This design comes from an exercise in tuning for small area on the open sky130 flow, not from production work.
Where RTL was checked, it was by simulation tests only, not by an equivalence proof against the original.
Some runs may be left out. An edit can pass the tests and still lose a function that they never use.
For runs 2 and 9, only the layout was checked, not whether the RTL still works.

run_1/clock_wires.png
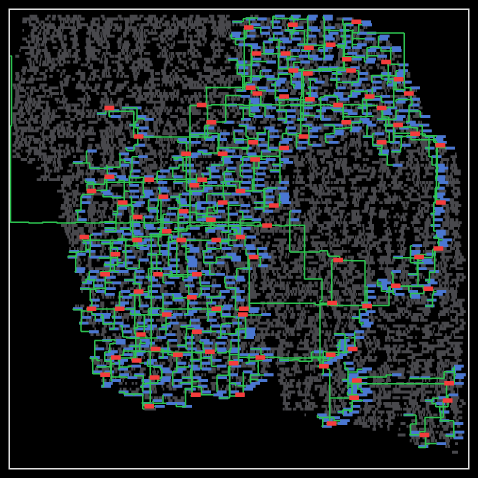
run_1/route_heat.png
The die is cut into 22 by 22 equal tiles; black is low, pale yellow is high, scaled to the fullest tile. Values are wire area over tile area, all layers added.
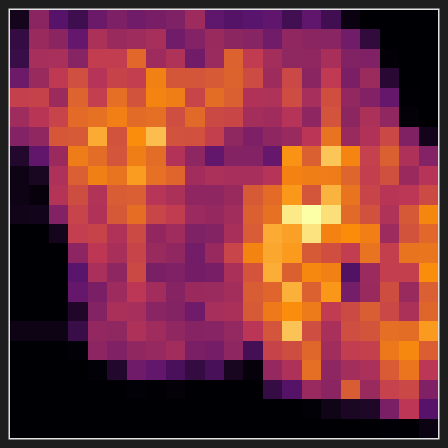
run_1/cts.png
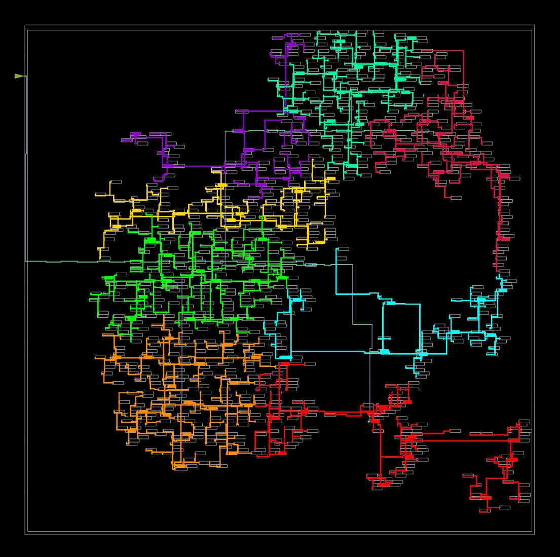
$ cat flow/config.mk
export PLATFORM = sky130hd
export DESIGN_NAME = fme_satd_8x8
export DESIGN_NICKNAME = fme_satd_8x8
export VERILOG_FILES = /design/flow/design.v
export SDC_FILE = /design/flow/constraint.sdc
export NUM_CORES = 4
export LEC_CHECK = 0
export CAP_MARGIN = 20
export CORE_MARGIN = 2
export CORE_UTILIZATION = 40
export SLEW_MARGIN = 20
$ cat flow/constraint.sdc
create_clock -name core_clock -period 7.0 [get_ports {clk}]
set_input_delay 1.4000 -clock core_clock [delete_from_list [all_inputs] [get_ports {clk}]]
set_output_delay 1.4000 -clock core_clock [all_outputs]
set_load 0.01 [all_outputs]
$ cat flow/design.v
`timescale 1ns/100ps
module fme_abs (
    a_i,
    b_o
);
parameter INPUT_BITS = 8;
input     [INPUT_BITS-1 : 0] a_i;
output    [INPUT_BITS-2 : 0] b_o;
wire      [INPUT_BITS-1 : 0] b_o_w ; 
assign b_o_w = ({(INPUT_BITS-1){a_i[INPUT_BITS-1]}} ^ {a_i[INPUT_BITS-2:0]}) + {{(INPUT_BITS-1){1'b0}},a_i[INPUT_BITS-1]};
assign b_o   = b_o_w[INPUT_BITS-2:0];
endmodule
module hadamard_trans_1d (
    idata_0, 
    idata_1, 
    idata_2, 
    idata_3, 
    idata_4, 
    idata_5, 
    idata_6, 
    idata_7,
    odata_0,
    odata_1,
    odata_2,
    odata_3,
    odata_4,
    odata_5,
    odata_6,
    odata_7
);
parameter DATA_WIDTH = 8 + 1;
input  signed  [DATA_WIDTH-1         :0] idata_0;
input  signed  [DATA_WIDTH-1         :0] idata_1;
input  signed  [DATA_WIDTH-1         :0] idata_2;
input  signed  [DATA_WIDTH-1         :0] idata_3;
input  signed  [DATA_WIDTH-1         :0] idata_4;
input  signed  [DATA_WIDTH-1         :0] idata_5;
input  signed  [DATA_WIDTH-1         :0] idata_6;
input  signed  [DATA_WIDTH-1         :0] idata_7;
output signed  [DATA_WIDTH+2         :0] odata_0;
output signed  [DATA_WIDTH+2         :0] odata_1;
output signed  [DATA_WIDTH+2         :0] odata_2;
output signed  [DATA_WIDTH+2         :0] odata_3;
output signed  [DATA_WIDTH+2         :0] odata_4;
output signed  [DATA_WIDTH+2         :0] odata_5;
output signed  [DATA_WIDTH+2         :0] odata_6;
output signed  [DATA_WIDTH+2         :0] odata_7;
wire   signed  [DATA_WIDTH           :0] m1_0;
wire   signed  [DATA_WIDTH           :0] m1_1;
wire   signed  [DATA_WIDTH           :0] m1_2;
wire   signed  [DATA_WIDTH           :0] m1_3;
wire   signed  [DATA_WIDTH           :0] m1_4;
wire   signed  [DATA_WIDTH           :0] m1_5;
wire   signed  [DATA_WIDTH           :0] m1_6;
wire   signed  [DATA_WIDTH           :0] m1_7;
wire   signed  [DATA_WIDTH+1         :0] m2_0;
wire   signed  [DATA_WIDTH+1         :0] m2_1;
wire   signed  [DATA_WIDTH+1         :0] m2_2;
wire   signed  [DATA_WIDTH+1         :0] m2_3;
wire   signed  [DATA_WIDTH+1         :0] m2_4;
wire   signed  [DATA_WIDTH+1         :0] m2_5;
wire   signed  [DATA_WIDTH+1         :0] m2_6;
wire   signed  [DATA_WIDTH+1         :0] m2_7;
assign m1_0    = {idata_0[DATA_WIDTH-1],idata_0} + {idata_4[DATA_WIDTH-1],idata_4};
assign m1_1    = {idata_1[DATA_WIDTH-1],idata_1} + {idata_5[DATA_WIDTH-1],idata_5};
assign m1_2    = {idata_2[DATA_WIDTH-1],idata_2} + {idata_6[DATA_WIDTH-1],idata_6};
assign m1_3    = {idata_3[DATA_WIDTH-1],idata_3} + {idata_7[DATA_WIDTH-1],idata_7};
assign m1_4    = {idata_0[DATA_WIDTH-1],idata_0} - {idata_4[DATA_WIDTH-1],idata_4};
assign m1_5    = {idata_1[DATA_WIDTH-1],idata_1} - {idata_5[DATA_WIDTH-1],idata_5};
assign m1_6    = {idata_2[DATA_WIDTH-1],idata_2} - {idata_6[DATA_WIDTH-1],idata_6};
assign m1_7    = {idata_3[DATA_WIDTH-1],idata_3} - {idata_7[DATA_WIDTH-1],idata_7};
assign m2_0    = {m1_0[DATA_WIDTH],m1_0}         + {m1_2[DATA_WIDTH],m1_2};
assign m2_1    = {m1_1[DATA_WIDTH],m1_1}         + {m1_3[DATA_WIDTH],m1_3};
assign m2_2    = {m1_0[DATA_WIDTH],m1_0}         - {m1_2[DATA_WIDTH],m1_2};
assign m2_3    = {m1_1[DATA_WIDTH],m1_1}         - {m1_3[DATA_WIDTH],m1_3};
assign m2_4    = {m1_4[DATA_WIDTH],m1_4}         + {m1_6[DATA_WIDTH],m1_6};
assign m2_5    = {m1_5[DATA_WIDTH],m1_5}         + {m1_7[DATA_WIDTH],m1_7};
assign m2_6    = {m1_4[DATA_WIDTH],m1_4}         - {m1_6[DATA_WIDTH],m1_6};
assign m2_7    = {m1_5[DATA_WIDTH],m1_5}         - {m1_7[DATA_WIDTH],m1_7};
assign odata_0 = {m2_0[DATA_WIDTH+1],m2_0}       + {m2_1[DATA_WIDTH+1],m2_1};
assign odata_1 = {m2_0[DATA_WIDTH+1],m2_0}       - {m2_1[DATA_WIDTH+1],m2_1};
assign odata_2 = {m2_2[DATA_WIDTH+1],m2_2}       + {m2_3[DATA_WIDTH+1],m2_3};
assign odata_3 = {m2_2[DATA_WIDTH+1],m2_2}       - {m2_3[DATA_WIDTH+1],m2_3};
assign odata_4 = {m2_4[DATA_WIDTH+1],m2_4}       + {m2_5[DATA_WIDTH+1],m2_5};
assign odata_5 = {m2_4[DATA_WIDTH+1],m2_4}       - {m2_5[DATA_WIDTH+1],m2_5};
assign odata_6 = {m2_6[DATA_WIDTH+1],m2_6}       + {m2_7[DATA_WIDTH+1],m2_7};
assign odata_7 = {m2_6[DATA_WIDTH+1],m2_6}       - {m2_7[DATA_WIDTH+1],m2_7};
endmodule
module hadamard_trans_2d (
    clk,
    rstn,
    valid_i,
    diff0_i, diff1_i, diff2_i, diff3_i,
    diff4_i, diff5_i, diff6_i, diff7_i,
    htvalid_o,
    ht0_o,   ht1_o,   ht2_o,   ht3_o,
    ht4_o,   ht5_o,   ht6_o,   ht7_o
);
parameter DATAIN_WIDTH      = 8 + 1;
localparam HAD_1D_IN_WIDTH  = DATAIN_WIDTH;
localparam HAD_1D_OUT_WIDTH = DATAIN_WIDTH + 3;
localparam HAD_2D_IN_WIDTH  = DATAIN_WIDTH + 3;
localparam HAD_2D_OUT_WIDTH = DATAIN_WIDTH + 6;
localparam DATAOUT_WIDTH    = DATAIN_WIDTH + 6;
input                               clk; 
input				    rstn;
input                               valid_i;
input  signed [DATAIN_WIDTH-1  : 0] diff0_i, diff1_i, diff2_i, diff3_i;
input  signed [DATAIN_WIDTH-1  : 0] diff4_i, diff5_i, diff6_i, diff7_i;
output                              htvalid_o;
output signed [DATAOUT_WIDTH-1 : 0] ht0_o,   ht1_o,   ht2_o,   ht3_o;
output signed [DATAOUT_WIDTH-1 : 0] ht4_o,   ht5_o,   ht6_o,   ht7_o;
wire   signed [DATAIN_WIDTH+2  : 0] ht_0, ht_1, ht_2, ht_3, ht_4, ht_5, ht_6, ht_7; 
reg           [2               : 0] write_cnt, read_cnt;
reg                                 flag               ;  
reg                                 read_available     ;  
wire   signed [DATAIN_WIDTH+2  : 0] ht_2d_0, ht_2d_1, ht_2d_2, ht_2d_3, ht_2d_4, ht_2d_5, ht_2d_6, ht_2d_7; 
always @ (posedge clk or negedge rstn) begin
    if (~rstn) begin
	read_available <= 1'b0;
    end
    else if (write_cnt == 3'd7 && valid_i) begin 
	read_available <= 1'b1;
    end
    else if (read_cnt == 3'd7) begin
	read_available <= 1'b0;
    end
end
always @ (posedge clk or negedge rstn) begin
    if (~rstn) begin
	write_cnt <= 'd0;
    end
    else if(valid_i) begin
	write_cnt <= write_cnt + 'd1;
    end
end
always @ (posedge clk or negedge rstn) begin
    if (~rstn) begin
	read_cnt <= 'd0;
    end
    else if(read_available) begin
	read_cnt <= read_cnt + 'd1;
    end
end
always @ (posedge clk or negedge rstn) begin
    if (~rstn) begin
	flag <= 1'b0;
    end
    else if (write_cnt == 3'd7 && valid_i) begin
	flag <= ~flag;
    end
end
reg	      [DATAIN_WIDTH+2  : 0] tb00,tb01,tb02,tb03,tb04,tb05,tb06,tb07; 
reg	      [DATAIN_WIDTH+2  : 0] tb10,tb11,tb12,tb13,tb14,tb15,tb16,tb17; 
reg	      [DATAIN_WIDTH+2  : 0] tb20,tb21,tb22,tb23,tb24,tb25,tb26,tb27; 
reg	      [DATAIN_WIDTH+2  : 0] tb30,tb31,tb32,tb33,tb34,tb35,tb36,tb37; 
reg	      [DATAIN_WIDTH+2  : 0] tb40,tb41,tb42,tb43,tb44,tb45,tb46,tb47; 
reg	      [DATAIN_WIDTH+2  : 0] tb50,tb51,tb52,tb53,tb54,tb55,tb56,tb57; 
reg	      [DATAIN_WIDTH+2  : 0] tb60,tb61,tb62,tb63,tb64,tb65,tb66,tb67; 
reg	      [DATAIN_WIDTH+2  : 0] tb70,tb71,tb72,tb73,tb74,tb75,tb76,tb77; 
always @ (posedge clk or negedge rstn) begin
    if(~rstn) begin
	tb00 <= 'd0; tb01 <= 'd0; tb02 <= 'd0; tb03 <= 'd0; tb04 <= 'd0; tb05 <= 'd0; tb06 <= 'd0; tb07 <= 'd0;
	tb10 <= 'd0; tb11 <= 'd0; tb12 <= 'd0; tb13 <= 'd0; tb14 <= 'd0; tb15 <= 'd0; tb16 <= 'd0; tb17 <= 'd0;
	tb20 <= 'd0; tb21 <= 'd0; tb22 <= 'd0; tb23 <= 'd0; tb24 <= 'd0; tb25 <= 'd0; tb26 <= 'd0; tb27 <= 'd0;
	tb30 <= 'd0; tb31 <= 'd0; tb32 <= 'd0; tb33 <= 'd0; tb34 <= 'd0; tb35 <= 'd0; tb36 <= 'd0; tb37 <= 'd0;
	tb40 <= 'd0; tb41 <= 'd0; tb42 <= 'd0; tb43 <= 'd0; tb44 <= 'd0; tb45 <= 'd0; tb46 <= 'd0; tb47 <= 'd0;
	tb50 <= 'd0; tb51 <= 'd0; tb52 <= 'd0; tb53 <= 'd0; tb54 <= 'd0; tb55 <= 'd0; tb56 <= 'd0; tb57 <= 'd0;
	tb60 <= 'd0; tb61 <= 'd0; tb62 <= 'd0; tb63 <= 'd0; tb64 <= 'd0; tb65 <= 'd0; tb66 <= 'd0; tb67 <= 'd0;
	tb70 <= 'd0; tb71 <= 'd0; tb72 <= 'd0; tb73 <= 'd0; tb74 <= 'd0; tb75 <= 'd0; tb76 <= 'd0; tb77 <= 'd0;
    end
    else if (flag & (valid_i | read_available)) begin
	tb00 <= ht_0; tb01 <= ht_1; tb02 <= ht_2; tb03 <= ht_3; tb04 <= ht_4; tb05 <= ht_5; tb06 <= ht_6; tb07 <= ht_7; 
	tb10 <= tb00; tb11 <= tb01; tb12 <= tb02; tb13 <= tb03; tb14 <= tb04; tb15 <= tb05; tb16 <= tb06; tb17 <= tb07; 
	tb20 <= tb10; tb21 <= tb11; tb22 <= tb12; tb23 <= tb13; tb24 <= tb14; tb25 <= tb15; tb26 <= tb16; tb27 <= tb17; 
	tb30 <= tb20; tb31 <= tb21; tb32 <= tb22; tb33 <= tb23; tb34 <= tb24; tb35 <= tb25; tb36 <= tb26; tb37 <= tb27; 
	tb40 <= tb30; tb41 <= tb31; tb42 <= tb32; tb43 <= tb33; tb44 <= tb34; tb45 <= tb35; tb46 <= tb36; tb47 <= tb37; 
	tb50 <= tb40; tb51 <= tb41; tb52 <= tb42; tb53 <= tb43; tb54 <= tb44; tb55 <= tb45; tb56 <= tb46; tb57 <= tb47; 
	tb60 <= tb50; tb61 <= tb51; tb62 <= tb52; tb63 <= tb53; tb64 <= tb54; tb65 <= tb55; tb66 <= tb56; tb67 <= tb57; 
	tb70 <= tb60; tb71 <= tb61; tb72 <= tb62; tb73 <= tb63; tb74 <= tb64; tb75 <= tb65; tb76 <= tb66; tb77 <= tb67; 
    end
    else if (~flag & (valid_i | read_available)) begin
	tb00 <= ht_0; tb10 <= ht_1; tb20 <= ht_2; tb30 <= ht_3; tb40 <= ht_4; tb50 <= ht_5; tb60 <= ht_6; tb70 <= ht_7;
	tb01 <= tb00; tb11 <= tb10; tb21 <= tb20; tb31 <= tb30; tb41 <= tb40; tb51 <= tb50; tb61 <= tb60; tb71 <= tb70;
	tb02 <= tb01; tb12 <= tb11; tb22 <= tb21; tb32 <= tb31; tb42 <= tb41; tb52 <= tb51; tb62 <= tb61; tb72 <= tb71;
	tb03 <= tb02; tb13 <= tb12; tb23 <= tb22; tb33 <= tb32; tb43 <= tb42; tb53 <= tb52; tb63 <= tb62; tb73 <= tb72;
	tb04 <= tb03; tb14 <= tb13; tb24 <= tb23; tb34 <= tb33; tb44 <= tb43; tb54 <= tb53; tb64 <= tb63; tb74 <= tb73;
	tb05 <= tb04; tb15 <= tb14; tb25 <= tb24; tb35 <= tb34; tb45 <= tb44; tb55 <= tb54; tb65 <= tb64; tb75 <= tb74;
	tb06 <= tb05; tb16 <= tb15; tb26 <= tb25; tb36 <= tb35; tb46 <= tb45; tb56 <= tb55; tb66 <= tb65; tb76 <= tb75;
	tb07 <= tb06; tb17 <= tb16; tb27 <= tb26; tb37 <= tb36; tb47 <= tb46; tb57 <= tb56; tb67 <= tb66; tb77 <= tb76;
    end
end
hadamard_trans_1d #( .DATA_WIDTH(HAD_1D_IN_WIDTH)
) ht_1d(
    .idata_0(diff0_i), 
    .idata_1(diff1_i), 
    .idata_2(diff2_i), 
    .idata_3(diff3_i), 
    .idata_4(diff4_i), 
    .idata_5(diff5_i), 
    .idata_6(diff6_i), 
    .idata_7(diff7_i),
    .odata_0(ht_0),
    .odata_1(ht_1),
    .odata_2(ht_2),
    .odata_3(ht_3),
    .odata_4(ht_4),
    .odata_5(ht_5),
    .odata_6(ht_6),
    .odata_7(ht_7)
);
assign ht_2d_0 = (flag) ?  tb70 : tb07 ;
assign ht_2d_1 = (flag) ?  tb71 : tb17 ;
assign ht_2d_2 = (flag) ?  tb72 : tb27 ;
assign ht_2d_3 = (flag) ?  tb73 : tb37 ;
assign ht_2d_4 = (flag) ?  tb74 : tb47 ;
assign ht_2d_5 = (flag) ?  tb75 : tb57 ;
assign ht_2d_6 = (flag) ?  tb76 : tb67 ;
assign ht_2d_7 = (flag) ?  tb77 : tb77 ;
hadamard_trans_1d #( .DATA_WIDTH(HAD_2D_IN_WIDTH) 
) ht_2d(
    .idata_0(ht_2d_0), 
    .idata_1(ht_2d_1), 
    .idata_2(ht_2d_2), 
    .idata_3(ht_2d_3), 
    .idata_4(ht_2d_4), 
    .idata_5(ht_2d_5), 
    .idata_6(ht_2d_6), 
    .idata_7(ht_2d_7),
    .odata_0(ht0_o),
    .odata_1(ht1_o),
    .odata_2(ht2_o),
    .odata_3(ht3_o),
    .odata_4(ht4_o),
    .odata_5(ht5_o),
    .odata_6(ht6_o),
    .odata_7(ht7_o)
);
assign htvalid_o = read_available;
endmodule
module fme_satd_8x8 (
    clk,
    rstn,
    cur_p0_i, cur_p1_i, cur_p2_i, cur_p3_i,
    cur_p4_i, cur_p5_i, cur_p6_i, cur_p7_i,
    sp0_i,    sp1_i,    sp2_i,    sp3_i,
    sp4_i,    sp5_i,    sp6_i,    sp7_i,
    sp_valid_i,
    satd_8x8_o,
    satd_8x8_valid_o
);
parameter       DIFF_WIDTH          = 8 + 1               ;  
parameter       HAD_1D_WIDTH        = 8 + 1 + 3           ;  
parameter       HAD_2D_WIDTH        = 8 + 1 + 3 + 3       ;  
parameter       ABS_WIDTH           = 8 + 1 + 3 + 3 -1    ;  
parameter       SATD_SUM_WIDTH      = 8 + 1 + 3 + 3 -1 + 6;  
parameter       SATD_WIDTH          = 8 + 1 + 3 + 3 -1 + 6 - 2;  
input                                 clk;
input                                 rstn;
input		[8-1  : 0] cur_p0_i, cur_p1_i, cur_p2_i, cur_p3_i;
input		[8-1  : 0] cur_p4_i, cur_p5_i, cur_p6_i, cur_p7_i;
input           [8-1  : 0] sp0_i,    sp1_i,    sp2_i,    sp3_i;
input           [8-1  : 0] sp4_i,    sp5_i,    sp6_i,    sp7_i;
input                                 sp_valid_i;
output          [SATD_WIDTH-1    : 0] satd_8x8_o;
output                                satd_8x8_valid_o;
wire            [DIFF_WIDTH-1    : 0] diff0,diff1,diff2,diff3,diff4,diff5,diff6,diff7;
wire            [HAD_2D_WIDTH-1  : 0] ht0,ht1,ht2,ht3,ht4,ht5,ht6,ht7;
wire            [ABS_WIDTH-1     : 0] abs_ht0,abs_ht1,abs_ht2,abs_ht3,abs_ht4,abs_ht5,abs_ht6,abs_ht7;
wire                                  htvalid;
reg             [HAD_2D_WIDTH-1  : 0] ht0_r,ht1_r,ht2_r,ht3_r,ht4_r,ht5_r,ht6_r,ht7_r;
reg				      sum_satd_valid;
wire            [ABS_WIDTH       : 0] sum_satd00, sum_satd01, sum_satd02, sum_satd03;
wire            [ABS_WIDTH+1     : 0] sum_satd10, sum_satd11;
wire            [ABS_WIDTH+2     : 0] sum_satd_row;
reg             [SATD_SUM_WIDTH-1: 0] satd_8x8;
wire            [SATD_SUM_WIDTH-1: 0] satd_8x8_tmp;
reg		[2               : 0] cnt;
reg                                   satd_8x8_valid_o;
assign          diff0 = {1'b0,cur_p0_i} - {1'b0,sp0_i};
assign          diff1 = {1'b0,cur_p1_i} - {1'b0,sp1_i};
assign          diff2 = {1'b0,cur_p2_i} - {1'b0,sp2_i};
assign          diff3 = {1'b0,cur_p3_i} - {1'b0,sp3_i};
assign          diff4 = {1'b0,cur_p4_i} - {1'b0,sp4_i};
assign          diff5 = {1'b0,cur_p5_i} - {1'b0,sp5_i};
assign          diff6 = {1'b0,cur_p6_i} - {1'b0,sp6_i};
assign          diff7 = {1'b0,cur_p7_i} - {1'b0,sp7_i};
assign          sum_satd00 = abs_ht0 + abs_ht1;
assign          sum_satd01 = abs_ht2 + abs_ht3;
assign          sum_satd02 = abs_ht4 + abs_ht5;
assign          sum_satd03 = abs_ht6 + abs_ht7;
assign          sum_satd10 = sum_satd00 + sum_satd01;
assign          sum_satd11 = sum_satd02 + sum_satd03;
assign          sum_satd_row = sum_satd10 + sum_satd11;  
assign          satd_8x8_tmp = satd_8x8 + 2;
assign          satd_8x8_o   = satd_8x8_tmp[SATD_SUM_WIDTH-1:2];
always @ (posedge clk or negedge rstn) begin
    if (~rstn) begin
        ht0_r <= 'd0;
	ht1_r <= 'd0;
	ht2_r <= 'd0;
	ht3_r <= 'd0;
	ht4_r <= 'd0;
	ht5_r <= 'd0;
	ht6_r <= 'd0;
	ht7_r <= 'd0;
	sum_satd_valid <= 1'b0;
    end
    else begin
	ht0_r <= ht0;
	ht1_r <= ht1;
	ht2_r <= ht2;
	ht3_r <= ht3;
	ht4_r <= ht4;
	ht5_r <= ht5;
	ht6_r <= ht6;
	ht7_r <= ht7;
	sum_satd_valid <= htvalid;
    end
end
always @ (posedge clk or negedge rstn) begin
    if (~rstn) begin
	cnt <= 'd0;
    end
    else if (sum_satd_valid) begin
	cnt <= cnt + 'd1;
    end
end
always @ (posedge clk or negedge rstn) begin
    if (~rstn) begin
	satd_8x8 <= 'd0;
	satd_8x8_valid_o <= 1'b0;
    end
    else if (sum_satd_valid) begin
	satd_8x8 <= ((cnt == 'd0) ? ({SATD_SUM_WIDTH{1'b0}}) : (satd_8x8)) + {3'b0,sum_satd_row};
	satd_8x8_valid_o <= (cnt == 'd7);
    end
    else begin
	satd_8x8 <= satd_8x8;
	satd_8x8_valid_o <= 1'b0;
    end
end
hadamard_trans_2d #(
    .DATAIN_WIDTH(DIFF_WIDTH)
) hadamard (
    .clk      (clk ),
    .rstn     (rstn),
    .valid_i  (sp_valid_i),
    .diff0_i  (diff0  ),   .diff1_i(diff1),  .diff2_i(diff2),   .diff3_i(diff3),
    .diff4_i  (diff4  ),   .diff5_i(diff5),  .diff6_i(diff6),   .diff7_i(diff7),
    .htvalid_o(htvalid),
    .ht0_o    (ht0    ),   .ht1_o  (ht1  ),  .ht2_o  (ht2  ),   .ht3_o  (ht3  ),
    .ht4_o    (ht4    ),   .ht5_o  (ht5  ),  .ht6_o  (ht6  ),   .ht7_o  (ht7  )
);
fme_abs #(.INPUT_BITS(HAD_2D_WIDTH)) ht_abs0 (.a_i(ht0_r), .b_o(abs_ht0));
fme_abs #(.INPUT_BITS(HAD_2D_WIDTH)) ht_abs1 (.a_i(ht1_r), .b_o(abs_ht1));
fme_abs #(.INPUT_BITS(HAD_2D_WIDTH)) ht_abs2 (.a_i(ht2_r), .b_o(abs_ht2));
fme_abs #(.INPUT_BITS(HAD_2D_WIDTH)) ht_abs3 (.a_i(ht3_r), .b_o(abs_ht3));
fme_abs #(.INPUT_BITS(HAD_2D_WIDTH)) ht_abs4 (.a_i(ht4_r), .b_o(abs_ht4));
fme_abs #(.INPUT_BITS(HAD_2D_WIDTH)) ht_abs5 (.a_i(ht5_r), .b_o(abs_ht5));
fme_abs #(.INPUT_BITS(HAD_2D_WIDTH)) ht_abs6 (.a_i(ht6_r), .b_o(abs_ht6));
fme_abs #(.INPUT_BITS(HAD_2D_WIDTH)) ht_abs7 (.a_i(ht7_r), .b_o(abs_ht7));
endmodule
$ cat flow/run.sh
#!/bin/bash
# synth_recipe.tcl (not shown) runs the flow's synth.tcl, then flattens the netlist and writes it again
# the make line also repeats each setting of config.mk as NAME=value (left out here)
make -C /OpenROAD-flow-scripts/flow DESIGN_CONFIG=/design/flow/config.mk WORK_HOME=/design/flow/orfs CLKGATE_MAP_FILE= SYNTH_SCRIPT=/design/flow/synth_recipe.tcl finish
==> impl_metrics.env, run 1 <==
export IMPL_status="timing/DRC/antenna clean"
export IMPL_hold_start="hadamard.write_cnt[0]$_DFFE_PN0P_"
export IMPL_regToRegSetupSlack_ns=0.36
export IMPL_r2r_start="hadamard.flag$_DFFE_PN0P_"
export IMPL_startpoint_type="flip-flop"
export IMPL_multi_input_cells=6362
export IMPL_final_nonclk_buf_share_pct=4.78
export IMPL_critPathKind="flip-flop to flip-flop"
export IMPL_synth_top_family_by_area="compound AO/OA/AOI/OAI gates"
export IMPL_yosys_area_share_adder_pct=15.3
export IMPL_tns_ns=0
export IMPL_place_area_mm2=0.0793
export IMPL_synthDistinctLibCells=94
export IMPL_min_to="hadamard.write_cnt[0]$_DFFE_PN0P_"
export IMPL_die_h_um=434
export IMPL_detail_route_vias_per_cell=5.21
export IMPL_inverters_excl_clock=648
export IMPL_pin_count=150
export IMPL_hold_buffers=0
export IMPL_cp_arrival_ns=7.29
export IMPL_slowest_stage="dfrtp_4"
export IMPL_routedWlPerCell_um=17.5
export IMPL_cts_tree="built"
export IMPL_cts_repair_resized=0
export IMPL_grt_pass1_wl_um=307000
export IMPL_final_common_cell="dfrtp_1"
export IMPL_whs_path_depth=1
export IMPL_dpl_worst_slack_ns=-0.278
export IMPL_fill_cells=17900
export IMPL_wl_met3_um=5680
export IMPL_cp_required_ns=7.65
export IMPL_tightest_slew_ns=1.12
export IMPL_drt_iter0_drc=3681
export IMPL_fin_nets=9422
export IMPL_synthCells=8374
export IMPL_synth_area_mm2=0.0740
export IMPL_grt_antenna_before_repair=2
export IMPL_path_buf_inv=6
export IMPL_critical_path_startpoint="hadamard.flag$_DFFE_PN0P_"
export IMPL_multi_input_area_share_pct=56.7
export IMPL_synth_seq_cells=917
export IMPL_synth_mux_area_share_pct=10.7
export IMPL_dp_cells=10800
export IMPL_seq_share_pct=27.8
export IMPL_largestClassByArea="multi-input combinational cells"
export IMPL_synth_edf_count=0
export IMPL_critPathMaxStageDelay_ns=0.66
export IMPL_stdcell_count=11000
export IMPL_cts_root_buffer="clkbuf_16"
export IMPL_final_core_util_pct=45.0
export IMPL_endpoint_kind="flip-flop"
export IMPL_row_count=157
export IMPL_use_met1_pct=26.8
export IMPL_ys_seq_area_share_pct=31.0
export IMPL_cap_violations=0
export IMPL_grt_busiest_layer="met2"
export IMPL_final_area_mm2=0.0826
export IMPL_clockBufferDepth=3
export IMPL_layout_common_cells="916 x dfrtp_1, 907 x o21ai_0, 870 x nand2_1"
export IMPL_top_layer="met5"
export IMPL_synthTopCellsByArea="dfrtp_1 31%, ha_1 11%, mux2i_1 9.6%"
export IMPL_met3_usage_pct=1.97
export IMPL_gp_congestion=0.914
export IMPL_critPathMostFrequentCell="buf_12"
export IMPL_hold_path_class="flip-flop to flip-flop"
export IMPL_hold_ws_ns=0.474
export IMPL_finalHoldViolations=0
export IMPL_grt_pass1_vias=55600
export IMPL_synth_top_area_share_pct=31.0
export IMPL_first_pass_iters=5
export IMPL_crit_chain="buf_12 -> buf_12 -> buf_12 -> buf_12 -> mux2_2 -> ha_1 -> inv_1 -> o41ai_1 -> nor2_1 -> xnor2_1 -> ha_1 -> nor2_1 -> a21oi_1 -> nand3_1 -> xnor2_1 -> ha_1 -> inv_1 -> a21oi_1 -> o21bai_1 -> nor3_1 -> a221oi_1 -> xnor2_1"
export IMPL_top_register="satd_8x8"
export IMPL_yosys_warnings=2
export IMPL_cp_endpoint="ht7_r[13]$_DFF_PN0_"
export IMPL_post_synth_top_area_cell="dfrtp_1"
export IMPL_taps=2464
export IMPL_route_met2_wl_um=93700
export IMPL_path_max_fanout=32
export IMPL_cts_setup_buffers=0
export IMPL_nClkBuffers=149
export IMPL_synthFlopType="dfrtp_1"
export IMPL_clk_share_pct=4.02
export IMPL_fmax_mhz=151
export IMPL_multi_input_area_mm2=0.0469
export IMPL_globalRouteTotalUtil_pct=20.2
export IMPL_yosys_area_share_simple_pct=12.9
export IMPL_rr_worst_depth=22
Notes on clock_wires.png above:
Green shows clock wires, length 12500 um. Blue shows flip-flops, count 917. Red shows clock-net drivers, count 100.
There are 101 routed clock nets.
clock latency on the worst-skew pair: 0.75 ns
Final Skew: 0.0599 ns

Notes on route_heat.png above:
35% of the tiles are over half the peak. 19% of the tiles are nearly empty. The emptiest ninth of the die: south-west. The densest ninth of the die: east.
Vias: 57400
DRT Wirelength: 193000 um

Notes on cts.png above:
Num Clock Sinks: 917
Inserted Clock Buffers: 100
H-tree depth: 3

==> run 2: a larger rewrite; changed files in full <==
==> flow/design.v <==
`timescale 1ns/100ps
module satd_rca #(parameter W = 8) (
    input  [W-1:0] a,
    input  [W-1:0] b,
    input          ci,
    output [W-1:0] s
);
wire [W:0] c;
assign c[0] = ci;
genvar i;
generate
for (i = 0; i < W; i = i + 1) begin : bit_
    assign s[i]   = a[i] ^ b[i] ^ c[i];
    assign c[i+1] = (a[i] & b[i]) | (c[i] & (a[i] ^ b[i]));
end
endgenerate
endmodule
module fme_satd_8x8 (
    clk,
    rstn,
    cur_p0_i, cur_p1_i, cur_p2_i, cur_p3_i,
    cur_p4_i, cur_p5_i, cur_p6_i, cur_p7_i,
    sp0_i,    sp1_i,    sp2_i,    sp3_i,
    sp4_i,    sp5_i,    sp6_i,    sp7_i,
    sp_valid_i,
    satd_8x8_o,
    satd_8x8_valid_o
);
input                                 clk;
input                                 rstn;
input		[8-1  : 0] cur_p0_i, cur_p1_i, cur_p2_i, cur_p3_i;
input		[8-1  : 0] cur_p4_i, cur_p5_i, cur_p6_i, cur_p7_i;
input           [8-1  : 0] sp0_i,    sp1_i,    sp2_i,    sp3_i;
input           [8-1  : 0] sp4_i,    sp5_i,    sp6_i,    sp7_i;
input                                 sp_valid_i;
output          [17              : 0] satd_8x8_o;
output                                satd_8x8_valid_o;
reg  [2:0] cnt;           
reg        win;           
wire       adv = sp_valid_i | win;
always @(posedge clk or negedge rstn) begin
    if (~rstn) begin
        cnt <= 3'd0;
        win <= 1'b0;
    end else if (adv) begin
        cnt <= cnt + 3'd1;
        if (cnt == 3'd7) win <= sp_valid_i;
    end
end
reg        adv1;
reg  [1:0] cnt1;
reg  [3:0] load_d;        
reg  [4:0] done_d;        
always @(posedge clk) begin
    adv1   <= adv;
    cnt1   <= cnt[1:0];
    load_d <= {load_d[2:0], adv & (cnt == 3'd7)};
end
always @(posedge clk or negedge rstn) begin
    if (~rstn) done_d <= 5'd0;
    else       done_d <= {done_d[3:0], win & (cnt == 3'd6)};
end
assign satd_8x8_valid_o = done_d[4];
wire [8-1:0] cur [0:7];
wire [8-1:0] sp  [0:7];
assign cur[0] = cur_p0_i; assign cur[1] = cur_p1_i; assign cur[2] = cur_p2_i; assign cur[3] = cur_p3_i;
assign cur[4] = cur_p4_i; assign cur[5] = cur_p5_i; assign cur[6] = cur_p6_i; assign cur[7] = cur_p7_i;
assign sp[0]  = sp0_i;    assign sp[1]  = sp1_i;    assign sp[2]  = sp2_i;    assign sp[3]  = sp3_i;
assign sp[4]  = sp4_i;    assign sp[5]  = sp5_i;    assign sp[6]  = sp6_i;    assign sp[7]  = sp7_i;
reg  [9:0]  f1 [0:3][0:7];
reg  [10:0] f2 [0:1][0:7];
reg  [11:0] f3 [0:7];
reg  [9:0]  r1 [0:7];       
reg  [11:0] r2 [0:7];       
wire h1 = cnt[2];
wire h2 = cnt1[1];
wire h3 = cnt1[0];
genvar g;
generate
for (g = 0; g < 8; g = g + 1) begin : lane
    wire [8:0] x1;
    satd_rca #(9) u_d (.a({1'b0, cur[g]}), .b({1'b1, ~sp[g]}), .ci(1'b1), .s(x1));
    wire [9:0] x1e = {x1[8], x1};
    wire [9:0] o1, i1;
    satd_rca #(10) u_o1 (.a(f1[3][g]), .b(x1e & {10{h1}}),    .ci(1'b0), .s(o1));
    satd_rca #(10) u_i1 (.a(x1e),      .b(~(f1[3][g] & {10{h1}})), .ci(1'b1), .s(i1));
    always @(posedge clk) begin
        if (adv) begin
            f1[0][g] <= i1;
            f1[1][g] <= f1[0][g];
            f1[2][g] <= f1[1][g];
            f1[3][g] <= f1[2][g];
        end
        r1[g] <= o1;
    end
    wire [10:0] x2e = {r1[g][9], r1[g]};
    wire [10:0] o2, i2;
    satd_rca #(11) u_o2 (.a(f2[1][g]), .b(x2e & {11{h2}}),    .ci(1'b0), .s(o2));
    satd_rca #(11) u_i2 (.a(x2e),      .b(~(f2[1][g] & {11{h2}})), .ci(1'b1), .s(i2));
    always @(posedge clk) if (adv1) begin
        f2[0][g] <= i2;
        f2[1][g] <= f2[0][g];
    end
    wire [11:0] x3e = {o2[10], o2};
    wire [11:0] o3, i3;
    satd_rca #(12) u_o3 (.a(f3[g]), .b(x3e & {12{h3}}),    .ci(1'b0), .s(o3));
    satd_rca #(12) u_i3 (.a(x3e),   .b(~(f3[g] & {12{h3}})), .ci(1'b1), .s(i3));
    always @(posedge clk) begin
        if (adv1) f3[g] <= i3;
        r2[g] <= o3;
    end
end
endgenerate
wire [12:0] a [0:7];
wire [13:0] b [0:7];
reg  [13:0] r3 [0:7];
generate
for (g = 0; g < 4; g = g + 1) begin : rs1
    satd_rca #(13) u_s (.a({r2[g][11], r2[g]}), .b({r2[g+4][11], r2[g+4]}),  .ci(1'b0), .s(a[g]));
    satd_rca #(13) u_d (.a({r2[g][11], r2[g]}), .b(~{r2[g+4][11], r2[g+4]}), .ci(1'b1), .s(a[g+4]));
end
for (g = 0; g < 4; g = g + 1) begin : rs2
    localparam integer I = (g < 2) ? g : g + 2;    
    wire [13:0] ae  = {a[I][12],   a[I]};
    wire [13:0] ae2 = {a[I+2][12], a[I+2]};
    satd_rca #(14) u_s (.a(ae), .b(ae2),  .ci(1'b0), .s(b[I]));
    satd_rca #(14) u_d (.a(ae), .b(~ae2), .ci(1'b1), .s(b[I+2]));
end
for (g = 0; g < 8; g = g + 1) begin : rr3
    always @(posedge clk) r3[g] <= b[g];
end
endgenerate
reg  [12:0] r4 [0:3];      
reg  [3:0]  r4s;           
generate
for (g = 0; g < 4; g = g + 1) begin : mx
    wire signed [14:0] p = {r3[2*g][13],   r3[2*g]};
    wire signed [14:0] q = {r3[2*g+1][13], r3[2*g+1]};
    wire [14:0] sum = p + q;
    wire [14:0] dif = p - q;
    wire        selp = ~(sum[14] ^ dif[14]);
    wire [13:0] v = selp ? r3[2*g] : r3[2*g+1];
    always @(posedge clk) begin
        r4[g]  <= v[12:0] ^ {13{v[13]}};
        r4s[g] <= v[13];
    end
end
endgenerate
reg  [15:0] acc;
wire [15:0] acc_n = (load_d[3] ? 16'd1 : acc) + r4[0] + r4[1] + r4[2] + r4[3]
                    + r4s[0] + r4s[1] + r4s[2] + r4s[3];
always @(posedge clk) acc <= acc_n;
assign satd_8x8_o = {3'b000, acc[15:1]};
endmodule
==> run 2 against run 1 <==
Net effect:
- core utilization grew 0.69 points
- critical endpoint is now r3[0][12]$_DFF_P_
- setup slack lost 0.075 ns
- critical path type unchanged
- worst hold slack lost 0.15 ns
- via count shrank 56%
==> impl_metrics.env, run 2 <==
export IMPL_status="timing/DRC/antenna clean"
export IMPL_synth_top_area_share_pct=34.3
export IMPL_whs_path_depth=0
export IMPL_drt_total_wl_um=90700
export IMPL_wl_met3_um=3420
export IMPL_cts_setup_buffers=0
export IMPL_globalRouteTotalUtil_pct=14.5
export IMPL_met3_usage_pct=2.25
export IMPL_critical_path_startpoint="r2[4][0]$_DFF_P_"
export IMPL_synth_edf_count=592
export IMPL_dpl_worst_slack_ns=0.181
export IMPL_cp_arrival_ns=7.30
export IMPL_clockBufferDepth=3
export IMPL_rr_worst_depth=16
export IMPL_detail_route_vias_per_cell=4.32
export IMPL_synth_seq_cells=962
export IMPL_top_layer="met4"
export IMPL_fill_cells=11700
export IMPL_critPathMostFrequentCell="fa_1"
export IMPL_gp_congestion=0.870
export IMPL_synth_top_family_by_area="adder cells"
export IMPL_critPathKind="flip-flop to flip-flop"
export IMPL_synthTopCellsByArea="edfxtp_1 34%, fa_1 28%, dfxtp_1 14%"
export IMPL_slowest_stage="fa_1"
export IMPL_r2r_start="r2[4][0]$_DFF_P_"
export IMPL_synth_mux_area_share_pct=1.13
export IMPL_antenna_cells=1
export IMPL_ys_seq_area_share_pct=48.7
export IMPL_synthFlopType="edfxtp_1"
export IMPL_path_buf_inv=2
export IMPL_critPathMaxStageDelay_ns=0.57
export IMPL_multi_input_cells=1890
export IMPL_clk_share_pct=6.12
export IMPL_path_max_fanout=2
export IMPL_route_met2_wl_um=40600
export IMPL_synthCells=3797
export IMPL_startpoint_type="flip-flop"
export IMPL_drt_iter0_drc=1405
export IMPL_cp_required_ns=7.59
export IMPL_taps=1742
export IMPL_final_nonclk_buf_share_pct=3.07
export IMPL_cts_tree="built"
export IMPL_cp_endpoint="r3[0][12]$_DFF_P_"
export IMPL_post_synth_top_area_cell="edfxtp_1"
export IMPL_finClkSkew_ns=0.0490
export IMPL_async_reset_ff_share_pct=0.936
export IMPL_top_register="f1"
export IMPL_multi_input_area_mm2=0.0230
export IMPL_hold_ws_ns=0.326
export IMPL_synth_area_mm2=0.0519
export IMPL_grt_pass1_wl_um=149000
export IMPL_crit_chain="ha_1 -> inv_1 -> fa_1 -> fa_1 -> fa_1 -> fa_1 -> fa_2 -> fa_1 -> fa_1 -> fa_1 -> fa_1 -> fa_1 -> inv_1 -> fa_1 -> fa_1 -> fa_1"
export IMPL_num_vias=25200
export IMPL_cap_violations=0
export IMPL_yosys_area_share_adder_pct=32.2
export IMPL_layout_common_cells="850 x inv_1, 712 x fa_1, 592 x edfxtp_1"
export IMPL_largestClassByArea="flip-flops and latches"
export IMPL_drv_slew=0
export IMPL_stdcell_count=5835
export IMPL_cts_repair_resized=0
export IMPL_die_h_um=364
export IMPL_h_tree_depth=3
export IMPL_yosys_warnings=15
export IMPL_fin_nets=5035
export IMPL_hold_path_class="flip-flop to flip-flop"
export IMPL_regToRegSetupSlack_ns=0.29
export IMPL_routedWlPerCell_um=15.5
export IMPL_place_area_mm2=0.0554
export IMPL_tns_ns=0
export IMPL_nClkBuffers=143
export IMPL_pin_count=150
export IMPL_min_to="load_d[3]$_DFF_P_"
export IMPL_first_pass_iters=5
export IMPL_hold_start="load_d[2]$_DFF_P_"
export IMPL_grt_pass1_vias=27700
export IMPL_yosys_area_share_xor_xnor_pct=3.71
export IMPL_multi_input_area_share_pct=38.9
export IMPL_yosys_area_share_simple_pct=5.68
export IMPL_endpoint_kind="flip-flop"
export IMPL_final_common_cell="inv_1"
export IMPL_clkLatencyLatePin_ns=0.72
export IMPL_synthDistinctLibCells=46
export IMPL_hold_buffers=0
export IMPL_grt_antenna_before_repair=2
export IMPL_grt_busiest_layer="met2"
export IMPL_rsz0062_at_grt="no"
export IMPL_finalHoldViolations=0
export IMPL_tightest_slew_ns=1.06
export IMPL_dp_cells=5631
export IMPL_use_met1_pct=21.4
export IMPL_fmax_mhz=149
export IMPL_inverters_excl_clock=851
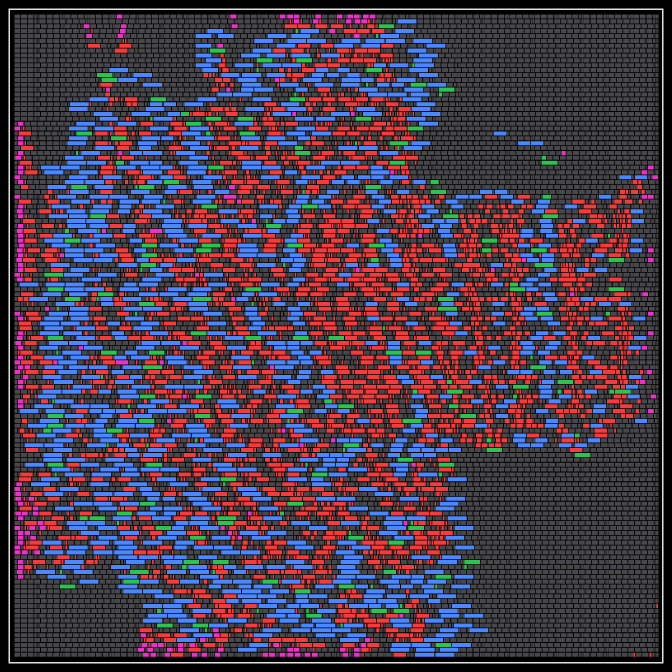
run_2/class_map.png
Fill, decap, tap and diode cells in gray.
Magenta shows remaining buffers and delay cells, cells 187, share of their area 3.2%. Red shows remaining logic cells, cells 2741, share of their area 46%. Blue shows registers, cells 962, share of their area 44%. Green shows clock drivers and dummy loads, cells 202, share of their area 6.4%.
Rows: 132
utilization after layout: 45.7%
sequential share of cell area: 42.8%
design area: 0.0590 mm^2

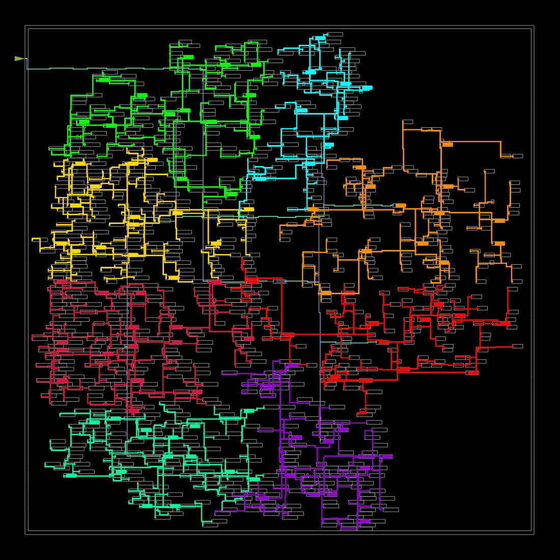
run_2/cts.png
Num Clock Sinks: 962
Inserted Clock Buffers: 107
Clock Tree Root: clkbuf_16
sequential cell count: 962

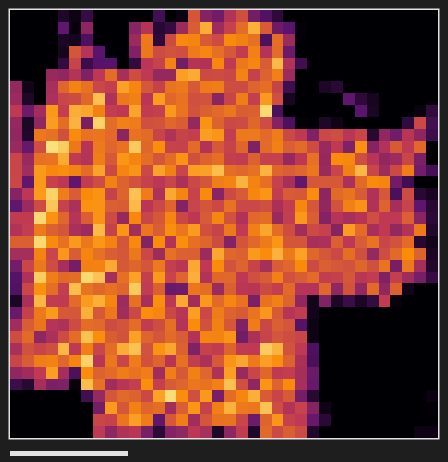
run_2/util_map.png
The bar under the picture is 100 um long. The die is cut into 36 by 36 equal tiles; black is low, pale yellow is high, 0 to 100% covered.
The emptiest ninth of the die: south-east. The mean over all tiles is 43%. The fullest tile reaches 93%. 22% of the tiles are nearly empty.
Starting Density: 40.1%
Placeable Area: 0.129 mm^2

==> run 3, diff against run 2 <==
--- a/flow/design.v
+++ b/flow/design.v
@@ -49,18 +49,18 @@
 end
 reg        adv1;
 reg  [1:0] cnt1;
-reg  [3:0] load_d;        
-reg  [4:0] done_d;        
+reg  [2:0] load_d;        
+reg  [3:0] done_d;        
 always @(posedge clk) begin
     adv1   <= adv;
     cnt1   <= cnt[1:0];
-    load_d <= {load_d[2:0], adv & (cnt == 3'd7)};
+    load_d <= {load_d[1:0], adv & (cnt == 3'd7)};
 end
 always @(posedge clk or negedge rstn) begin
-    if (~rstn) done_d <= 5'd0;
-    else       done_d <= {done_d[3:0], win & (cnt == 3'd6)};
+    if (~rstn) done_d <= 4'd0;
+    else       done_d <= {done_d[2:0], win & (cnt == 3'd6)};
 end
-assign satd_8x8_valid_o = done_d[4];
+assign satd_8x8_valid_o = done_d[3];
 wire [8-1:0] cur [0:7];
 wire [8-1:0] sp  [0:7];
 assign cur[0] = cur_p0_i; assign cur[1] = cur_p1_i; assign cur[2] = cur_p2_i; assign cur[3] = cur_p3_i;
@@ -130,8 +130,8 @@
     always @(posedge clk) r3[g] <= b[g];
 end
 endgenerate
-reg  [12:0] r4 [0:3];      
-reg  [3:0]  r4s;           
+wire [12:0] mv [0:3];      
+wire [3:0]  ms;            
 generate
 for (g = 0; g < 4; g = g + 1) begin : mx
     wire signed [14:0] p = {r3[2*g][13],   r3[2*g]};
@@ -140,15 +140,13 @@
     wire [14:0] dif = p - q;
     wire        selp = ~(sum[14] ^ dif[14]);
     wire [13:0] v = selp ? r3[2*g] : r3[2*g+1];
-    always @(posedge clk) begin
-        r4[g]  <= v[12:0] ^ {13{v[13]}};
-        r4s[g] <= v[13];
-    end
+    assign mv[g] = v[12:0] ^ {13{v[13]}};
+    assign ms[g] = v[13];
 end
 endgenerate
 reg  [15:0] acc;
-wire [15:0] acc_n = (load_d[3] ? 16'd1 : acc) + r4[0] + r4[1] + r4[2] + r4[3]
-                    + r4s[0] + r4s[1] + r4s[2] + r4s[3];
+wire [15:0] acc_n = (load_d[2] ? 16'd1 : acc) + mv[0] + mv[1] + mv[2] + mv[3]
+                    + ms[0] + ms[1] + ms[2] + ms[3];
 always @(posedge clk) acc <= acc_n;
 assign satd_8x8_o = {3'b000, acc[15:1]};
 endmodule
--- a/flow/config.mk
+++ b/flow/config.mk
@@ -7,5 +7,8 @@
 export LEC_CHECK = 0
 export CAP_MARGIN = 20
 export CORE_MARGIN = 2
-export CORE_UTILIZATION = 40
+export CORE_UTILIZATION = 60
+export CTS_BUF_LIST = sky130_fd_sc_hd__clkbuf_4 sky130_fd_sc_hd__clkbuf_8
+export CTS_CLUSTER_DIAMETER = 60
+export CTS_CLUSTER_SIZE = 20
 export SLEW_MARGIN = 20
==> run 3 against run 2 <==
Net effect:
- setup slack improved by 0.051 ns
- sequential share of layout area increased by 0.56 points
- critical path depth increased by 1
- cell area decreased by 5.7%
- via count increased by 1.8%
- area after synthesis decreased by 1.5%
- first-iteration DRC count increased by 7.4%
- register-to-register slack improved by 0.05 ns
- clock skew increased by 0.022 ns
- critical endpoint is now f3[4][11]$_DFFE_PP_
- largest cell class unchanged
==> impl_metrics.env, run 3 <==
export IMPL_die_h_um=296
export IMPL_r2r_start="cnt1[1]$_DFF_P_"
export IMPL_route_met2_wl_um=44700
export IMPL_synth_seq_cells=906
export IMPL_critPathMostFrequentCell="fa_1"
export IMPL_synthTopCellsByArea="edfxtp_1 35%, fa_1 28%, dfxtp_1 12%"
export IMPL_grt_antenna_before_repair=1
export IMPL_synth_top_area_share_pct=34.8
export IMPL_seq_share_pct=43.3
export IMPL_synth_common_cells="870 x inv_1, 712 x fa_1, 592 x edfxtp_1, 306 x dfxtp_1, 273 x nand2_1"
export IMPL_hold_path_class="flip-flop to flip-flop"
export IMPL_h_tree_depth=3
export IMPL_cts_tree="built"
export IMPL_dpl_worst_slack_ns=0.205
export IMPL_synthCells=3816
export IMPL_synth_mux_area_share_pct=0.961
export IMPL_clock_sinks=906
export IMPL_yosys_area_share_xor_xnor_pct=3.74
export IMPL_hold_buffers=0
export IMPL_hold_ws_ns=0.351
export IMPL_critPathKind="flip-flop to flip-flop"
export IMPL_synthFlopType="edfxtp_1"
export IMPL_globalRouteTotalUtil_pct=23.4
export IMPL_cts_inserted_buffers=77
export IMPL_path_buf_inv=2
export IMPL_fin_nets=5032
export IMPL_finalHoldViolations=0
export IMPL_status="timing/DRC/antenna clean"
export IMPL_nClkBuffers=97
export IMPL_endpoint_kind="flip-flop"
export IMPL_synth_area_mm2=0.0511
export IMPL_drv_slew=0
export IMPL_hold_start="done_d[0]$_DFF_PN0_"
export IMPL_dp_cells=5045
export IMPL_rr_worst_depth=17
export IMPL_yosys_area_share_simple_pct=6.35
export IMPL_yosys_warnings=13
export IMPL_regToRegSetupSlack_ns=0.34
export IMPL_cp_arrival_ns=7.13
export IMPL_use_met1_pct=34.6
export IMPL_pin_count=150
export IMPL_start_util_pct=60.8
export IMPL_critical_path_startpoint="cnt1[1]$_DFF_P_"
export IMPL_final_area_mm2=0.0557
export IMPL_synth_edf_count=592
export IMPL_ys_seq_area_share_pct=47.2
export IMPL_taps=1134
export IMPL_reg_top3="f1: 320 flops, f2: 176 flops, r3: 108 flops"
export IMPL_async_reset_ff_share_pct=0.883
export IMPL_synth_top_family_by_area="adder cells"
export IMPL_clockBufferDepth=3
export IMPL_crit_chain="and2_1 -> ha_1 -> inv_1 -> fa_1 -> fa_1 -> inv_1 -> fa_1 -> fa_1 -> fa_1 -> fa_1 -> fa_1 -> fa_1 -> fa_1 -> fa_1 -> fa_1 -> xnor2_1 -> xnor2_1"
export IMPL_drt_iter0_drc=1509
export IMPL_first_pass_iters=5
export IMPL_cts_setup_buffers=0
export IMPL_multi_input_area_share_pct=41.8
export IMPL_clk_share_pct=3.15
export IMPL_antenna_cells=2
export IMPL_cp_required_ns=7.47
export IMPL_cts_clk_slew_worst_paths_ns=0.12
export IMPL_drt_total_wl_um=94800
export IMPL_min_to="done_d[1]$_DFF_PN0_"
export IMPL_stdcell_count=5192
export IMPL_yosys_area_share_adder_pct=32.7
export IMPL_grt_busiest_layer="met2"
export IMPL_synthDistinctLibCells=67
export IMPL_grt_pass1_wl_um=156000
export IMPL_layout_common_cells="869 x inv_1, 712 x fa_1, 592 x edfxtp_1"
export IMPL_fill_cells=6201
export IMPL_cts_root_buffer="clkbuf_8"
export IMPL_largestClassByArea="flip-flops and latches"
export IMPL_cp_endpoint="f3[4][11]$_DFFE_PP_"
export IMPL_detail_route_vias_per_cell=4.95
export IMPL_place_area_mm2=0.0539
export IMPL_met3_usage_pct=2.39
export IMPL_cap_violations=0
export IMPL_multi_input_area_mm2=0.0233
export IMPL_top_layer="met4"
export IMPL_flops_and_latches=906
export IMPL_final_nonclk_buf_share_pct=3.31
export IMPL_slowest_stage="dfxtp_4"
export IMPL_cts_repair_resized=0
export IMPL_fmax_mhz=150
export IMPL_inverters_excl_clock=870
export IMPL_whs_path_depth=0
export IMPL_wl_met3_um=3110
export IMPL_top_register="f1"
export IMPL_path_max_fanout=18
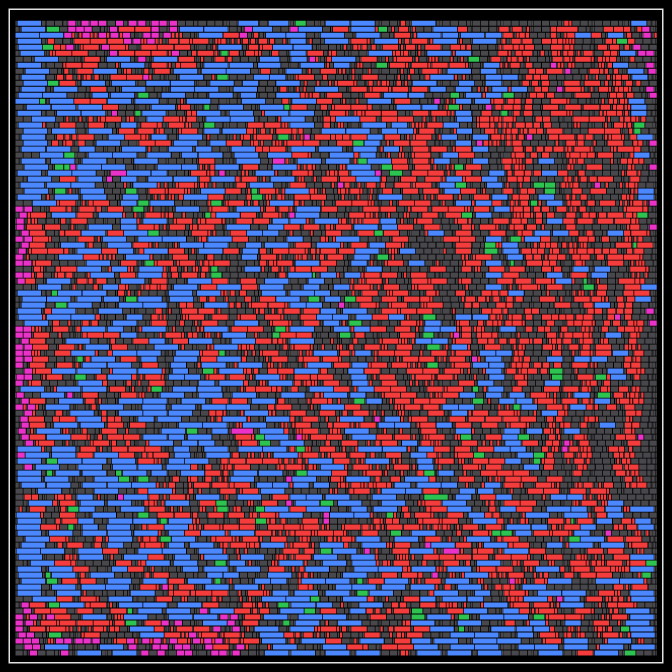
run_3/class_map.png
Fill, decap, tap and diode cells in gray.
Green shows clock drivers and dummy loads, cells 143, share of their area 3.2%. Blue shows registers, cells 906, share of their area 44%. Red shows remaining logic cells, cells 2817, share of their area 49%. Magenta shows remaining buffers and delay cells, cells 190, share of their area 3.4%.
utilization after layout: 66.3%
Placeable Area: 0.0840 mm^2
Rows: 106

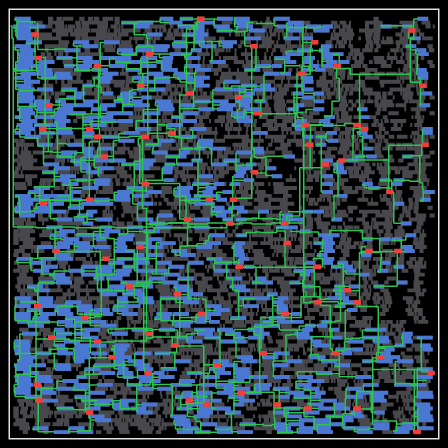
run_3/clock_wires.png
Green shows clock wires, length 10900 um. Blue shows flip-flops, count 906. Red shows clock-net drivers, count 77.
There are 78 routed clock nets.
Final Skew: 0.0709 ns
clock latency on the worst-skew pair: 0.73 ns

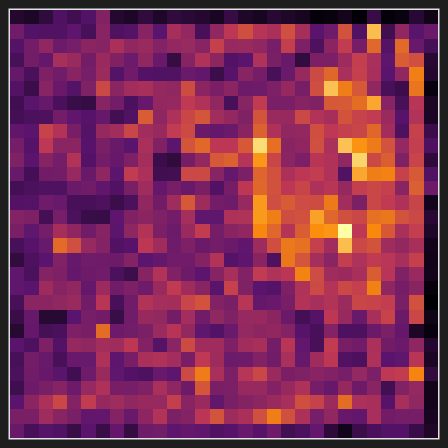
run_3/route_heat.png
The die is cut into 30 by 30 equal tiles; black is low, pale yellow is high, scaled to the fullest tile. Values are wire area over tile area, all layers added.
19% of the tiles are over half the peak. The densest ninth of the die: east. 0.60% of the tiles are nearly empty. The mean over all tiles is 0.17. The fullest tile reaches 0.46.
Vias: 25700
wire length per cell: 18.3 um

run_3/util_map.png
The bar under the picture is 100 um long. The die is cut into 30 by 30 equal tiles; black is low, pale yellow is high, 0 to 100% covered.
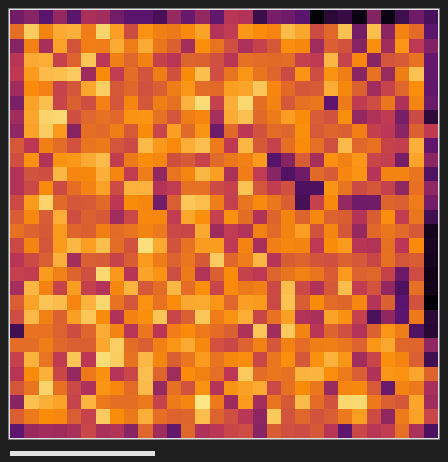

==> run 4, diff against run 3 <==
--- a/flow/config.mk
+++ b/flow/config.mk
@@ -7,7 +7,7 @@
 export LEC_CHECK = 0
 export CAP_MARGIN = 20
 export CORE_MARGIN = 2
-export CORE_UTILIZATION = 60
+export CORE_UTILIZATION = 40
 export CTS_BUF_LIST = sky130_fd_sc_hd__clkbuf_4 sky130_fd_sc_hd__clkbuf_8
 export CTS_CLUSTER_DIAMETER = 60
 export CTS_CLUSTER_SIZE = 20
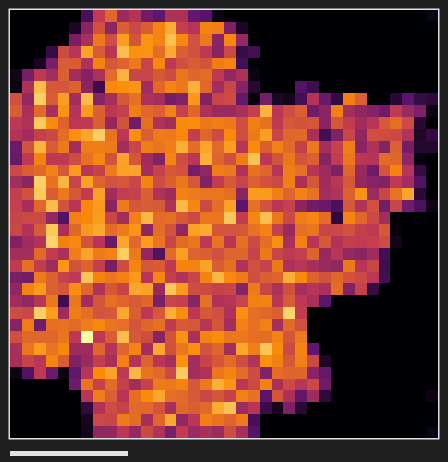
run_4/util_map.png
The bar under the picture is 100 um long. The die is cut into 36 by 36 equal tiles; black is low, pale yellow is high, 0 to 100% covered.
8.2% of the tiles are over 75% full. The mean over all tiles is 42%. 25% of the tiles are nearly empty. The fullest tile reaches 100%.
Starting Density: 40.2%
Placeable Area: 0.127 mm^2
utilization after layout: 44.5%

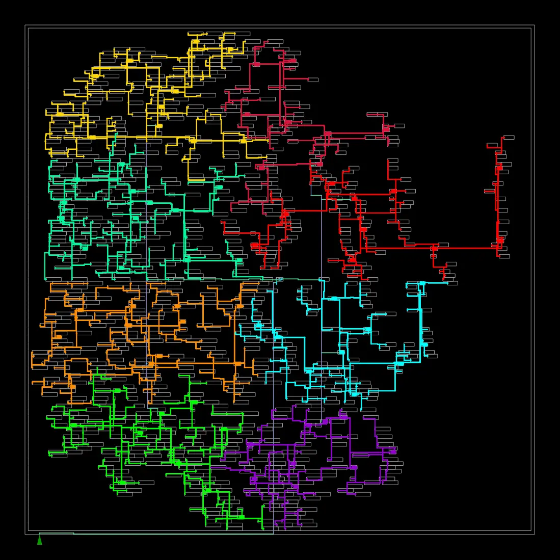
run_4/cts.png
Clock Tree Root: clkbuf_8
Num Clock Sinks: 906
sequential cell count: 906
Inserted Clock Buffers: 83

==> run 4 against run 3 <==
Net effect:
- still clean
- global-route usage fell by 8.6 points
- first-iteration DRC count decreased by 5.9%
- clock-buffer cell count is 9 lower
- setup slack better by 0.016 ns
- non-clock buffer count is 4 lower
- synthesized cell count did not move
- critical path type unchanged
- critical endpoint is now f3[0][11]$_DFFE_PP_
- highest routed layer unchanged
==> impl_metrics.env, run 4 <==
export IMPL_status="timing/DRC/antenna clean"
export IMPL_critPathMaxStageDelay_ns=0.49
export IMPL_critPathKind="flip-flop to flip-flop"
export IMPL_hold_start="load_d[0]$_DFF_P_"
export IMPL_top_register="f1"
export IMPL_dp_cells=5571
export IMPL_ys_seq_area_share_pct=47.2
export IMPL_met3_usage_pct=2.02
export IMPL_slowest_stage="fa_1"
export IMPL_final_common_cell="inv_1"
export IMPL_fin_nets=5034
export IMPL_gp_congestion=0.875
export IMPL_reg_top3="f1: 320 flops, f2: 176 flops, r3: 108 flops"
export IMPL_synth_edf_count=592
export IMPL_drv_slew=0
export IMPL_tns_ns=0
export IMPL_nClkBuffers=88
export IMPL_num_vias=25100
export IMPL_final_area_mm2=0.0565
export IMPL_critical_path_startpoint="cnt1[1]$_DFF_P_"
export IMPL_cts_clk_slew_worst_paths_ns=0.10
export IMPL_startpoint_type="flip-flop"
export IMPL_taps=1662
export IMPL_synth_mux_area_share_pct=0.961
export IMPL_hold_path_class="flip-flop to flip-flop"
export IMPL_synth_top_area_share_pct=34.8
export IMPL_cts_setup_buffers=0
export IMPL_inverters_excl_clock=870
export IMPL_dpl_worst_slack_ns=0.308
export IMPL_routedWlPerCell_um=16.0
export IMPL_rr_worst_depth=18
export IMPL_cp_arrival_ns=7.11
export IMPL_multi_input_area_share_pct=41.2
export IMPL_largestClassByArea="flip-flops and latches"
export IMPL_rsz0062_at_grt="no"
export IMPL_cts_tree="built"
export IMPL_hold_buffers=0
export IMPL_regToRegSetupSlack_ns=0.35
export IMPL_place_area_mm2=0.0545
export IMPL_grt_busiest_layer="met2"
export IMPL_finalHoldViolations=0
export IMPL_critPathMostFrequentCell="fa_1"
export IMPL_cap_violations=0
export IMPL_final_nonclk_buf_share_pct=3.23
export IMPL_grt_pass1_vias=27300
export IMPL_multi_input_area_mm2=0.0233
export IMPL_pin_count=150
export IMPL_post_synth_top_area_cell="edfxtp_1"
export IMPL_top_layer="met4"
export IMPL_cts_repair_resized=0
export IMPL_globalRouteTotalUtil_pct=14.7
export IMPL_cp_required_ns=7.46
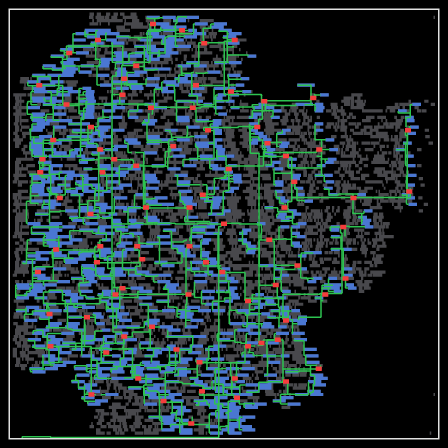
run_4/clock_wires.png
Red shows clock-net drivers, count 83. Blue shows flip-flops, count 906. Green shows clock wires, length 11400 um.
There are 84 routed clock nets.
Final Skew: 0.0535 ns

run_4/route_heat.png
The die is cut into 36 by 36 equal tiles; black is low, pale yellow is high, scaled to the fullest tile. Values are wire area over tile area, all layers added.
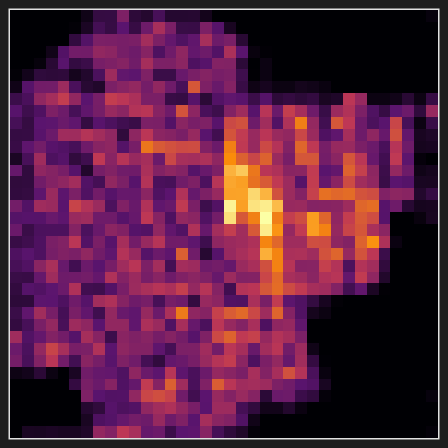

==> run 5, diff against run 4 <==
--- a/flow/config.mk
+++ b/flow/config.mk
@@ -7,8 +7,8 @@
 export LEC_CHECK = 0
 export CAP_MARGIN = 20
 export CORE_MARGIN = 2
-export CORE_UTILIZATION = 40
+export CORE_UTILIZATION = 60
 export CTS_BUF_LIST = sky130_fd_sc_hd__clkbuf_4 sky130_fd_sc_hd__clkbuf_8
-export CTS_CLUSTER_DIAMETER = 60
-export CTS_CLUSTER_SIZE = 20
+export CTS_CLUSTER_DIAMETER = 40
+export CTS_CLUSTER_SIZE = 12
 export SLEW_MARGIN = 20
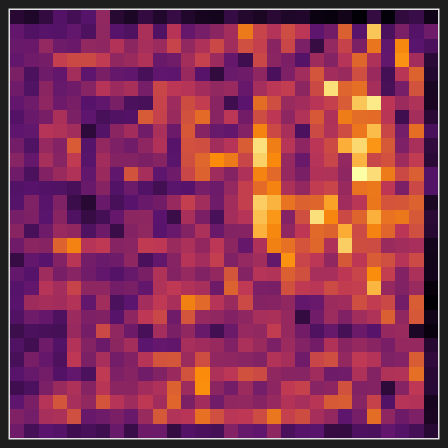
run_5/route_heat.png
The die is cut into 30 by 30 equal tiles; black is low, pale yellow is high, scaled to the fullest tile. Values are wire area over tile area, all layers added.
The fullest tile reaches 0.44. The mean over all tiles is 0.17. 0.40% of the tiles are nearly empty. 24% of the tiles are over half the peak. The densest ninth of the die: east.
DRT Wirelength: 96200 um
GRT Overall Usage: 23.9%
wire length per cell: 18.1 um

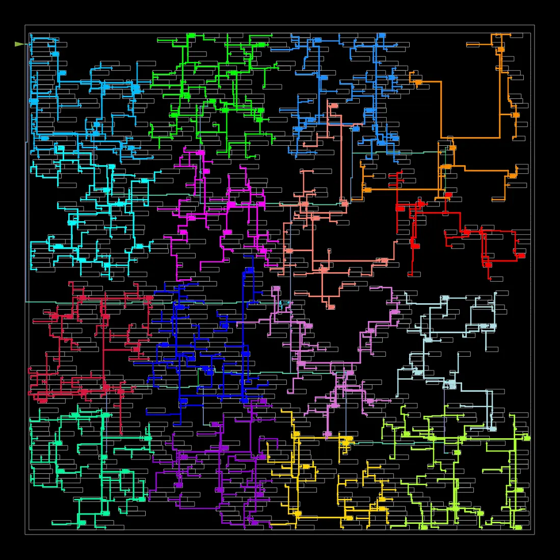
run_5/cts.png
Inserted Clock Buffers: 144
H-tree depth: 4

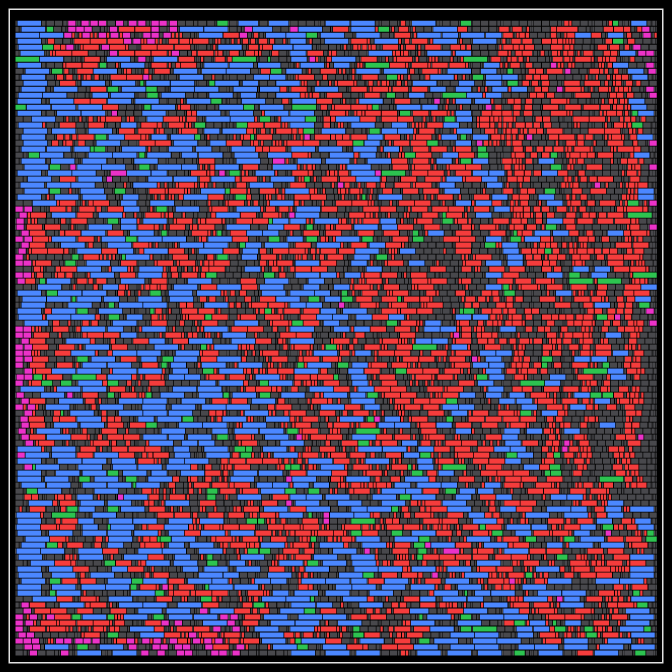
run_5/class_map.png
Fill, decap, tap and diode cells in gray.
Magenta shows remaining buffers and delay cells, cells 189, share of their area 3.3%. Green shows clock drivers and dummy loads, cells 263, share of their area 6.1%. Blue shows registers, cells 906, share of their area 43%. Red shows remaining logic cells, cells 2817, share of their area 48%.
utilization after layout: 68.2%
design area: 0.0573 mm^2
sequential share of cell area: 42.1%
Placeable Area: 0.0840 mm^2

==> run 5 against run 4 <==
Net effect:
- non-clock buffer count rose by 3
- sequential cell count is the same
- setup slack got worse by 0.015 ns
- critical path depth shrank 1
- synthesized cell count unchanged
- maximum frequency down 0.23%
- cell area rose by 1.3%
- core utilization rose by 24 points
==> impl_metrics.env, run 5 <==
export IMPL_status="timing/DRC/antenna clean"
export IMPL_top_register="f1"
export IMPL_gp_congestion=0.896
export IMPL_hold_path_class="flip-flop to flip-flop"
export IMPL_synth_seq_cells=906
export IMPL_inverters_excl_clock=870
export IMPL_tightest_slew_ns=1.26
export IMPL_critPathMostFrequentCell="fa_1"
export IMPL_dpl_worst_slack_ns=0.205
export IMPL_final_common_cell="inv_1"
export IMPL_cts_repair_resized=0
export IMPL_critPathMaxStageDelay_ns=0.55
export IMPL_cts_setup_buffers=0
export IMPL_critical_path_startpoint="cnt1[1]$_DFF_P_"
export IMPL_flops_and_latches=906
export IMPL_async_reset_ff_share_pct=0.883
export IMPL_drv_slew=0
export IMPL_fill_cells=6044
export IMPL_finalHoldViolations=0
export IMPL_post_synth_top_area_cell="edfxtp_1"
export IMPL_nClkBuffers=165
export IMPL_synth_common_cells="870 x inv_1, 712 x fa_1, 592 x edfxtp_1, 306 x dfxtp_1, 273 x nand2_1"
export IMPL_wl_met3_um=3830
export IMPL_use_met1_pct=34.7
export IMPL_grt_busiest_layer="met2"
export IMPL_cp_endpoint="f3[4][11]$_DFFE_PP_"
export IMPL_first_pass_iters=5
export IMPL_endpoint_kind="flip-flop"
export IMPL_cts_tree="built"
export IMPL_synthCells=3816
export IMPL_cp_required_ns=7.54
export IMPL_antenna_cells=3
export IMPL_synthFlopType="edfxtp_1"
export IMPL_synth_mux_area_share_pct=0.961
export IMPL_tns_ns=0
export IMPL_startpoint_type="flip-flop"
export IMPL_num_vias=26100
export IMPL_synth_top_family_by_area="adder cells"
export IMPL_multi_input_cells=1947
export IMPL_hold_start="load_d[0]$_DFF_P_"
export IMPL_largestClassByArea="flip-flops and latches"
export IMPL_cap_violations=0
export IMPL_synthDistinctLibCells=67
export IMPL_top_layer="met4"
export IMPL_cp_arrival_ns=7.20
export IMPL_route_met2_wl_um=44900
export IMPL_critPathKind="flip-flop to flip-flop"
export IMPL_yosys_area_share_adder_pct=32.7
export IMPL_grt_antenna_before_repair=1
export IMPL_cts_root_buffer="clkbuf_8"
export IMPL_path_max_fanout=18
export IMPL_final_nonclk_buf_share_pct=3.17
export IMPL_crit_chain="and2_1 -> ha_1 -> inv_1 -> fa_1 -> fa_1 -> inv_1 -> fa_1 -> fa_1 -> fa_1 -> fa_1 -> fa_1 -> fa_1 -> fa_1 -> fa_1 -> fa_1 -> xnor2_1 -> xnor2_1"
export IMPL_die_h_um=296
export IMPL_hold_buffers=0
export IMPL_slowest_stage="dfxtp_4"
export IMPL_hold_ws_ns=0.347
export IMPL_rr_worst_depth=17
export IMPL_regToRegSetupSlack_ns=0.34
export IMPL_cts_clk_slew_worst_paths_ns=0.08
export IMPL_stdcell_count=5312
export IMPL_yosys_area_share_xor_xnor_pct=3.74
export IMPL_row_count=106
export IMPL_fin_nets=5098
export IMPL_met3_usage_pct=3.69
run_5/clock_wires.png
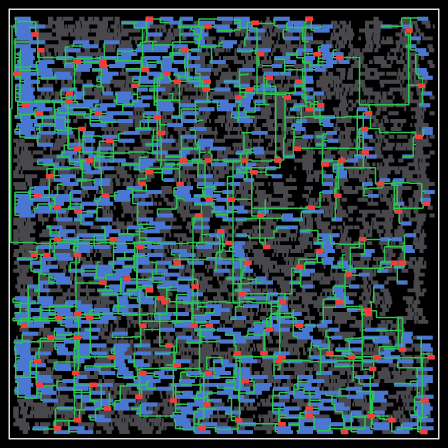

==> run 6, diff against run 5 <==
--- a/flow/config.mk
+++ b/flow/config.mk
@@ -8,7 +8,7 @@
 export CAP_MARGIN = 20
 export CORE_MARGIN = 2
 export CORE_UTILIZATION = 60
-export CTS_BUF_LIST = sky130_fd_sc_hd__clkbuf_4 sky130_fd_sc_hd__clkbuf_8
-export CTS_CLUSTER_DIAMETER = 40
-export CTS_CLUSTER_SIZE = 12
+export CTS_BUF_LIST = sky130_fd_sc_hd__clkbuf_8
+export CTS_CLUSTER_DIAMETER = 50
+export CTS_CLUSTER_SIZE = 16
 export SLEW_MARGIN = 20
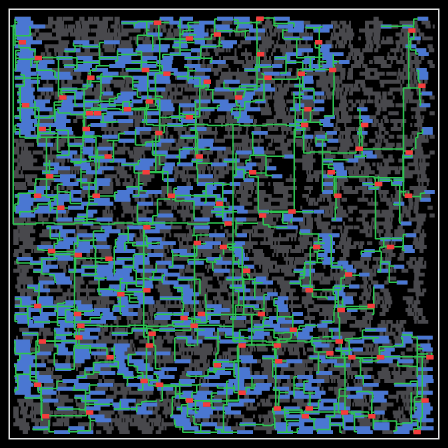
run_6/clock_wires.png
Blue shows flip-flops, count 906. Red shows clock-net drivers, count 102. Green shows clock wires, length 11100 um.
Position of the flops: all over the die. There are 103 routed clock nets.
Final Skew: 0.0366 ns
clock latency on the worst-skew pair: 0.76 ns

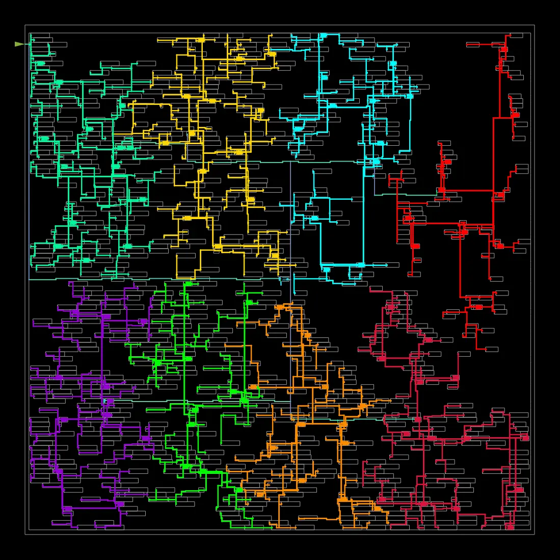
run_6/cts.png
Inserted Clock Buffers: 102
H-tree depth: 3

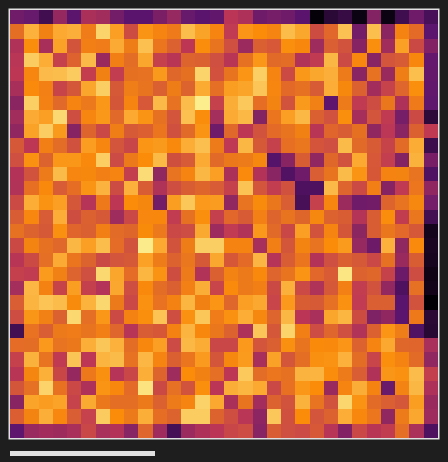
run_6/util_map.png
The bar under the picture is 100 um long. The die is cut into 30 by 30 equal tiles; black is low, pale yellow is high, 0 to 100% covered.
The fullest tile reaches 96%. The mean over all tiles is 63%. 0.20% of the tiles are nearly empty. 25% of the tiles are over 75% full.
utilization after layout: 67.0%
Starting Density: 60.8%

==> run 6 against run 5 <==
Net effect:
- still clean on timing, DRC and antenna
- die area unchanged
- cell area down 1.7%
==> impl_metrics.env, run 6 <==
export IMPL_tns_ns=0
export IMPL_cap_violations=0
export IMPL_inverters_excl_clock=870
export IMPL_yosys_area_share_adder_pct=32.7
export IMPL_top_register="f1"
export IMPL_dpl_worst_slack_ns=0.205
export IMPL_row_count=106
export IMPL_critPathMaxStageDelay_ns=0.55
export IMPL_critPathKind="flip-flop to flip-flop"
export IMPL_cts_clk_slew_worst_paths_ns=0.09
export IMPL_place_area_mm2=0.0539
export IMPL_multi_input_area_mm2=0.0233
export IMPL_grt_pass1_wl_um=157000
export IMPL_num_vias=25900
export IMPL_taps=1134
export IMPL_cts_setup_buffers=0
export IMPL_pin_count=150
export IMPL_status="timing/DRC/antenna clean"
export IMPL_gp_congestion=0.896
export IMPL_endpoint_kind="flip-flop"
export IMPL_hold_buffers=0
export IMPL_tightest_slew_ns=1.00
export IMPL_drv_slew=0
export IMPL_rr_worst_depth=17
export IMPL_clk_share_pct=4.18
export IMPL_critical_path_startpoint="cnt1[1]$_DFF_P_"
export IMPL_cp_endpoint="f3[4][11]$_DFFE_PP_"
export IMPL_first_pass_iters=5
export IMPL_final_common_cell="inv_1"
export IMPL_startpoint_type="flip-flop"
export IMPL_die_h_um=296
export IMPL_path_buf_inv=2
export IMPL_cp_required_ns=7.50
export IMPL_whs_path_depth=0
export IMPL_fill_cells=6173
export IMPL_regToRegSetupSlack_ns=0.33
export IMPL_final_area_mm2=0.0563
export IMPL_wl_met3_um=3800
export IMPL_critPathMostFrequentCell="fa_1"
export IMPL_layout_common_cells="882 x inv_1, 712 x fa_1, 592 x edfxtp_1"
export IMPL_stdcell_count=5245
export IMPL_reg_top3="f1: 320 flops, f2: 176 flops, r3: 108 flops"
export IMPL_multi_input_cells=1947
export IMPL_yosys_area_share_xor_xnor_pct=3.74
export IMPL_antenna_cells=4
export IMPL_hold_start="load_d[0]$_DFF_P_"
export IMPL_drt_total_wl_um=95000
export IMPL_clock_sinks=906
export IMPL_globalRouteTotalUtil_pct=23.5
export IMPL_cts_repair_resized=0
export IMPL_final_nonclk_buf_share_pct=3.28
export IMPL_drt_iter0_drc=1577
export IMPL_hold_path_class="flip-flop to flip-flop"
export IMPL_grt_antenna_before_repair=2
export IMPL_cts_tree="built"
export IMPL_coreArea_mm2=0.0840
==> run 7, diff against run 6 <==
--- a/flow/config.mk
+++ b/flow/config.mk
@@ -7,8 +7,5 @@
 export LEC_CHECK = 0
 export CAP_MARGIN = 20
 export CORE_MARGIN = 2
-export CORE_UTILIZATION = 60
-export CTS_BUF_LIST = sky130_fd_sc_hd__clkbuf_8
-export CTS_CLUSTER_DIAMETER = 50
-export CTS_CLUSTER_SIZE = 16
+export CORE_UTILIZATION = 40
 export SLEW_MARGIN = 20
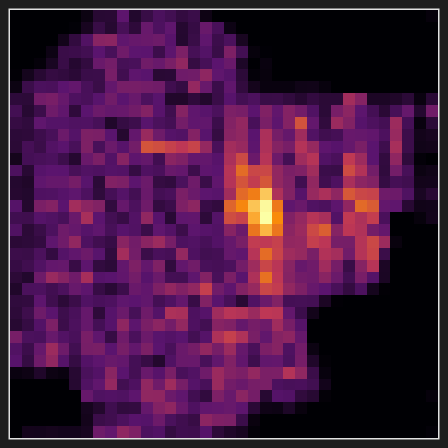
run_7/route_heat.png
The die is cut into 36 by 36 equal tiles; black is low, pale yellow is high, scaled to the fullest tile. Values are wire area over tile area, all layers added.
The emptiest ninth of the die: south-east. The fullest tile reaches 0.56. The densest ninth of the die: center. 4.2% of the tiles are over half the peak.
GRT Overall Usage: 14.9%
wire length per cell: 16.1 um
DRT Wirelength: 92600 um

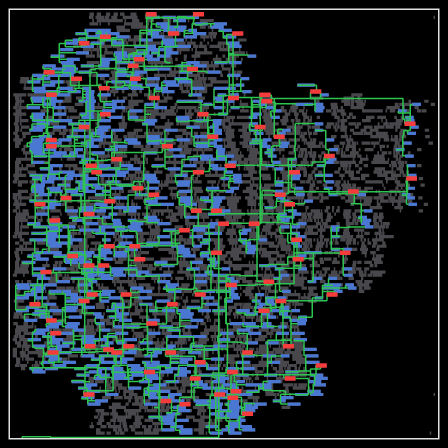
run_7/clock_wires.png
Blue shows flip-flops, count 906. Red shows clock-net drivers, count 98. Green shows clock wires, length 12100 um.
There are 99 routed clock nets.
Final Skew: 0.0220 ns
clock latency on the worst-skew pair: 0.70 ns

==> run 7 against run 6 <==
Net effect:
- register-to-register slack improved by 0.04 ns
- sequential cell count stayed put
- maximum frequency is 0.63% higher
- synthesized cell count unchanged
- wire length shrank 2.4%
- critical path type unchanged
- global-route usage decreased by 8.5 points
- worst hold slack got worse by 0.018 ns
- critical endpoint unchanged
==> impl_metrics.env, run 7 <==
export IMPL_critPathKind="flip-flop to flip-flop"
export IMPL_synthTopCellsByArea="edfxtp_1 35%, fa_1 28%, dfxtp_1 12%"
export IMPL_fill_cells=11400
export IMPL_path_buf_inv=3
export IMPL_cts_setup_buffers=0
export IMPL_antenna_cells=1
export IMPL_yosys_warnings=13
export IMPL_async_reset_ff_share_pct=0.883
export IMPL_synthFlopType="edfxtp_1"
export IMPL_post_synth_top_area_cell="edfxtp_1"
export IMPL_final_nonclk_buf_share_pct=3.15
export IMPL_gp_congestion=0.875
export IMPL_cts_root_buffer="clkbuf_16"
export IMPL_final_area_mm2=0.0579
export IMPL_multi_input_area_mm2=0.0233
export IMPL_yosys_area_share_xor_xnor_pct=3.74
export IMPL_flops_and_latches=906
export IMPL_clockBufferDepth=3
export IMPL_clk_share_pct=5.78
export IMPL_multi_input_area_share_pct=40.2
export IMPL_yosys_area_share_simple_pct=6.35
export IMPL_cp_arrival_ns=7.06
export IMPL_synthDistinctLibCells=67
export IMPL_stdcell_count=5758
export IMPL_r2r_start="cnt1[1]$_DFF_P_"
export IMPL_synth_area_mm2=0.0511
export IMPL_dp_cells=5571
export IMPL_grt_pass1_vias=27500
export IMPL_synth_top_family_by_area="adder cells"
export IMPL_rr_worst_depth=18
export IMPL_top_register="f1"
export IMPL_synth_seq_cells=906
export IMPL_detail_route_vias_per_cell=4.38
export IMPL_endpoint_kind="flip-flop"
export IMPL_path_max_fanout=19
export IMPL_fin_nets=5049
export IMPL_final_common_cell="inv_1"
export IMPL_cts_repair_resized=0
export IMPL_hold_buffers=0
export IMPL_top_layer="met4"
export IMPL_row_count=131
export IMPL_grt_pass1_wl_um=152000
export IMPL_whs_path_depth=0
export IMPL_taps=1662
export IMPL_critical_path_startpoint="cnt1[1]$_DFF_P_"
export IMPL_seq_share_pct=41.7
export IMPL_synth_common_cells="870 x inv_1, 712 x fa_1, 592 x edfxtp_1, 306 x dfxtp_1, 273 x nand2_1"
export IMPL_cap_violations=0
export IMPL_cts_inserted_buffers=98
export IMPL_crit_chain="buf_12 -> and2_1 -> ha_1 -> inv_1 -> fa_1 -> inv_1 -> fa_1 -> fa_1 -> fa_1 -> fa_1 -> fa_1 -> fa_1 -> fa_1 -> fa_1 -> fa_1 -> fa_1 -> xnor2_1 -> xnor2_1"
export IMPL_first_pass_iters=5
export IMPL_ys_seq_area_share_pct=47.2
export IMPL_regToRegSetupSlack_ns=0.37
export IMPL_cts_tree="built"
export IMPL_critPathMaxStageDelay_ns=0.50
export IMPL_pin_count=150
export IMPL_yosys_area_share_adder_pct=32.7
export IMPL_status="timing/DRC/antenna clean"
export IMPL_hold_path_class="flip-flop to flip-flop"
export IMPL_inverters_excl_clock=870
export IMPL_min_to="load_d[1]$_DFF_P_"
export IMPL_multi_input_cells=1947
export IMPL_synth_edf_count=592
export IMPL_die_h_um=361
export IMPL_rsz0062_at_grt="no"
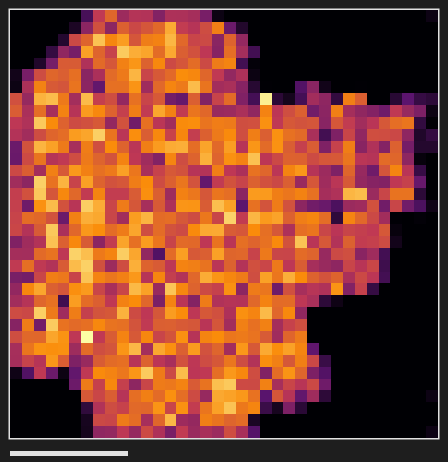
run_7/util_map.png
The bar under the picture is 100 um long. The die is cut into 36 by 36 equal tiles; black is low, pale yellow is high, 0 to 100% covered.
25% of the tiles are nearly empty. The emptiest ninth of the die: south-east. 11% of the tiles are over 75% full.
Starting Density: 40.2%
Placeable Area: 0.127 mm^2

## Run 8: files that changed since run 7, shown whole
removed: flow/run.sh
==> flow/design.v <==
`timescale 1ns/100ps
module satd_rca #(parameter W = 8) (
    input  [W-1:0] a,
    input  [W-1:0] b,
    input          ci,
    output [W-1:0] s
);
wire [W:0] c;
assign c[0] = ci;
genvar i;
generate
for (i = 0; i < W; i = i + 1) begin : bit_
    assign s[i]   = a[i] ^ b[i] ^ c[i];
    assign c[i+1] = (a[i] & b[i]) | (c[i] & (a[i] ^ b[i]));
end
endgenerate
endmodule
module fme_satd_8x8 (
    clk,
    rstn,
    cur_p0_i, cur_p1_i, cur_p2_i, cur_p3_i,
    cur_p4_i, cur_p5_i, cur_p6_i, cur_p7_i,
    sp0_i,    sp1_i,    sp2_i,    sp3_i,
    sp4_i,    sp5_i,    sp6_i,    sp7_i,
    sp_valid_i,
    satd_8x8_o,
    satd_8x8_valid_o
);
input                                 clk;
input                                 rstn;
input		[8-1  : 0] cur_p0_i, cur_p1_i, cur_p2_i, cur_p3_i;
input		[8-1  : 0] cur_p4_i, cur_p5_i, cur_p6_i, cur_p7_i;
input           [8-1  : 0] sp0_i,    sp1_i,    sp2_i,    sp3_i;
input           [8-1  : 0] sp4_i,    sp5_i,    sp6_i,    sp7_i;
input                                 sp_valid_i;
output          [17              : 0] satd_8x8_o;
output                                satd_8x8_valid_o;
reg  [2:0] cnt;           
reg        win;           
wire       adv = sp_valid_i | win;
always @(posedge clk or negedge rstn) begin
    if (~rstn) begin
        cnt <= 3'd0;
        win <= 1'b0;
    end else if (adv) begin
        cnt <= cnt + 3'd1;
        if (cnt == 3'd7) win <= sp_valid_i;
    end
end
reg        adv1;
reg  [1:0] cnt1;
reg  [2:0] load_d;        
reg  [3:0] done_d;        
always @(posedge clk) begin
    adv1   <= adv;
    cnt1   <= cnt[1:0];
    load_d <= {load_d[1:0], adv & (cnt == 3'd7)};
end
always @(posedge clk or negedge rstn) begin
    if (~rstn) done_d <= 4'd0;
    else       done_d <= {done_d[2:0], win & (cnt == 3'd6)};
end
assign satd_8x8_valid_o = done_d[3];
wire [8-1:0] cur [0:7];
wire [8-1:0] sp  [0:7];
assign cur[0] = cur_p0_i; assign cur[1] = cur_p1_i; assign cur[2] = cur_p2_i; assign cur[3] = cur_p3_i;
assign cur[4] = cur_p4_i; assign cur[5] = cur_p5_i; assign cur[6] = cur_p6_i; assign cur[7] = cur_p7_i;
assign sp[0]  = sp0_i;    assign sp[1]  = sp1_i;    assign sp[2]  = sp2_i;    assign sp[3]  = sp3_i;
assign sp[4]  = sp4_i;    assign sp[5]  = sp5_i;    assign sp[6]  = sp6_i;    assign sp[7]  = sp7_i;
reg  [9:0]  f1 [0:3][0:7];
reg  [10:0] f2 [0:1][0:7];
reg  [11:0] f3 [0:7];
reg  [9:0]  r1 [0:7];       
reg  [11:0] r2 [0:7];       
wire h1 = cnt[2];
wire h2 = cnt1[1];
wire h3 = cnt1[0];
genvar g;
generate
for (g = 0; g < 8; g = g + 1) begin : lane
    wire [8:0] x1;
    satd_rca #(9) u_d (.a({1'b0, cur[g]}), .b({1'b1, ~sp[g]}), .ci(1'b1), .s(x1));
    wire [9:0] x1e = {x1[8], x1};
    wire [9:0] o1, i1;
    satd_rca #(10) u_o1 (.a(f1[3][g]), .b(x1e & {10{h1}}),    .ci(1'b0), .s(o1));
    satd_rca #(10) u_i1 (.a(x1e),      .b(~f1[3][g] & {10{h1}}), .ci(h1), .s(i1));
    always @(posedge clk) begin
        if (adv) begin
            f1[0][g] <= i1;
            f1[1][g] <= f1[0][g];
            f1[2][g] <= f1[1][g];
            f1[3][g] <= f1[2][g];
        end
        r1[g] <= o1;
    end
    wire [10:0] x2e = {r1[g][9], r1[g]};
    wire [10:0] o2, i2;
    satd_rca #(11) u_o2 (.a(f2[1][g]), .b(x2e & {11{h2}}),    .ci(1'b0), .s(o2));
    satd_rca #(11) u_i2 (.a(x2e),      .b(~f2[1][g] & {11{h2}}), .ci(h2), .s(i2));
    always @(posedge clk) if (adv1) begin
        f2[0][g] <= i2;
        f2[1][g] <= f2[0][g];
    end
    wire [11:0] x3e = {o2[10], o2};
    wire [11:0] o3, i3;
    satd_rca #(12) u_o3 (.a(f3[g]), .b(x3e & {12{h3}}),    .ci(1'b0), .s(o3));
    satd_rca #(12) u_i3 (.a(x3e),   .b(~f3[g] & {12{h3}}), .ci(h3), .s(i3));
    always @(posedge clk) begin
        if (adv1) f3[g] <= i3;
        r2[g] <= o3;
    end
end
endgenerate
wire [12:0] a [0:7];
wire [13:0] b [0:7];
reg  [13:0] r3 [0:7];
generate
for (g = 0; g < 4; g = g + 1) begin : rs1
    satd_rca #(13) u_s (.a({r2[g][11], r2[g]}), .b({r2[g+4][11], r2[g+4]}),  .ci(1'b0), .s(a[g]));
    satd_rca #(13) u_d (.a({r2[g][11], r2[g]}), .b(~{r2[g+4][11], r2[g+4]}), .ci(1'b1), .s(a[g+4]));
end
for (g = 0; g < 4; g = g + 1) begin : rs2
    localparam integer I = (g < 2) ? g : g + 2;    
    wire [13:0] ae  = {a[I][12],   a[I]};
    wire [13:0] ae2 = {a[I+2][12], a[I+2]};
    satd_rca #(14) u_s (.a(ae), .b(ae2),  .ci(1'b0), .s(b[I]));
    satd_rca #(14) u_d (.a(ae), .b(~ae2), .ci(1'b1), .s(b[I+2]));
end
for (g = 0; g < 8; g = g + 1) begin : rr3
    always @(posedge clk) r3[g] <= b[g];
end
endgenerate
wire [12:0] mv [0:3];      
wire [3:0]  ms;            
generate
for (g = 0; g < 4; g = g + 1) begin : mx
    wire [13:0] p = r3[2*g];
    wire [13:0] q = r3[2*g+1];
    wire        same = ~(p[13] ^ q[13]);
    wire [14:0] r = {p[13], p} + {q[13] ^ same, q ^ {14{same}}} + {14'd0, same};
    wire        selp = ~(r[14] ^ p[13]);
    wire [13:0] v = selp ? p : q;
    assign mv[g] = v[12:0] ^ {13{v[13]}};
    assign ms[g] = v[13];
end
endgenerate
reg  [15:0] acc;
wire [15:0] acc_n = (load_d[2] ? 16'd1 : acc) + mv[0] + mv[1] + mv[2] + mv[3]
                    + ms[0] + ms[1] + ms[2] + ms[3];
always @(posedge clk) acc <= acc_n;
assign satd_8x8_o = {3'b000, acc[15:1]};
endmodule
==> flow/flow/run.sh <==
#!/bin/bash
set -euo pipefail
W="$(cd "$(dirname "${BASH_SOURCE[0]}")/.." && pwd)"
cd "$W"
F="$W/flow"
PLAT="${FLOW_PLATFORM:-sky130hd}"
R="$W/orfs/results/$PLAT/fme_satd_8x8/base"
LIB="$FLOW_HOME/platforms/$PLAT/lib/sky130_fd_sc_hd__tt_025C_1v80.lib"
PORTBUF="BUFFER_PORTS_ARGS=-buffer_cell sky130_fd_sc_hd__buf_1"

# 1. the standard synthesis
bash standard.sh "$PORTBUF" "$R/1_2_yosys.v" > "$W/log_1_synth.log" 2>&1
cp "$R/1_2_yosys.v" "$W/standard_1_2_yosys.v"

# 2. map the combinational logic again
P="$W/post"
mkdir -p "$P"
python3 "$F/gen_models.py" "$LIB" "$P/models.v" \
    sky130_fd_sc_hd__fa_1,sky130_fd_sc_hd__fa_2,sky130_fd_sc_hd__fa_4,sky130_fd_sc_hd__ha_1,sky130_fd_sc_hd__ha_2,sky130_fd_sc_hd__ha_4 \
    > "$W/log_2_models.log" 2>&1
POST_LIB="$LIB" POST_MODELS="$P/models.v" POST_NET="$W/standard_1_2_yosys.v" \
POST_TOP="${FLOW_TOP:-fme_satd_8x8}" POST_DIR="$P" POST_PY="$F/polarity.py" \
POST_ABC="$F/abc_area.script" POST_OUT="$P/1_2_yosys.v" \
    yosys -c "$F/post.tcl" > "$W/log_2_post.log" 2>&1
cp "$P/1_2_yosys.v" "$R/1_2_yosys.v"

# 3. the rest of the standard layout
bash standard.sh "$PORTBUF" finish > "$W/log_3_layout.log" 2>&1
==> flow/flow/abc_area.script <==
strash
dch
amap
topo
==> flow/flow/gen_models.py <==
#!/usr/bin/env python3
"""Write Verilog models of the library's single-output combinational cells (from their
liberty functions), and list the cells left as black boxes."""
import re, sys
lib, out = sys.argv[1], sys.argv[2]
keep_bb = set(sys.argv[3].split(',')) if len(sys.argv) > 3 else set()
t = open(lib).read()
# split into cell groups
starts = [m for m in re.finditer(r'\n\s*cell\s*\(\s*"?([\w]+)"?\s*\)\s*\{', t)]
mods = []
for i, m in enumerate(starts):
    name = m.group(1)
    body = t[m.end(): starts[i + 1].start() if i + 1 < len(starts) else len(t)]
    if name in keep_bb:
        continue
    if re.search(r'\b(ff|latch|statetable|ff_bank|latch_bank)\s*\(', body):
        continue
    pins = re.findall(r'\n\s*pin\s*\(\s*"?(\w+)"?\s*\)\s*\{(.*?)\n\s{8}\}', body, re.S)
    ins, outs = [], []
    for pn, pb in pins:
        d = re.search(r'direction\s*:\s*"?(\w+)"?', pb)
        if not d:
            continue
        f = re.search(r'function\s*:\s*"([^"]*)"', pb)
        if d.group(1) == 'input':
            ins.append(pn)
        elif d.group(1) == 'output':
            outs.append((pn, f.group(1) if f else None))
    if len(outs) != 1 or outs[0][1] is None or not ins:
        continue
    pn, fn = outs[0]
    if 'VPWR' in fn or 'VGND' in fn:
        continue
    expr = fn.replace('!', '~').replace('+', '|')
    mods.append(f"module {name} ({', '.join(ins + [pn])});\n" +
                ''.join(f"  input {x};\n" for x in ins) +
                f"  output {pn};\n  assign {pn} = {expr};\nendmodule\n")
open(out, 'w').write('\n'.join(mods))
print(len(mods), 'models')
==> flow/flow/polarity.py <==
#!/usr/bin/env python3
"""Choose, for each full-adder cell, whether to build it from inverted inputs (a full adder is
self-dual: FA(~a,~b,~c) = (~sum, ~cout)), so that fewer inverters sit between adder, flip-flop
and port pins. Works on a Yosys JSON netlist of generic gates plus library black boxes; a flipped
adder gets $_NOT_ cells on its inputs and outputs, which ABC then merges or cancels."""
import json, sys, collections, random
src, dst, top = sys.argv[1], sys.argv[2], sys.argv[3]
FA = {'sky130_fd_sc_hd__fa_1', 'sky130_fd_sc_hd__fa_2', 'sky130_fd_sc_hd__fa_4'}
d = json.load(open(src))
m = d['modules'][top]
cells = m['cells']
OUTP = {'SUM', 'COUT'}
# net -> driver (cell, pin) ; net -> loads
drv = {}
loads = collections.defaultdict(list)
for cn, c in cells.items():
    pd = c.get('port_directions', {})
    for p, bits in c['connections'].items():
        dirn = pd.get(p, 'input')
        for i, b in enumerate(bits):
            if isinstance(b, str):
                continue
            if dirn == 'output':
                drv[b] = (cn, p)
            else:
                loads[b].append((cn, p))
for pn, p in m['ports'].items():
    for b in p['bits']:
        if isinstance(b, str):
            continue
        if p['direction'] == 'input':
            drv[b] = ('$port', pn)
        else:
            loads[b].append(('$port', pn))

def kind(cn):
    if cn == '$port':
        return 'hard'
    t = cells[cn]['type']
    if t == '$_NOT_':
        return 'not'
    if t.startswith('$'):
        return 'soft'
    return 'hard'

fas = [cn for cn, c in cells.items() if c['type'] in FA]
# edges: trace each hard input pin back through NOT chains to its source net
# edge: (src_net, src_node or None, sink_node or None, parity)
edges = []
for cn, c in cells.items():
    if kind(cn) != 'hard':
        continue
    pd = c.get('port_directions', {})
    for p, bits in c['connections'].items():
        if pd.get(p, 'input') == 'output':
            continue
        for b in bits:
            if isinstance(b, str):
                continue
            par = 0
            n = b
            while n in drv and drv[n][0] != '$port' and kind(drv[n][0]) == 'not':
                n = cells[drv[n][0]]['connections']['A'][0]
                par ^= 1
                if isinstance(n, str):
                    break
            if isinstance(n, str) or n not in drv:
                continue
            sc, sp = drv[n]
            if sc != '$port' and kind(sc) != 'hard':
                continue
            edges.append((n, sc, cn, par))
# output ports
for pn, p in m['ports'].items():
    if p['direction'] != 'output':
        continue
    for b in p['bits']:
        if isinstance(b, str):
            continue
        par = 0
        n = b
        while n in drv and drv[n][0] != '$port' and kind(drv[n][0]) == 'not':
            n = cells[drv[n][0]]['connections']['A'][0]
            par ^= 1
            if isinstance(n, str):
                break
        if isinstance(n, str) or n not in drv:
            continue
        sc, sp = drv[n]
        if sc != '$port' and kind(sc) != 'hard':
            continue
        edges.append((n, sc, '$port', par))
faset = set(fas)
flip = {cn: 0 for cn in fas}
by_src = collections.defaultdict(list)
for e in edges:
    by_src[e[0]].append(e)
node_srcs = collections.defaultdict(set)
for e in edges:
    n, sc, sk, par = e
    if sc in faset:
        node_srcs[sc].add(n)
    if sk in faset:
        node_srcs[sk].add(n)

def fl(x):
    return flip.get(x, 0)

def src_cost(n):
    need = set()
    for (_, sc, sk, par) in by_src[n]:
        need.add(par ^ fl(sc) ^ fl(sk))
    return 1 if 1 in need else 0

def total():
    return sum(src_cost(n) for n in by_src)

before = total()
random.seed(1)
improved = True
it = 0
while improved and it < 50:
    improved = False
    it += 1
    order = fas[:]
    random.shuffle(order)
    for x in order:
        srcs = node_srcs[x]
        old = sum(src_cost(n) for n in srcs)
        flip[x] ^= 1
        new = sum(src_cost(n) for n in srcs)
        if new < old:
            improved = True
        else:
            flip[x] ^= 1
# try flipping connected groups (carry chains) together
def chains():
    adj = collections.defaultdict(set)
    for (n, sc, sk, par) in edges:
        if sc in faset and sk in faset and cells[sc]['connections'].get('COUT', [None])[0] == n:
            adj[sc].add(sk); adj[sk].add(sc)
    seen = set(); out = []
    for x in fas:
        if x in seen:
            continue
        st = [x]; grp = []
        seen.add(x)
        while st:
            y = st.pop(); grp.append(y)
            for z in adj[y]:
                if z not in seen:
                    seen.add(z); st.append(z)
        out.append(grp)
    return out
for rnd in range(20):
    changed = False
    for grp in chains():
        srcs = set().union(*(node_srcs[x] for x in grp))
        old = sum(src_cost(n) for n in srcs)
        for x in grp: flip[x] ^= 1
        new = sum(src_cost(n) for n in srcs)
        if new < old:
            changed = True
        else:
            for x in grp: flip[x] ^= 1
    for x in fas:
        srcs = node_srcs[x]
        old = sum(src_cost(n) for n in srcs)
        flip[x] ^= 1
        new = sum(src_cost(n) for n in srcs)
        if new < old:
            changed = True
        else:
            flip[x] ^= 1
    if not changed:
        break
after = total()
# rewrite flipped adders
nxt = [max([b for nn in m['netnames'].values() for b in nn['bits'] if not isinstance(b, str)] + [0]) + 1]
def newnet():
    nxt[0] += 1
    return nxt[0]
k = 0
def add_not(a, y):
    global k
    k += 1
    cells[f'$pol$not${k}'] = {'hide_name': 1, 'type': '$_NOT_', 'parameters': {}, 'attributes': {},
                              'port_directions': {'A': 'input', 'Y': 'output'},
                              'connections': {'A': [a], 'Y': [y]}}
nflip = 0
for x in fas:
    if not flip[x]:
        continue
    nflip += 1
    c = cells[x]
    for p in ('A', 'B', 'CIN'):
        a = c['connections'][p][0]
        y = newnet()
        if isinstance(a, str):
            y = '1' if a == '0' else '0' if a == '1' else a
        else:
            add_not(a, y)
        c['connections'][p] = [y]
    for p in ('SUM', 'COUT'):
        yo = c['connections'][p][0]
        if isinstance(yo, str):
            continue
        a = newnet()
        c['connections'][p] = [a]
        add_not(a, yo)
# collapse NOT(NOT(x)) -> x for loads that are cell pins
drv2 = {}
for cn, c in cells.items():
    pd = c.get('port_directions', {})
    for p, bits in c['connections'].items():
        if pd.get(p, 'input') == 'output':
            for b in bits:
                if not isinstance(b, str):
                    drv2[b] = cn
outbits = set(b for p in m['ports'].values() if p['direction'] == 'output' for b in p['bits'])
nfold = 0
for cn, c in list(cells.items()):
    if c['type'] != '$_NOT_':
        continue
    a = c['connections']['A'][0]
    n1 = drv2.get(a)
    if n1 is None or cells[n1]['type'] != '$_NOT_':
        continue
    s0 = cells[n1]['connections']['A'][0]
    y = c['connections']['Y'][0]
    if y in outbits:
        continue
    for cn2, c2 in cells.items():
        pd = c2.get('port_directions', {})
        for p, bits in c2['connections'].items():
            if pd.get(p, 'input') != 'output' and y in bits:
                c2['connections'][p] = [s0 if b == y else b for b in bits]
    nfold += 1
print('folded', nfold, 'double inverters')
json.dump({'creator': d.get('creator',''), 'modules': {top: m}}, open(dst, 'w'))
print(f'polarity: {len(fas)} adders, {len(edges)} edges, inverter estimate {before} -> {after}, flipped {nflip}')
==> flow/flow/post.tcl <==
# Re-map the combinational logic of the standard synthesis netlist. Flip-flops, full and half
# adders and tie cells stay exactly as synthesized (same instances, names and cell types); every
# other cell is turned back into gates (models.v, from the library's functions), polarity.py
# chooses each full adder's polarity to save inverters, and ABC maps the gates again with an
# area-oriented script.
set lib $::env(POST_LIB)
yosys read_liberty -lib $lib
yosys read_verilog -overwrite $::env(POST_MODELS)
yosys read_verilog $::env(POST_NET)
yosys hierarchy -top $::env(POST_TOP)
yosys flatten
yosys proc
yosys opt_clean
yosys techmap
yosys opt -fast
yosys opt_clean -purge
yosys write_json $::env(POST_DIR)/pre.json
exec python3 $::env(POST_PY) $::env(POST_DIR)/pre.json $::env(POST_DIR)/post.json $::env(POST_TOP) >@ stdout
yosys delete $::env(POST_TOP)
yosys read_json $::env(POST_DIR)/post.json
yosys hierarchy -top $::env(POST_TOP)
yosys opt_clean
yosys abc -script $::env(POST_ABC) -liberty $lib -dont_use sky130_fd_sc_hd__probe_p_8 -dont_use sky130_fd_sc_hd__probec_p_8 -dont_use sky130_fd_sc_hd__lpflow_*
yosys opt_clean -purge
yosys hilomap -singleton -hicell sky130_fd_sc_hd__conb_1 HI -locell sky130_fd_sc_hd__conb_1 LO
yosys splitnets
yosys opt_clean -purge
yosys tee -o $::env(POST_DIR)/post_stat.txt stat -liberty $lib
yosys write_verilog -noattr -nohex -nodec $::env(POST_OUT)
==> flow/standard.sh <==
#!/bin/bash
# synth_recipe.tcl (not shown) runs the flow's synth.tcl, then flattens the netlist and writes it again
# the make line also repeats each setting of config.mk as NAME=value (left out here)
make -C /OpenROAD-flow-scripts/flow DESIGN_CONFIG=/design/flow/config.mk WORK_HOME=/design/flow/orfs CLKGATE_MAP_FILE= SYNTH_SCRIPT=/design/flow/synth_recipe.tcl "${@:-finish}"
==> flow/config.mk <==
export PLATFORM = sky130hd
export DESIGN_NAME = fme_satd_8x8
export DESIGN_NICKNAME = fme_satd_8x8
export VERILOG_FILES = /design/flow/design.v
export SDC_FILE = /design/flow/constraint.sdc
export NUM_CORES = 4
export LEC_CHECK = 0
export CAP_MARGIN = 20
export CORE_MARGIN = 2
export CORE_UTILIZATION = 60
export CTS_BUF_LIST = sky130_fd_sc_hd__clkbuf_8
export CTS_CLUSTER_DIAMETER = 50
export CTS_CLUSTER_SIZE = 16
export SLEW_MARGIN = 20
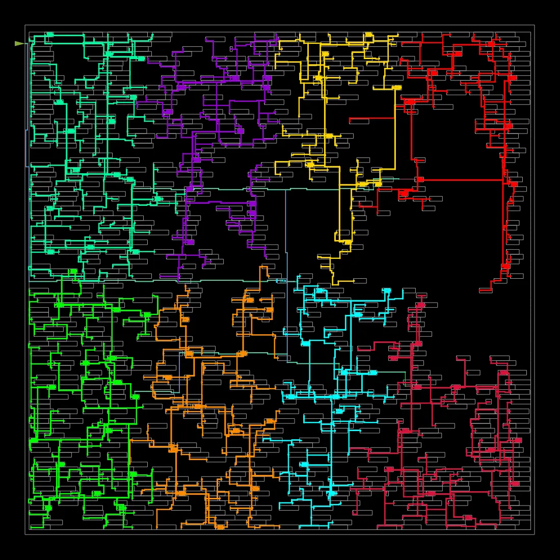
run_8/cts.png
Inserted Clock Buffers: 99

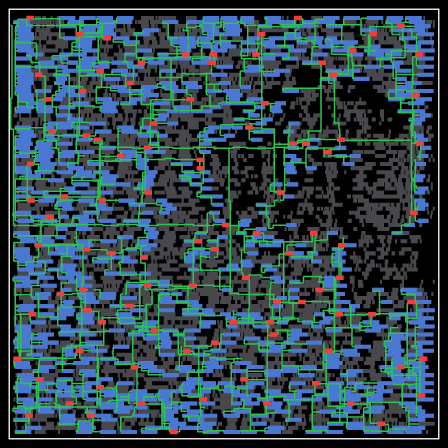
run_8/clock_wires.png
Blue shows flip-flops, count 906. Red shows clock-net drivers, count 99. Green shows clock wires, length 11100 um.
Position of the flops: all over the die.
Final Skew: 0.0561 ns
clock latency on the worst-skew pair: 0.76 ns

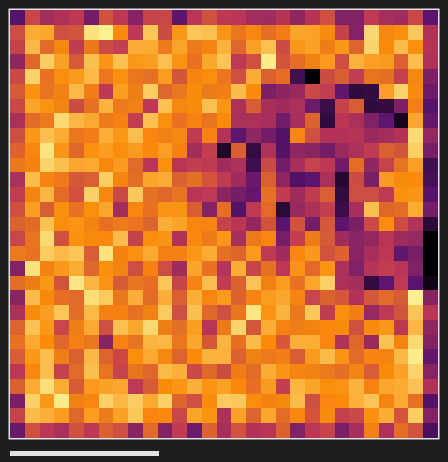
run_8/util_map.png
The bar under the picture is 100 um long. The die is cut into 29 by 29 equal tiles; black is low, pale yellow is high, 0 to 100% covered.
0.50% of the tiles are nearly empty. 31% of the tiles are over 75% full. The fullest tile reaches 97%. The mean over all tiles is 63%.
Starting Density: 60.7%
Placeable Area: 0.0791 mm^2
utilization after layout: 67.5%

==> run 8 against run 7 <==
Net effect:
- still clean on timing, DRC and antenna
- critical path depth fell by 4
- global-route usage grew 9.9 points
- maximum frequency is 2.0% lower
- clock skew grew 0.034 ns
- final cell count shrank 15%
- sequential share of layout area is 3.5 points higher
- non-clock buffer count is 77 higher
- critical endpoint is now r3[1][12]$_DFF_P_
- highest routed layer unchanged
==> impl_metrics.env, run 8 <==
export IMPL_seq_share_pct=45.1
export IMPL_tightest_slew_ns=1.03
export IMPL_h_tree_depth=3
export IMPL_path_max_fanout=2
export IMPL_multi_input_area_share_pct=41.4
export IMPL_whs_path_depth=0
export IMPL_cts_setup_buffers=0
export IMPL_pin_count=150
export IMPL_routedWlPerCell_um=19.4
export IMPL_num_vias=25600
export IMPL_finalHoldViolations=0
export IMPL_met3_usage_pct=3.88
export IMPL_synth_area_mm2=0.0480
export IMPL_path_buf_inv=0
export IMPL_wl_met3_um=4080
export IMPL_final_area_mm2=0.0534
export IMPL_die_h_um=287
export IMPL_fin_nets=4753
export IMPL_nClkBuffers=103
export IMPL_rr_worst_depth=14
export IMPL_cp_arrival_ns=7.36
export IMPL_drt_total_wl_um=95200
export IMPL_route_met2_wl_um=46000
export IMPL_min_to="load_d[2]$_DFF_P_"
export IMPL_fmax_mhz=148
export IMPL_hold_start="load_d[1]$_DFF_P_"
export IMPL_multi_input_area_mm2=0.0221
export IMPL_critPathMaxStageDelay_ns=0.56
export IMPL_top_register="f1"
export IMPL_critPathMostFrequentCell="fa_1"
export IMPL_gp_congestion=0.950
export IMPL_final_common_cell="fa_1"
export IMPL_grt_pass1_vias=28300
export IMPL_status="timing/DRC/antenna clean"
export IMPL_stdcell_count=4897
export IMPL_hold_buffers=0
export IMPL_taps=1050
export IMPL_cts_repair_resized=0
export IMPL_critPathKind="flip-flop to flip-flop"
export IMPL_place_area_mm2=0.0508
export IMPL_regToRegSetupSlack_ns=0.24
export IMPL_startpoint_type="flip-flop"
export IMPL_use_met1_pct=36.3
export IMPL_grt_busiest_layer="met2"
export IMPL_cap_violations=0
==> run 9, diff against run 8 <==
--- a/flow/design.v
+++ b/flow/design.v
@@ -14,6 +14,16 @@
     assign c[i+1] = (a[i] & b[i]) | (c[i] & (a[i] ^ b[i]));
 end
 endgenerate
+endmodule
+module satd_csa #(parameter W = 8) (
+    input  [W-1:0] a,
+    input  [W-1:0] b,
+    input  [W-1:0] c,
+    output [W-1:0] s,
+    output [W-1:0] co
+);
+assign s  = a ^ b ^ c;
+assign co = (a & b) | (c & (a ^ b));
 endmodule
 module fme_satd_8x8 (
     clk,
@@ -49,18 +59,18 @@
 end
 reg        adv1;
 reg  [1:0] cnt1;
-reg  [2:0] load_d;        
-reg  [3:0] done_d;        
+reg  [3:0] load_d;        
+reg  [4:0] done_d;        
 always @(posedge clk) begin
     adv1   <= adv;
     cnt1   <= cnt[1:0];
-    load_d <= {load_d[1:0], adv & (cnt == 3'd7)};
+    load_d <= {load_d[2:0], adv & (cnt == 3'd7)};
 end
 always @(posedge clk or negedge rstn) begin
-    if (~rstn) done_d <= 4'd0;
-    else       done_d <= {done_d[2:0], win & (cnt == 3'd6)};
+    if (~rstn) done_d <= 5'd0;
+    else       done_d <= {done_d[3:0], win & (cnt == 3'd6)};
 end
-assign satd_8x8_valid_o = done_d[3];
+assign satd_8x8_valid_o = done_d[4];
 wire [8-1:0] cur [0:7];
 wire [8-1:0] sp  [0:7];
 assign cur[0] = cur_p0_i; assign cur[1] = cur_p1_i; assign cur[2] = cur_p2_i; assign cur[3] = cur_p3_i;
@@ -130,23 +140,46 @@
     always @(posedge clk) r3[g] <= b[g];
 end
 endgenerate
-wire [12:0] mv [0:3];      
-wire [3:0]  ms;            
+reg  [12:0] r4 [0:3];      
+reg  [3:0]  r4s;           
 generate
 for (g = 0; g < 4; g = g + 1) begin : mx
     wire [13:0] p = r3[2*g];
     wire [13:0] q = r3[2*g+1];
-    wire        same = ~(p[13] ^ q[13]);
-    wire [14:0] r = {p[13], p} + {q[13] ^ same, q ^ {14{same}}} + {14'd0, same};
-    wire        selp = ~(r[14] ^ p[13]);
+    wire [14:0] cs, cd;
+    assign cs[0] = 1'b0;
+    assign cd[0] = 1'b1;
+    genvar k;
+    for (k = 0; k < 14; k = k + 1) begin : ch
+        assign cs[k+1] = (p[k] & q[k])  | (p[k] & cs[k]) | (q[k] & cs[k]);
+        assign cd[k+1] = (p[k] & ~q[k]) | (p[k] & cd[k]) | (~q[k] & cd[k]);
+    end
+    wire        selp = cs[14] ^ cd[14];
     wire [13:0] v = selp ? p : q;
-    assign mv[g] = v[12:0] ^ {13{v[13]}};
-    assign ms[g] = v[13];
+    always @(posedge clk) begin
+        r4[g]  <= v[12:0] ^ {13{v[13]}};
+        r4s[g] <= v[13];
+    end
 end
 endgenerate
+wire        load = load_d[3];
 reg  [15:0] acc;
-wire [15:0] acc_n = (load_d[2] ? 16'd1 : acc) + mv[0] + mv[1] + mv[2] + mv[3]
-                    + ms[0] + ms[1] + ms[2] + ms[3];
-always @(posedge clk) acc <= acc_n;
-assign satd_8x8_o = {3'b000, acc[15:1]};
+reg         c8;
+wire [15:0] accg = {acc[15:1] & {15{~load}}, acc[0] | load};
+wire [12:0] s1, k1;
+satd_csa #(13) u_l1 (.a(r4[0]), .b(r4[1]), .c(r4[2]), .s(s1), .co(k1));
+wire [13:0] s2, k2;
+satd_csa #(14) u_l2 (.a({1'b0, s1}), .b({k1, r4s[0]}), .c({1'b0, r4[3]}), .s(s2), .co(k2));
+wire [15:0] s3, k3;
+satd_csa #(16) u_l3 (.a({2'b00, s2}), .b({1'b0, k2, r4s[1]}), .c(accg), .s(s3), .co(k3));
+wire [8:0]  lo;
+satd_rca #(9) u_lo (.a({1'b0, s3[7:0]}), .b({1'b0, k3[6:0], r4s[2]}), .ci(r4s[3]), .s(lo));
+wire [7:0]  hi;
+satd_rca #(8) u_hi (.a(s3[15:8]), .b(k3[14:7]), .ci(c8 & ~load), .s(hi));
+always @(posedge clk) begin
+    acc <= {hi, lo[7:0]};
+    c8  <= lo[8];
+end
+wire [7:0] acc_hi = acc[15:8] + {7'd0, c8};
+assign satd_8x8_o = {3'b000, acc_hi, acc[7:1]};
 endmodule
==> run 9 against run 8 <==
Net effect:
- highest routed layer is now met5
- worst hold slack worse by 0.0030 ns
- area after synthesis is 1.4% higher
- core utilization is 0.96 points lower
- critical endpoint is now f3[3][11]$_DFFE_PP_
- non-clock buffer count is 86 lower
- clock-buffer cell count is 15 higher
- die area is 1.3% higher
- via count is 0.36% lower
- cell area is 0.18% higher
- wire length is 4.4% lower
- largest cell class unchanged
==> impl_metrics.env, run 9 <==
export IMPL_flops_and_latches=965
export IMPL_slowest_stage="fa_1"
export IMPL_cts_clk_slew_worst_paths_ns=0.10
export IMPL_hold_ws_ns=0.334
export IMPL_fill_cells=5921
export IMPL_hold_start="load_d[0]$_DFF_P_"
export IMPL_multi_input_area_share_pct=40.0
export IMPL_nClkBuffers=118
export IMPL_r2r_start="cnt1[1]$_DFF_P_"
export IMPL_cts_tree="built"
export IMPL_path_buf_inv=3
export IMPL_cts_repair_resized=0
export IMPL_multi_input_cells=1939
export IMPL_place_area_mm2=0.0508
export IMPL_final_nonclk_buf_share_pct=1.53
export IMPL_grt_busiest_layer="met2"
export IMPL_met3_usage_pct=3.11
export IMPL_critPathMaxStageDelay_ns=0.50
export IMPL_fmax_mhz=150
export IMPL_final_area_mm2=0.0535
export IMPL_route_met2_wl_um=42900
export IMPL_regToRegSetupSlack_ns=0.34
export IMPL_h_tree_depth=3
export IMPL_tightest_slew_ns=1.03
export IMPL_die_h_um=289
export IMPL_cp_required_ns=7.48
export IMPL_endpoint_kind="flip-flop"
export IMPL_cap_violations=0
export IMPL_antenna_cells=4
export IMPL_top_layer="met5"
export IMPL_grt_pass1_vias=28200
export IMPL_taps=1060
export IMPL_yosys_warnings=15
export IMPL_cts_setup_buffers=0
export IMPL_clkLatencyLatePin_ns=0.75
export IMPL_drt_iter0_drc=1775
export IMPL_cp_endpoint="f3[3][11]$_DFFE_PP_"
export IMPL_wl_met3_um=4070
export IMPL_critical_path_startpoint="cnt1[1]$_DFF_P_"
export IMPL_pin_count=150
export IMPL_whs_path_depth=0
export IMPL_clock_sinks=965
export IMPL_path_max_fanout=48
export IMPL_fin_nets=4656
export IMPL_tns_ns=0
export IMPL_dpl_worst_slack_ns=0.256
export IMPL_cts_root_buffer="clkbuf_8"
export IMPL_rsz0062_at_grt="no"
export IMPL_drv_slew=0
export IMPL_critPathKind="flip-flop to flip-flop"
export IMPL_grt_antenna_before_repair=2
export IMPL_largestClassByArea="flip-flops and latches"
export IMPL_status="timing/DRC/antenna clean"
export IMPL_cts_inserted_buffers=112
export IMPL_multi_input_area_mm2=0.0214
export IMPL_clk_share_pct=4.96
export IMPL_layout_common_cells="751 x fa_1, 592 x edfxtp_1, 523 x clkinv_1"
export IMPL_final_common_cell="fa_1"
export IMPL_hold_path_class="flip-flop to flip-flop"
export IMPL_routedWlPerCell_um=18.6
export IMPL_min_to="load_d[1]$_DFF_P_"
export IMPL_critPathMostFrequentCell="fa_1"
export IMPL_clockBufferDepth=3
export IMPL_stdcell_count=4885
export IMPL_hold_buffers=0
export IMPL_startpoint_type="flip-flop"
export IMPL_crit_chain="clkinv_8 -> buf_4 -> nor2b_1 -> fa_1 -> clkinv_1 -> fa_1 -> fa_1 -> fa_1 -> fa_1 -> fa_1 -> fa_1 -> fa_1 -> fa_1 -> fa_1 -> fa_1 -> o31ai_1 -> a21oi_1"
export IMPL_first_pass_iters=6
export IMPL_synth_area_mm2=0.0487
export IMPL_dp_cells=4667
export IMPL_rr_worst_depth=17
export IMPL_synthCells=3430
export IMPL_num_vias=25500
export IMPL_detail_route_vias_per_cell=5.23
export IMPL_cp_arrival_ns=7.14
export IMPL_gp_congestion=0.932
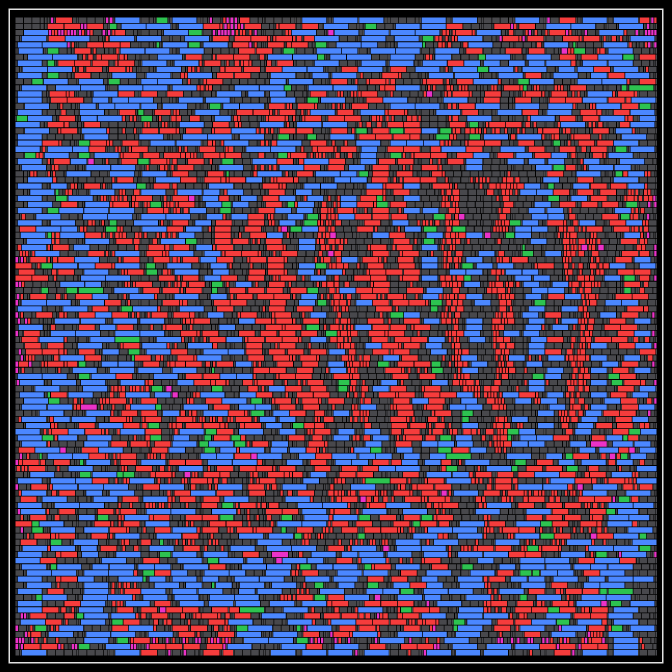
run_9/class_map.png
Fill, decap, tap and diode cells in gray.
Green shows clock drivers and dummy loads, cells 214, share of their area 5.1%. Magenta shows remaining buffers and delay cells, cells 177, share of their area 1.6%. Red shows remaining logic cells, cells 2465, share of their area 45%. Blue shows registers, cells 965, share of their area 48%.
sequential share of cell area: 47.3%
Rows: 104
Placeable Area: 0.0804 mm^2
utilization after layout: 66.6%

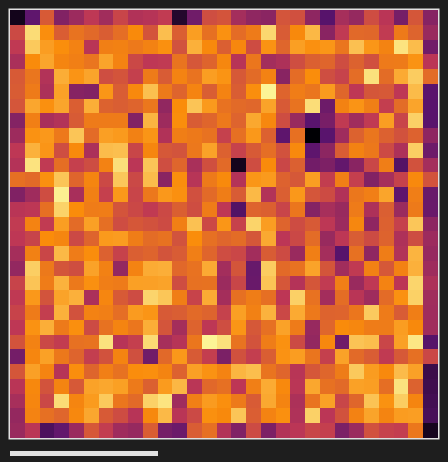
run_9/util_map.png
The bar under the picture is 100 um long. The die is cut into 29 by 29 equal tiles; black is low, pale yellow is high, 0 to 100% covered.
The mean over all tiles is 63%. 0.10% of the tiles are nearly empty. The fullest tile reaches 98%. 24% of the tiles are over 75% full.
Starting Density: 60.5%

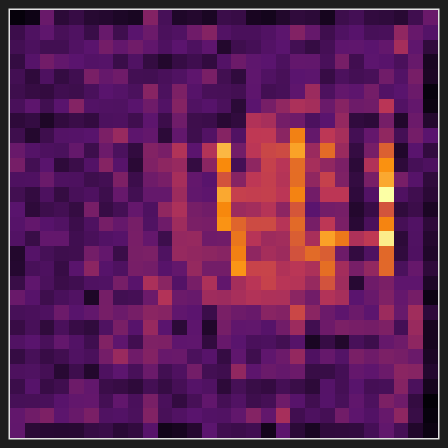
run_9/route_heat.png
The die is cut into 29 by 29 equal tiles; black is low, pale yellow is high, scaled to the fullest tile. Values are wire area over tile area, all layers added.
The densest ninth of the die: center. The fullest tile reaches 0.64. 0.20% of the tiles are nearly empty. The mean over all tiles is 0.17. 6.2% of the tiles are over half the peak.
DRT Wirelength: 91000 um
GRT Overall Usage: 23.4%


==> notes/layouts.md <==
Pictures saved along the way, in no particular order.

Routed metal per tile.
(a)
The die is cut into 36 by 36 equal tiles; black is low, pale yellow is high, scaled to the fullest tile. Values are wire area over tile area, all layers added.
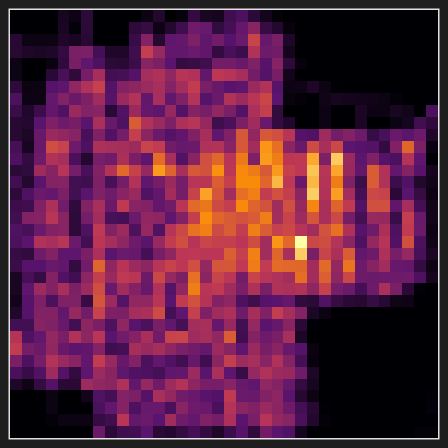
(b)
The die is cut into 30 by 30 equal tiles; black is low, pale yellow is high, scaled to the fullest tile. Values are wire area over tile area, all layers added.
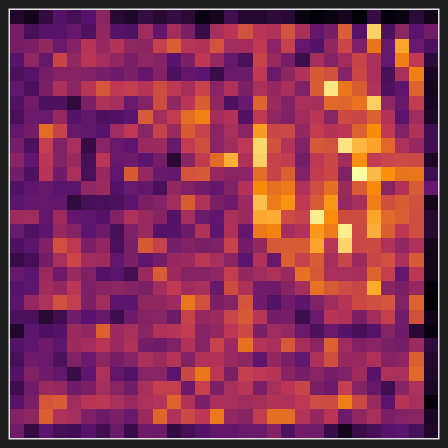
(c)
The die is cut into 29 by 29 equal tiles; black is low, pale yellow is high, scaled to the fullest tile. Values are wire area over tile area, all layers added.
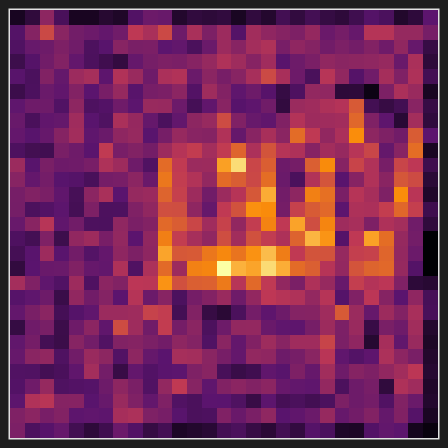
- (c) = run 8
- (b) = run 6
- (a) = run 2


==> notes/layouts.md <==
Pictures saved along the way, in no particular order.

Placed cells, one color a class.
Fill, decap, tap and diode cells in gray.
image #1
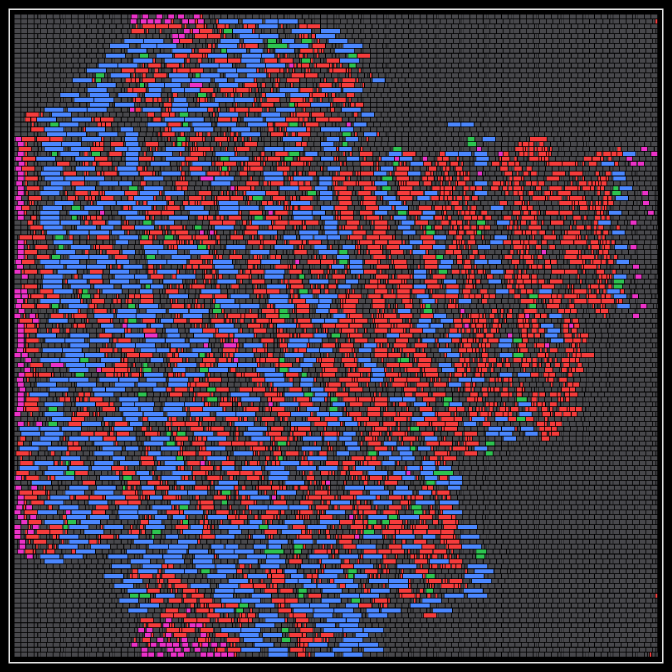
image #2
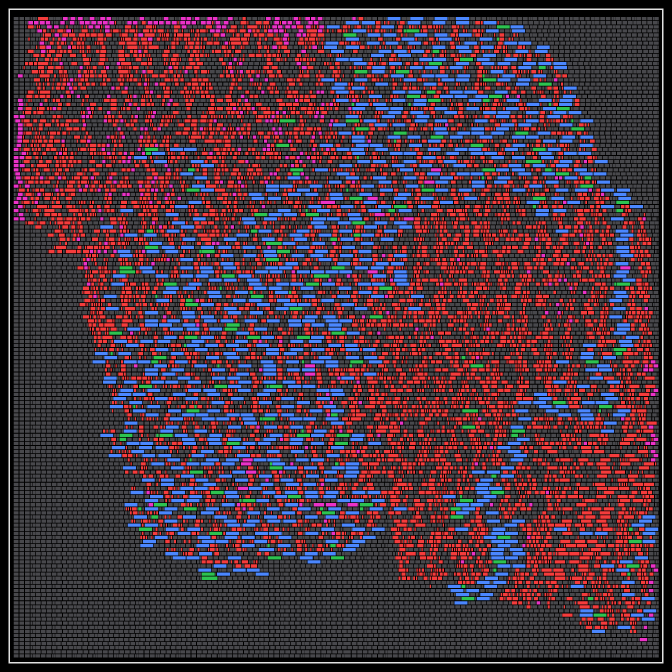
image #3
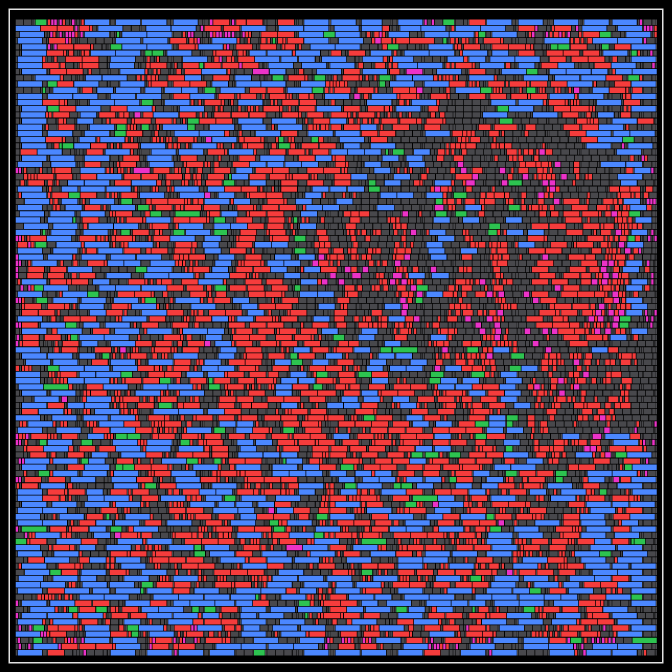
image #4
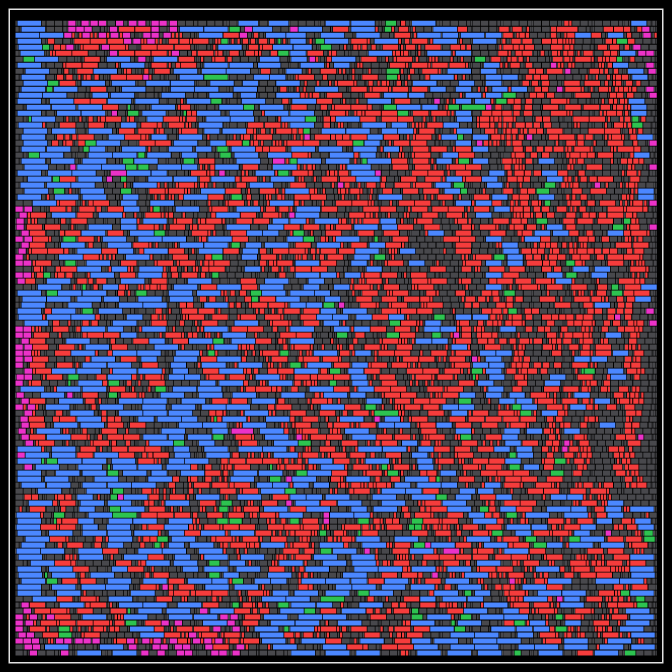
For run 1, see image #2.
For run 8, see image #3.
For run 4, see image #1.
For run 6, see image #4.
- most cells: image #2

[re-timing with driven ports]
In the flow no input, the clock included, has a driving cell. The finished layouts below were timed again as built, in two steps.
Step 1 (the two cells are an assumption about what drives the block):
set clk [get_ports {clk}]
set_driving_cell -lib_cell sky130_fd_sc_hd__clkbuf_16 $clk
set_driving_cell -lib_cell sky130_fd_sc_hd__buf_2 [delete_from_list [all_inputs] $clk]
Step 2 also shifts input and output timing later by t, the mid clock arrival at the registers, as if the neighbouring blocks saw the same clock.
Slacks: ideal / step 1 / step 2; pairs: ideal / step 1.
run | shift t [ns] | slack for setup (ns) | latest minus earliest clock arrival (ns) | worst data-port slew with drivers (ns) | pins driven straight from the clock port
run 1 | 0.803 | 0.361 / 0.361 / -0.321 | 0.068 / 0.068 | 0.08 | 1
run 2 | 0.764 | 0.286 / 0.286 / 0.286 | 0.053 / 0.053 | 0.04 | 1
run 3 | 0.764 | 0.337 / 0.337 / 0.337 | 0.071 / 0.071 | 0.04 | 1
run 4 | 0.805 | 0.353 / 0.353 / 0.353 | 0.059 / 0.059 | 0.04 | 1
run 5 | 0.851 | 0.338 / 0.338 / 0.338 | 0.048 / 0.049 | 0.04 | 1
run 6 | 0.812 | 0.331 / 0.331 / 0.331 | 0.040 / 0.040 | 0.04 | 1
run 7 | 0.755 | 0.372 / 0.372 / 0.372 | 0.027 / 0.026 | 0.04 | 1
run 8 | 0.797 | 0.238 / 0.238 / 0.238 | 0.061 / 0.062 | 0.04 | 1
run 9 | 0.793 | 0.342 / 0.342 / 0.342 | 0.043 / 0.043 | 0.09 | 1
Met with ideal ports but missed after step 2: setup timing in run 1. For run 1, which loses most, drivers alone change the setup slack by 0.000 ns; drivers and shift together by -0.682 ns.
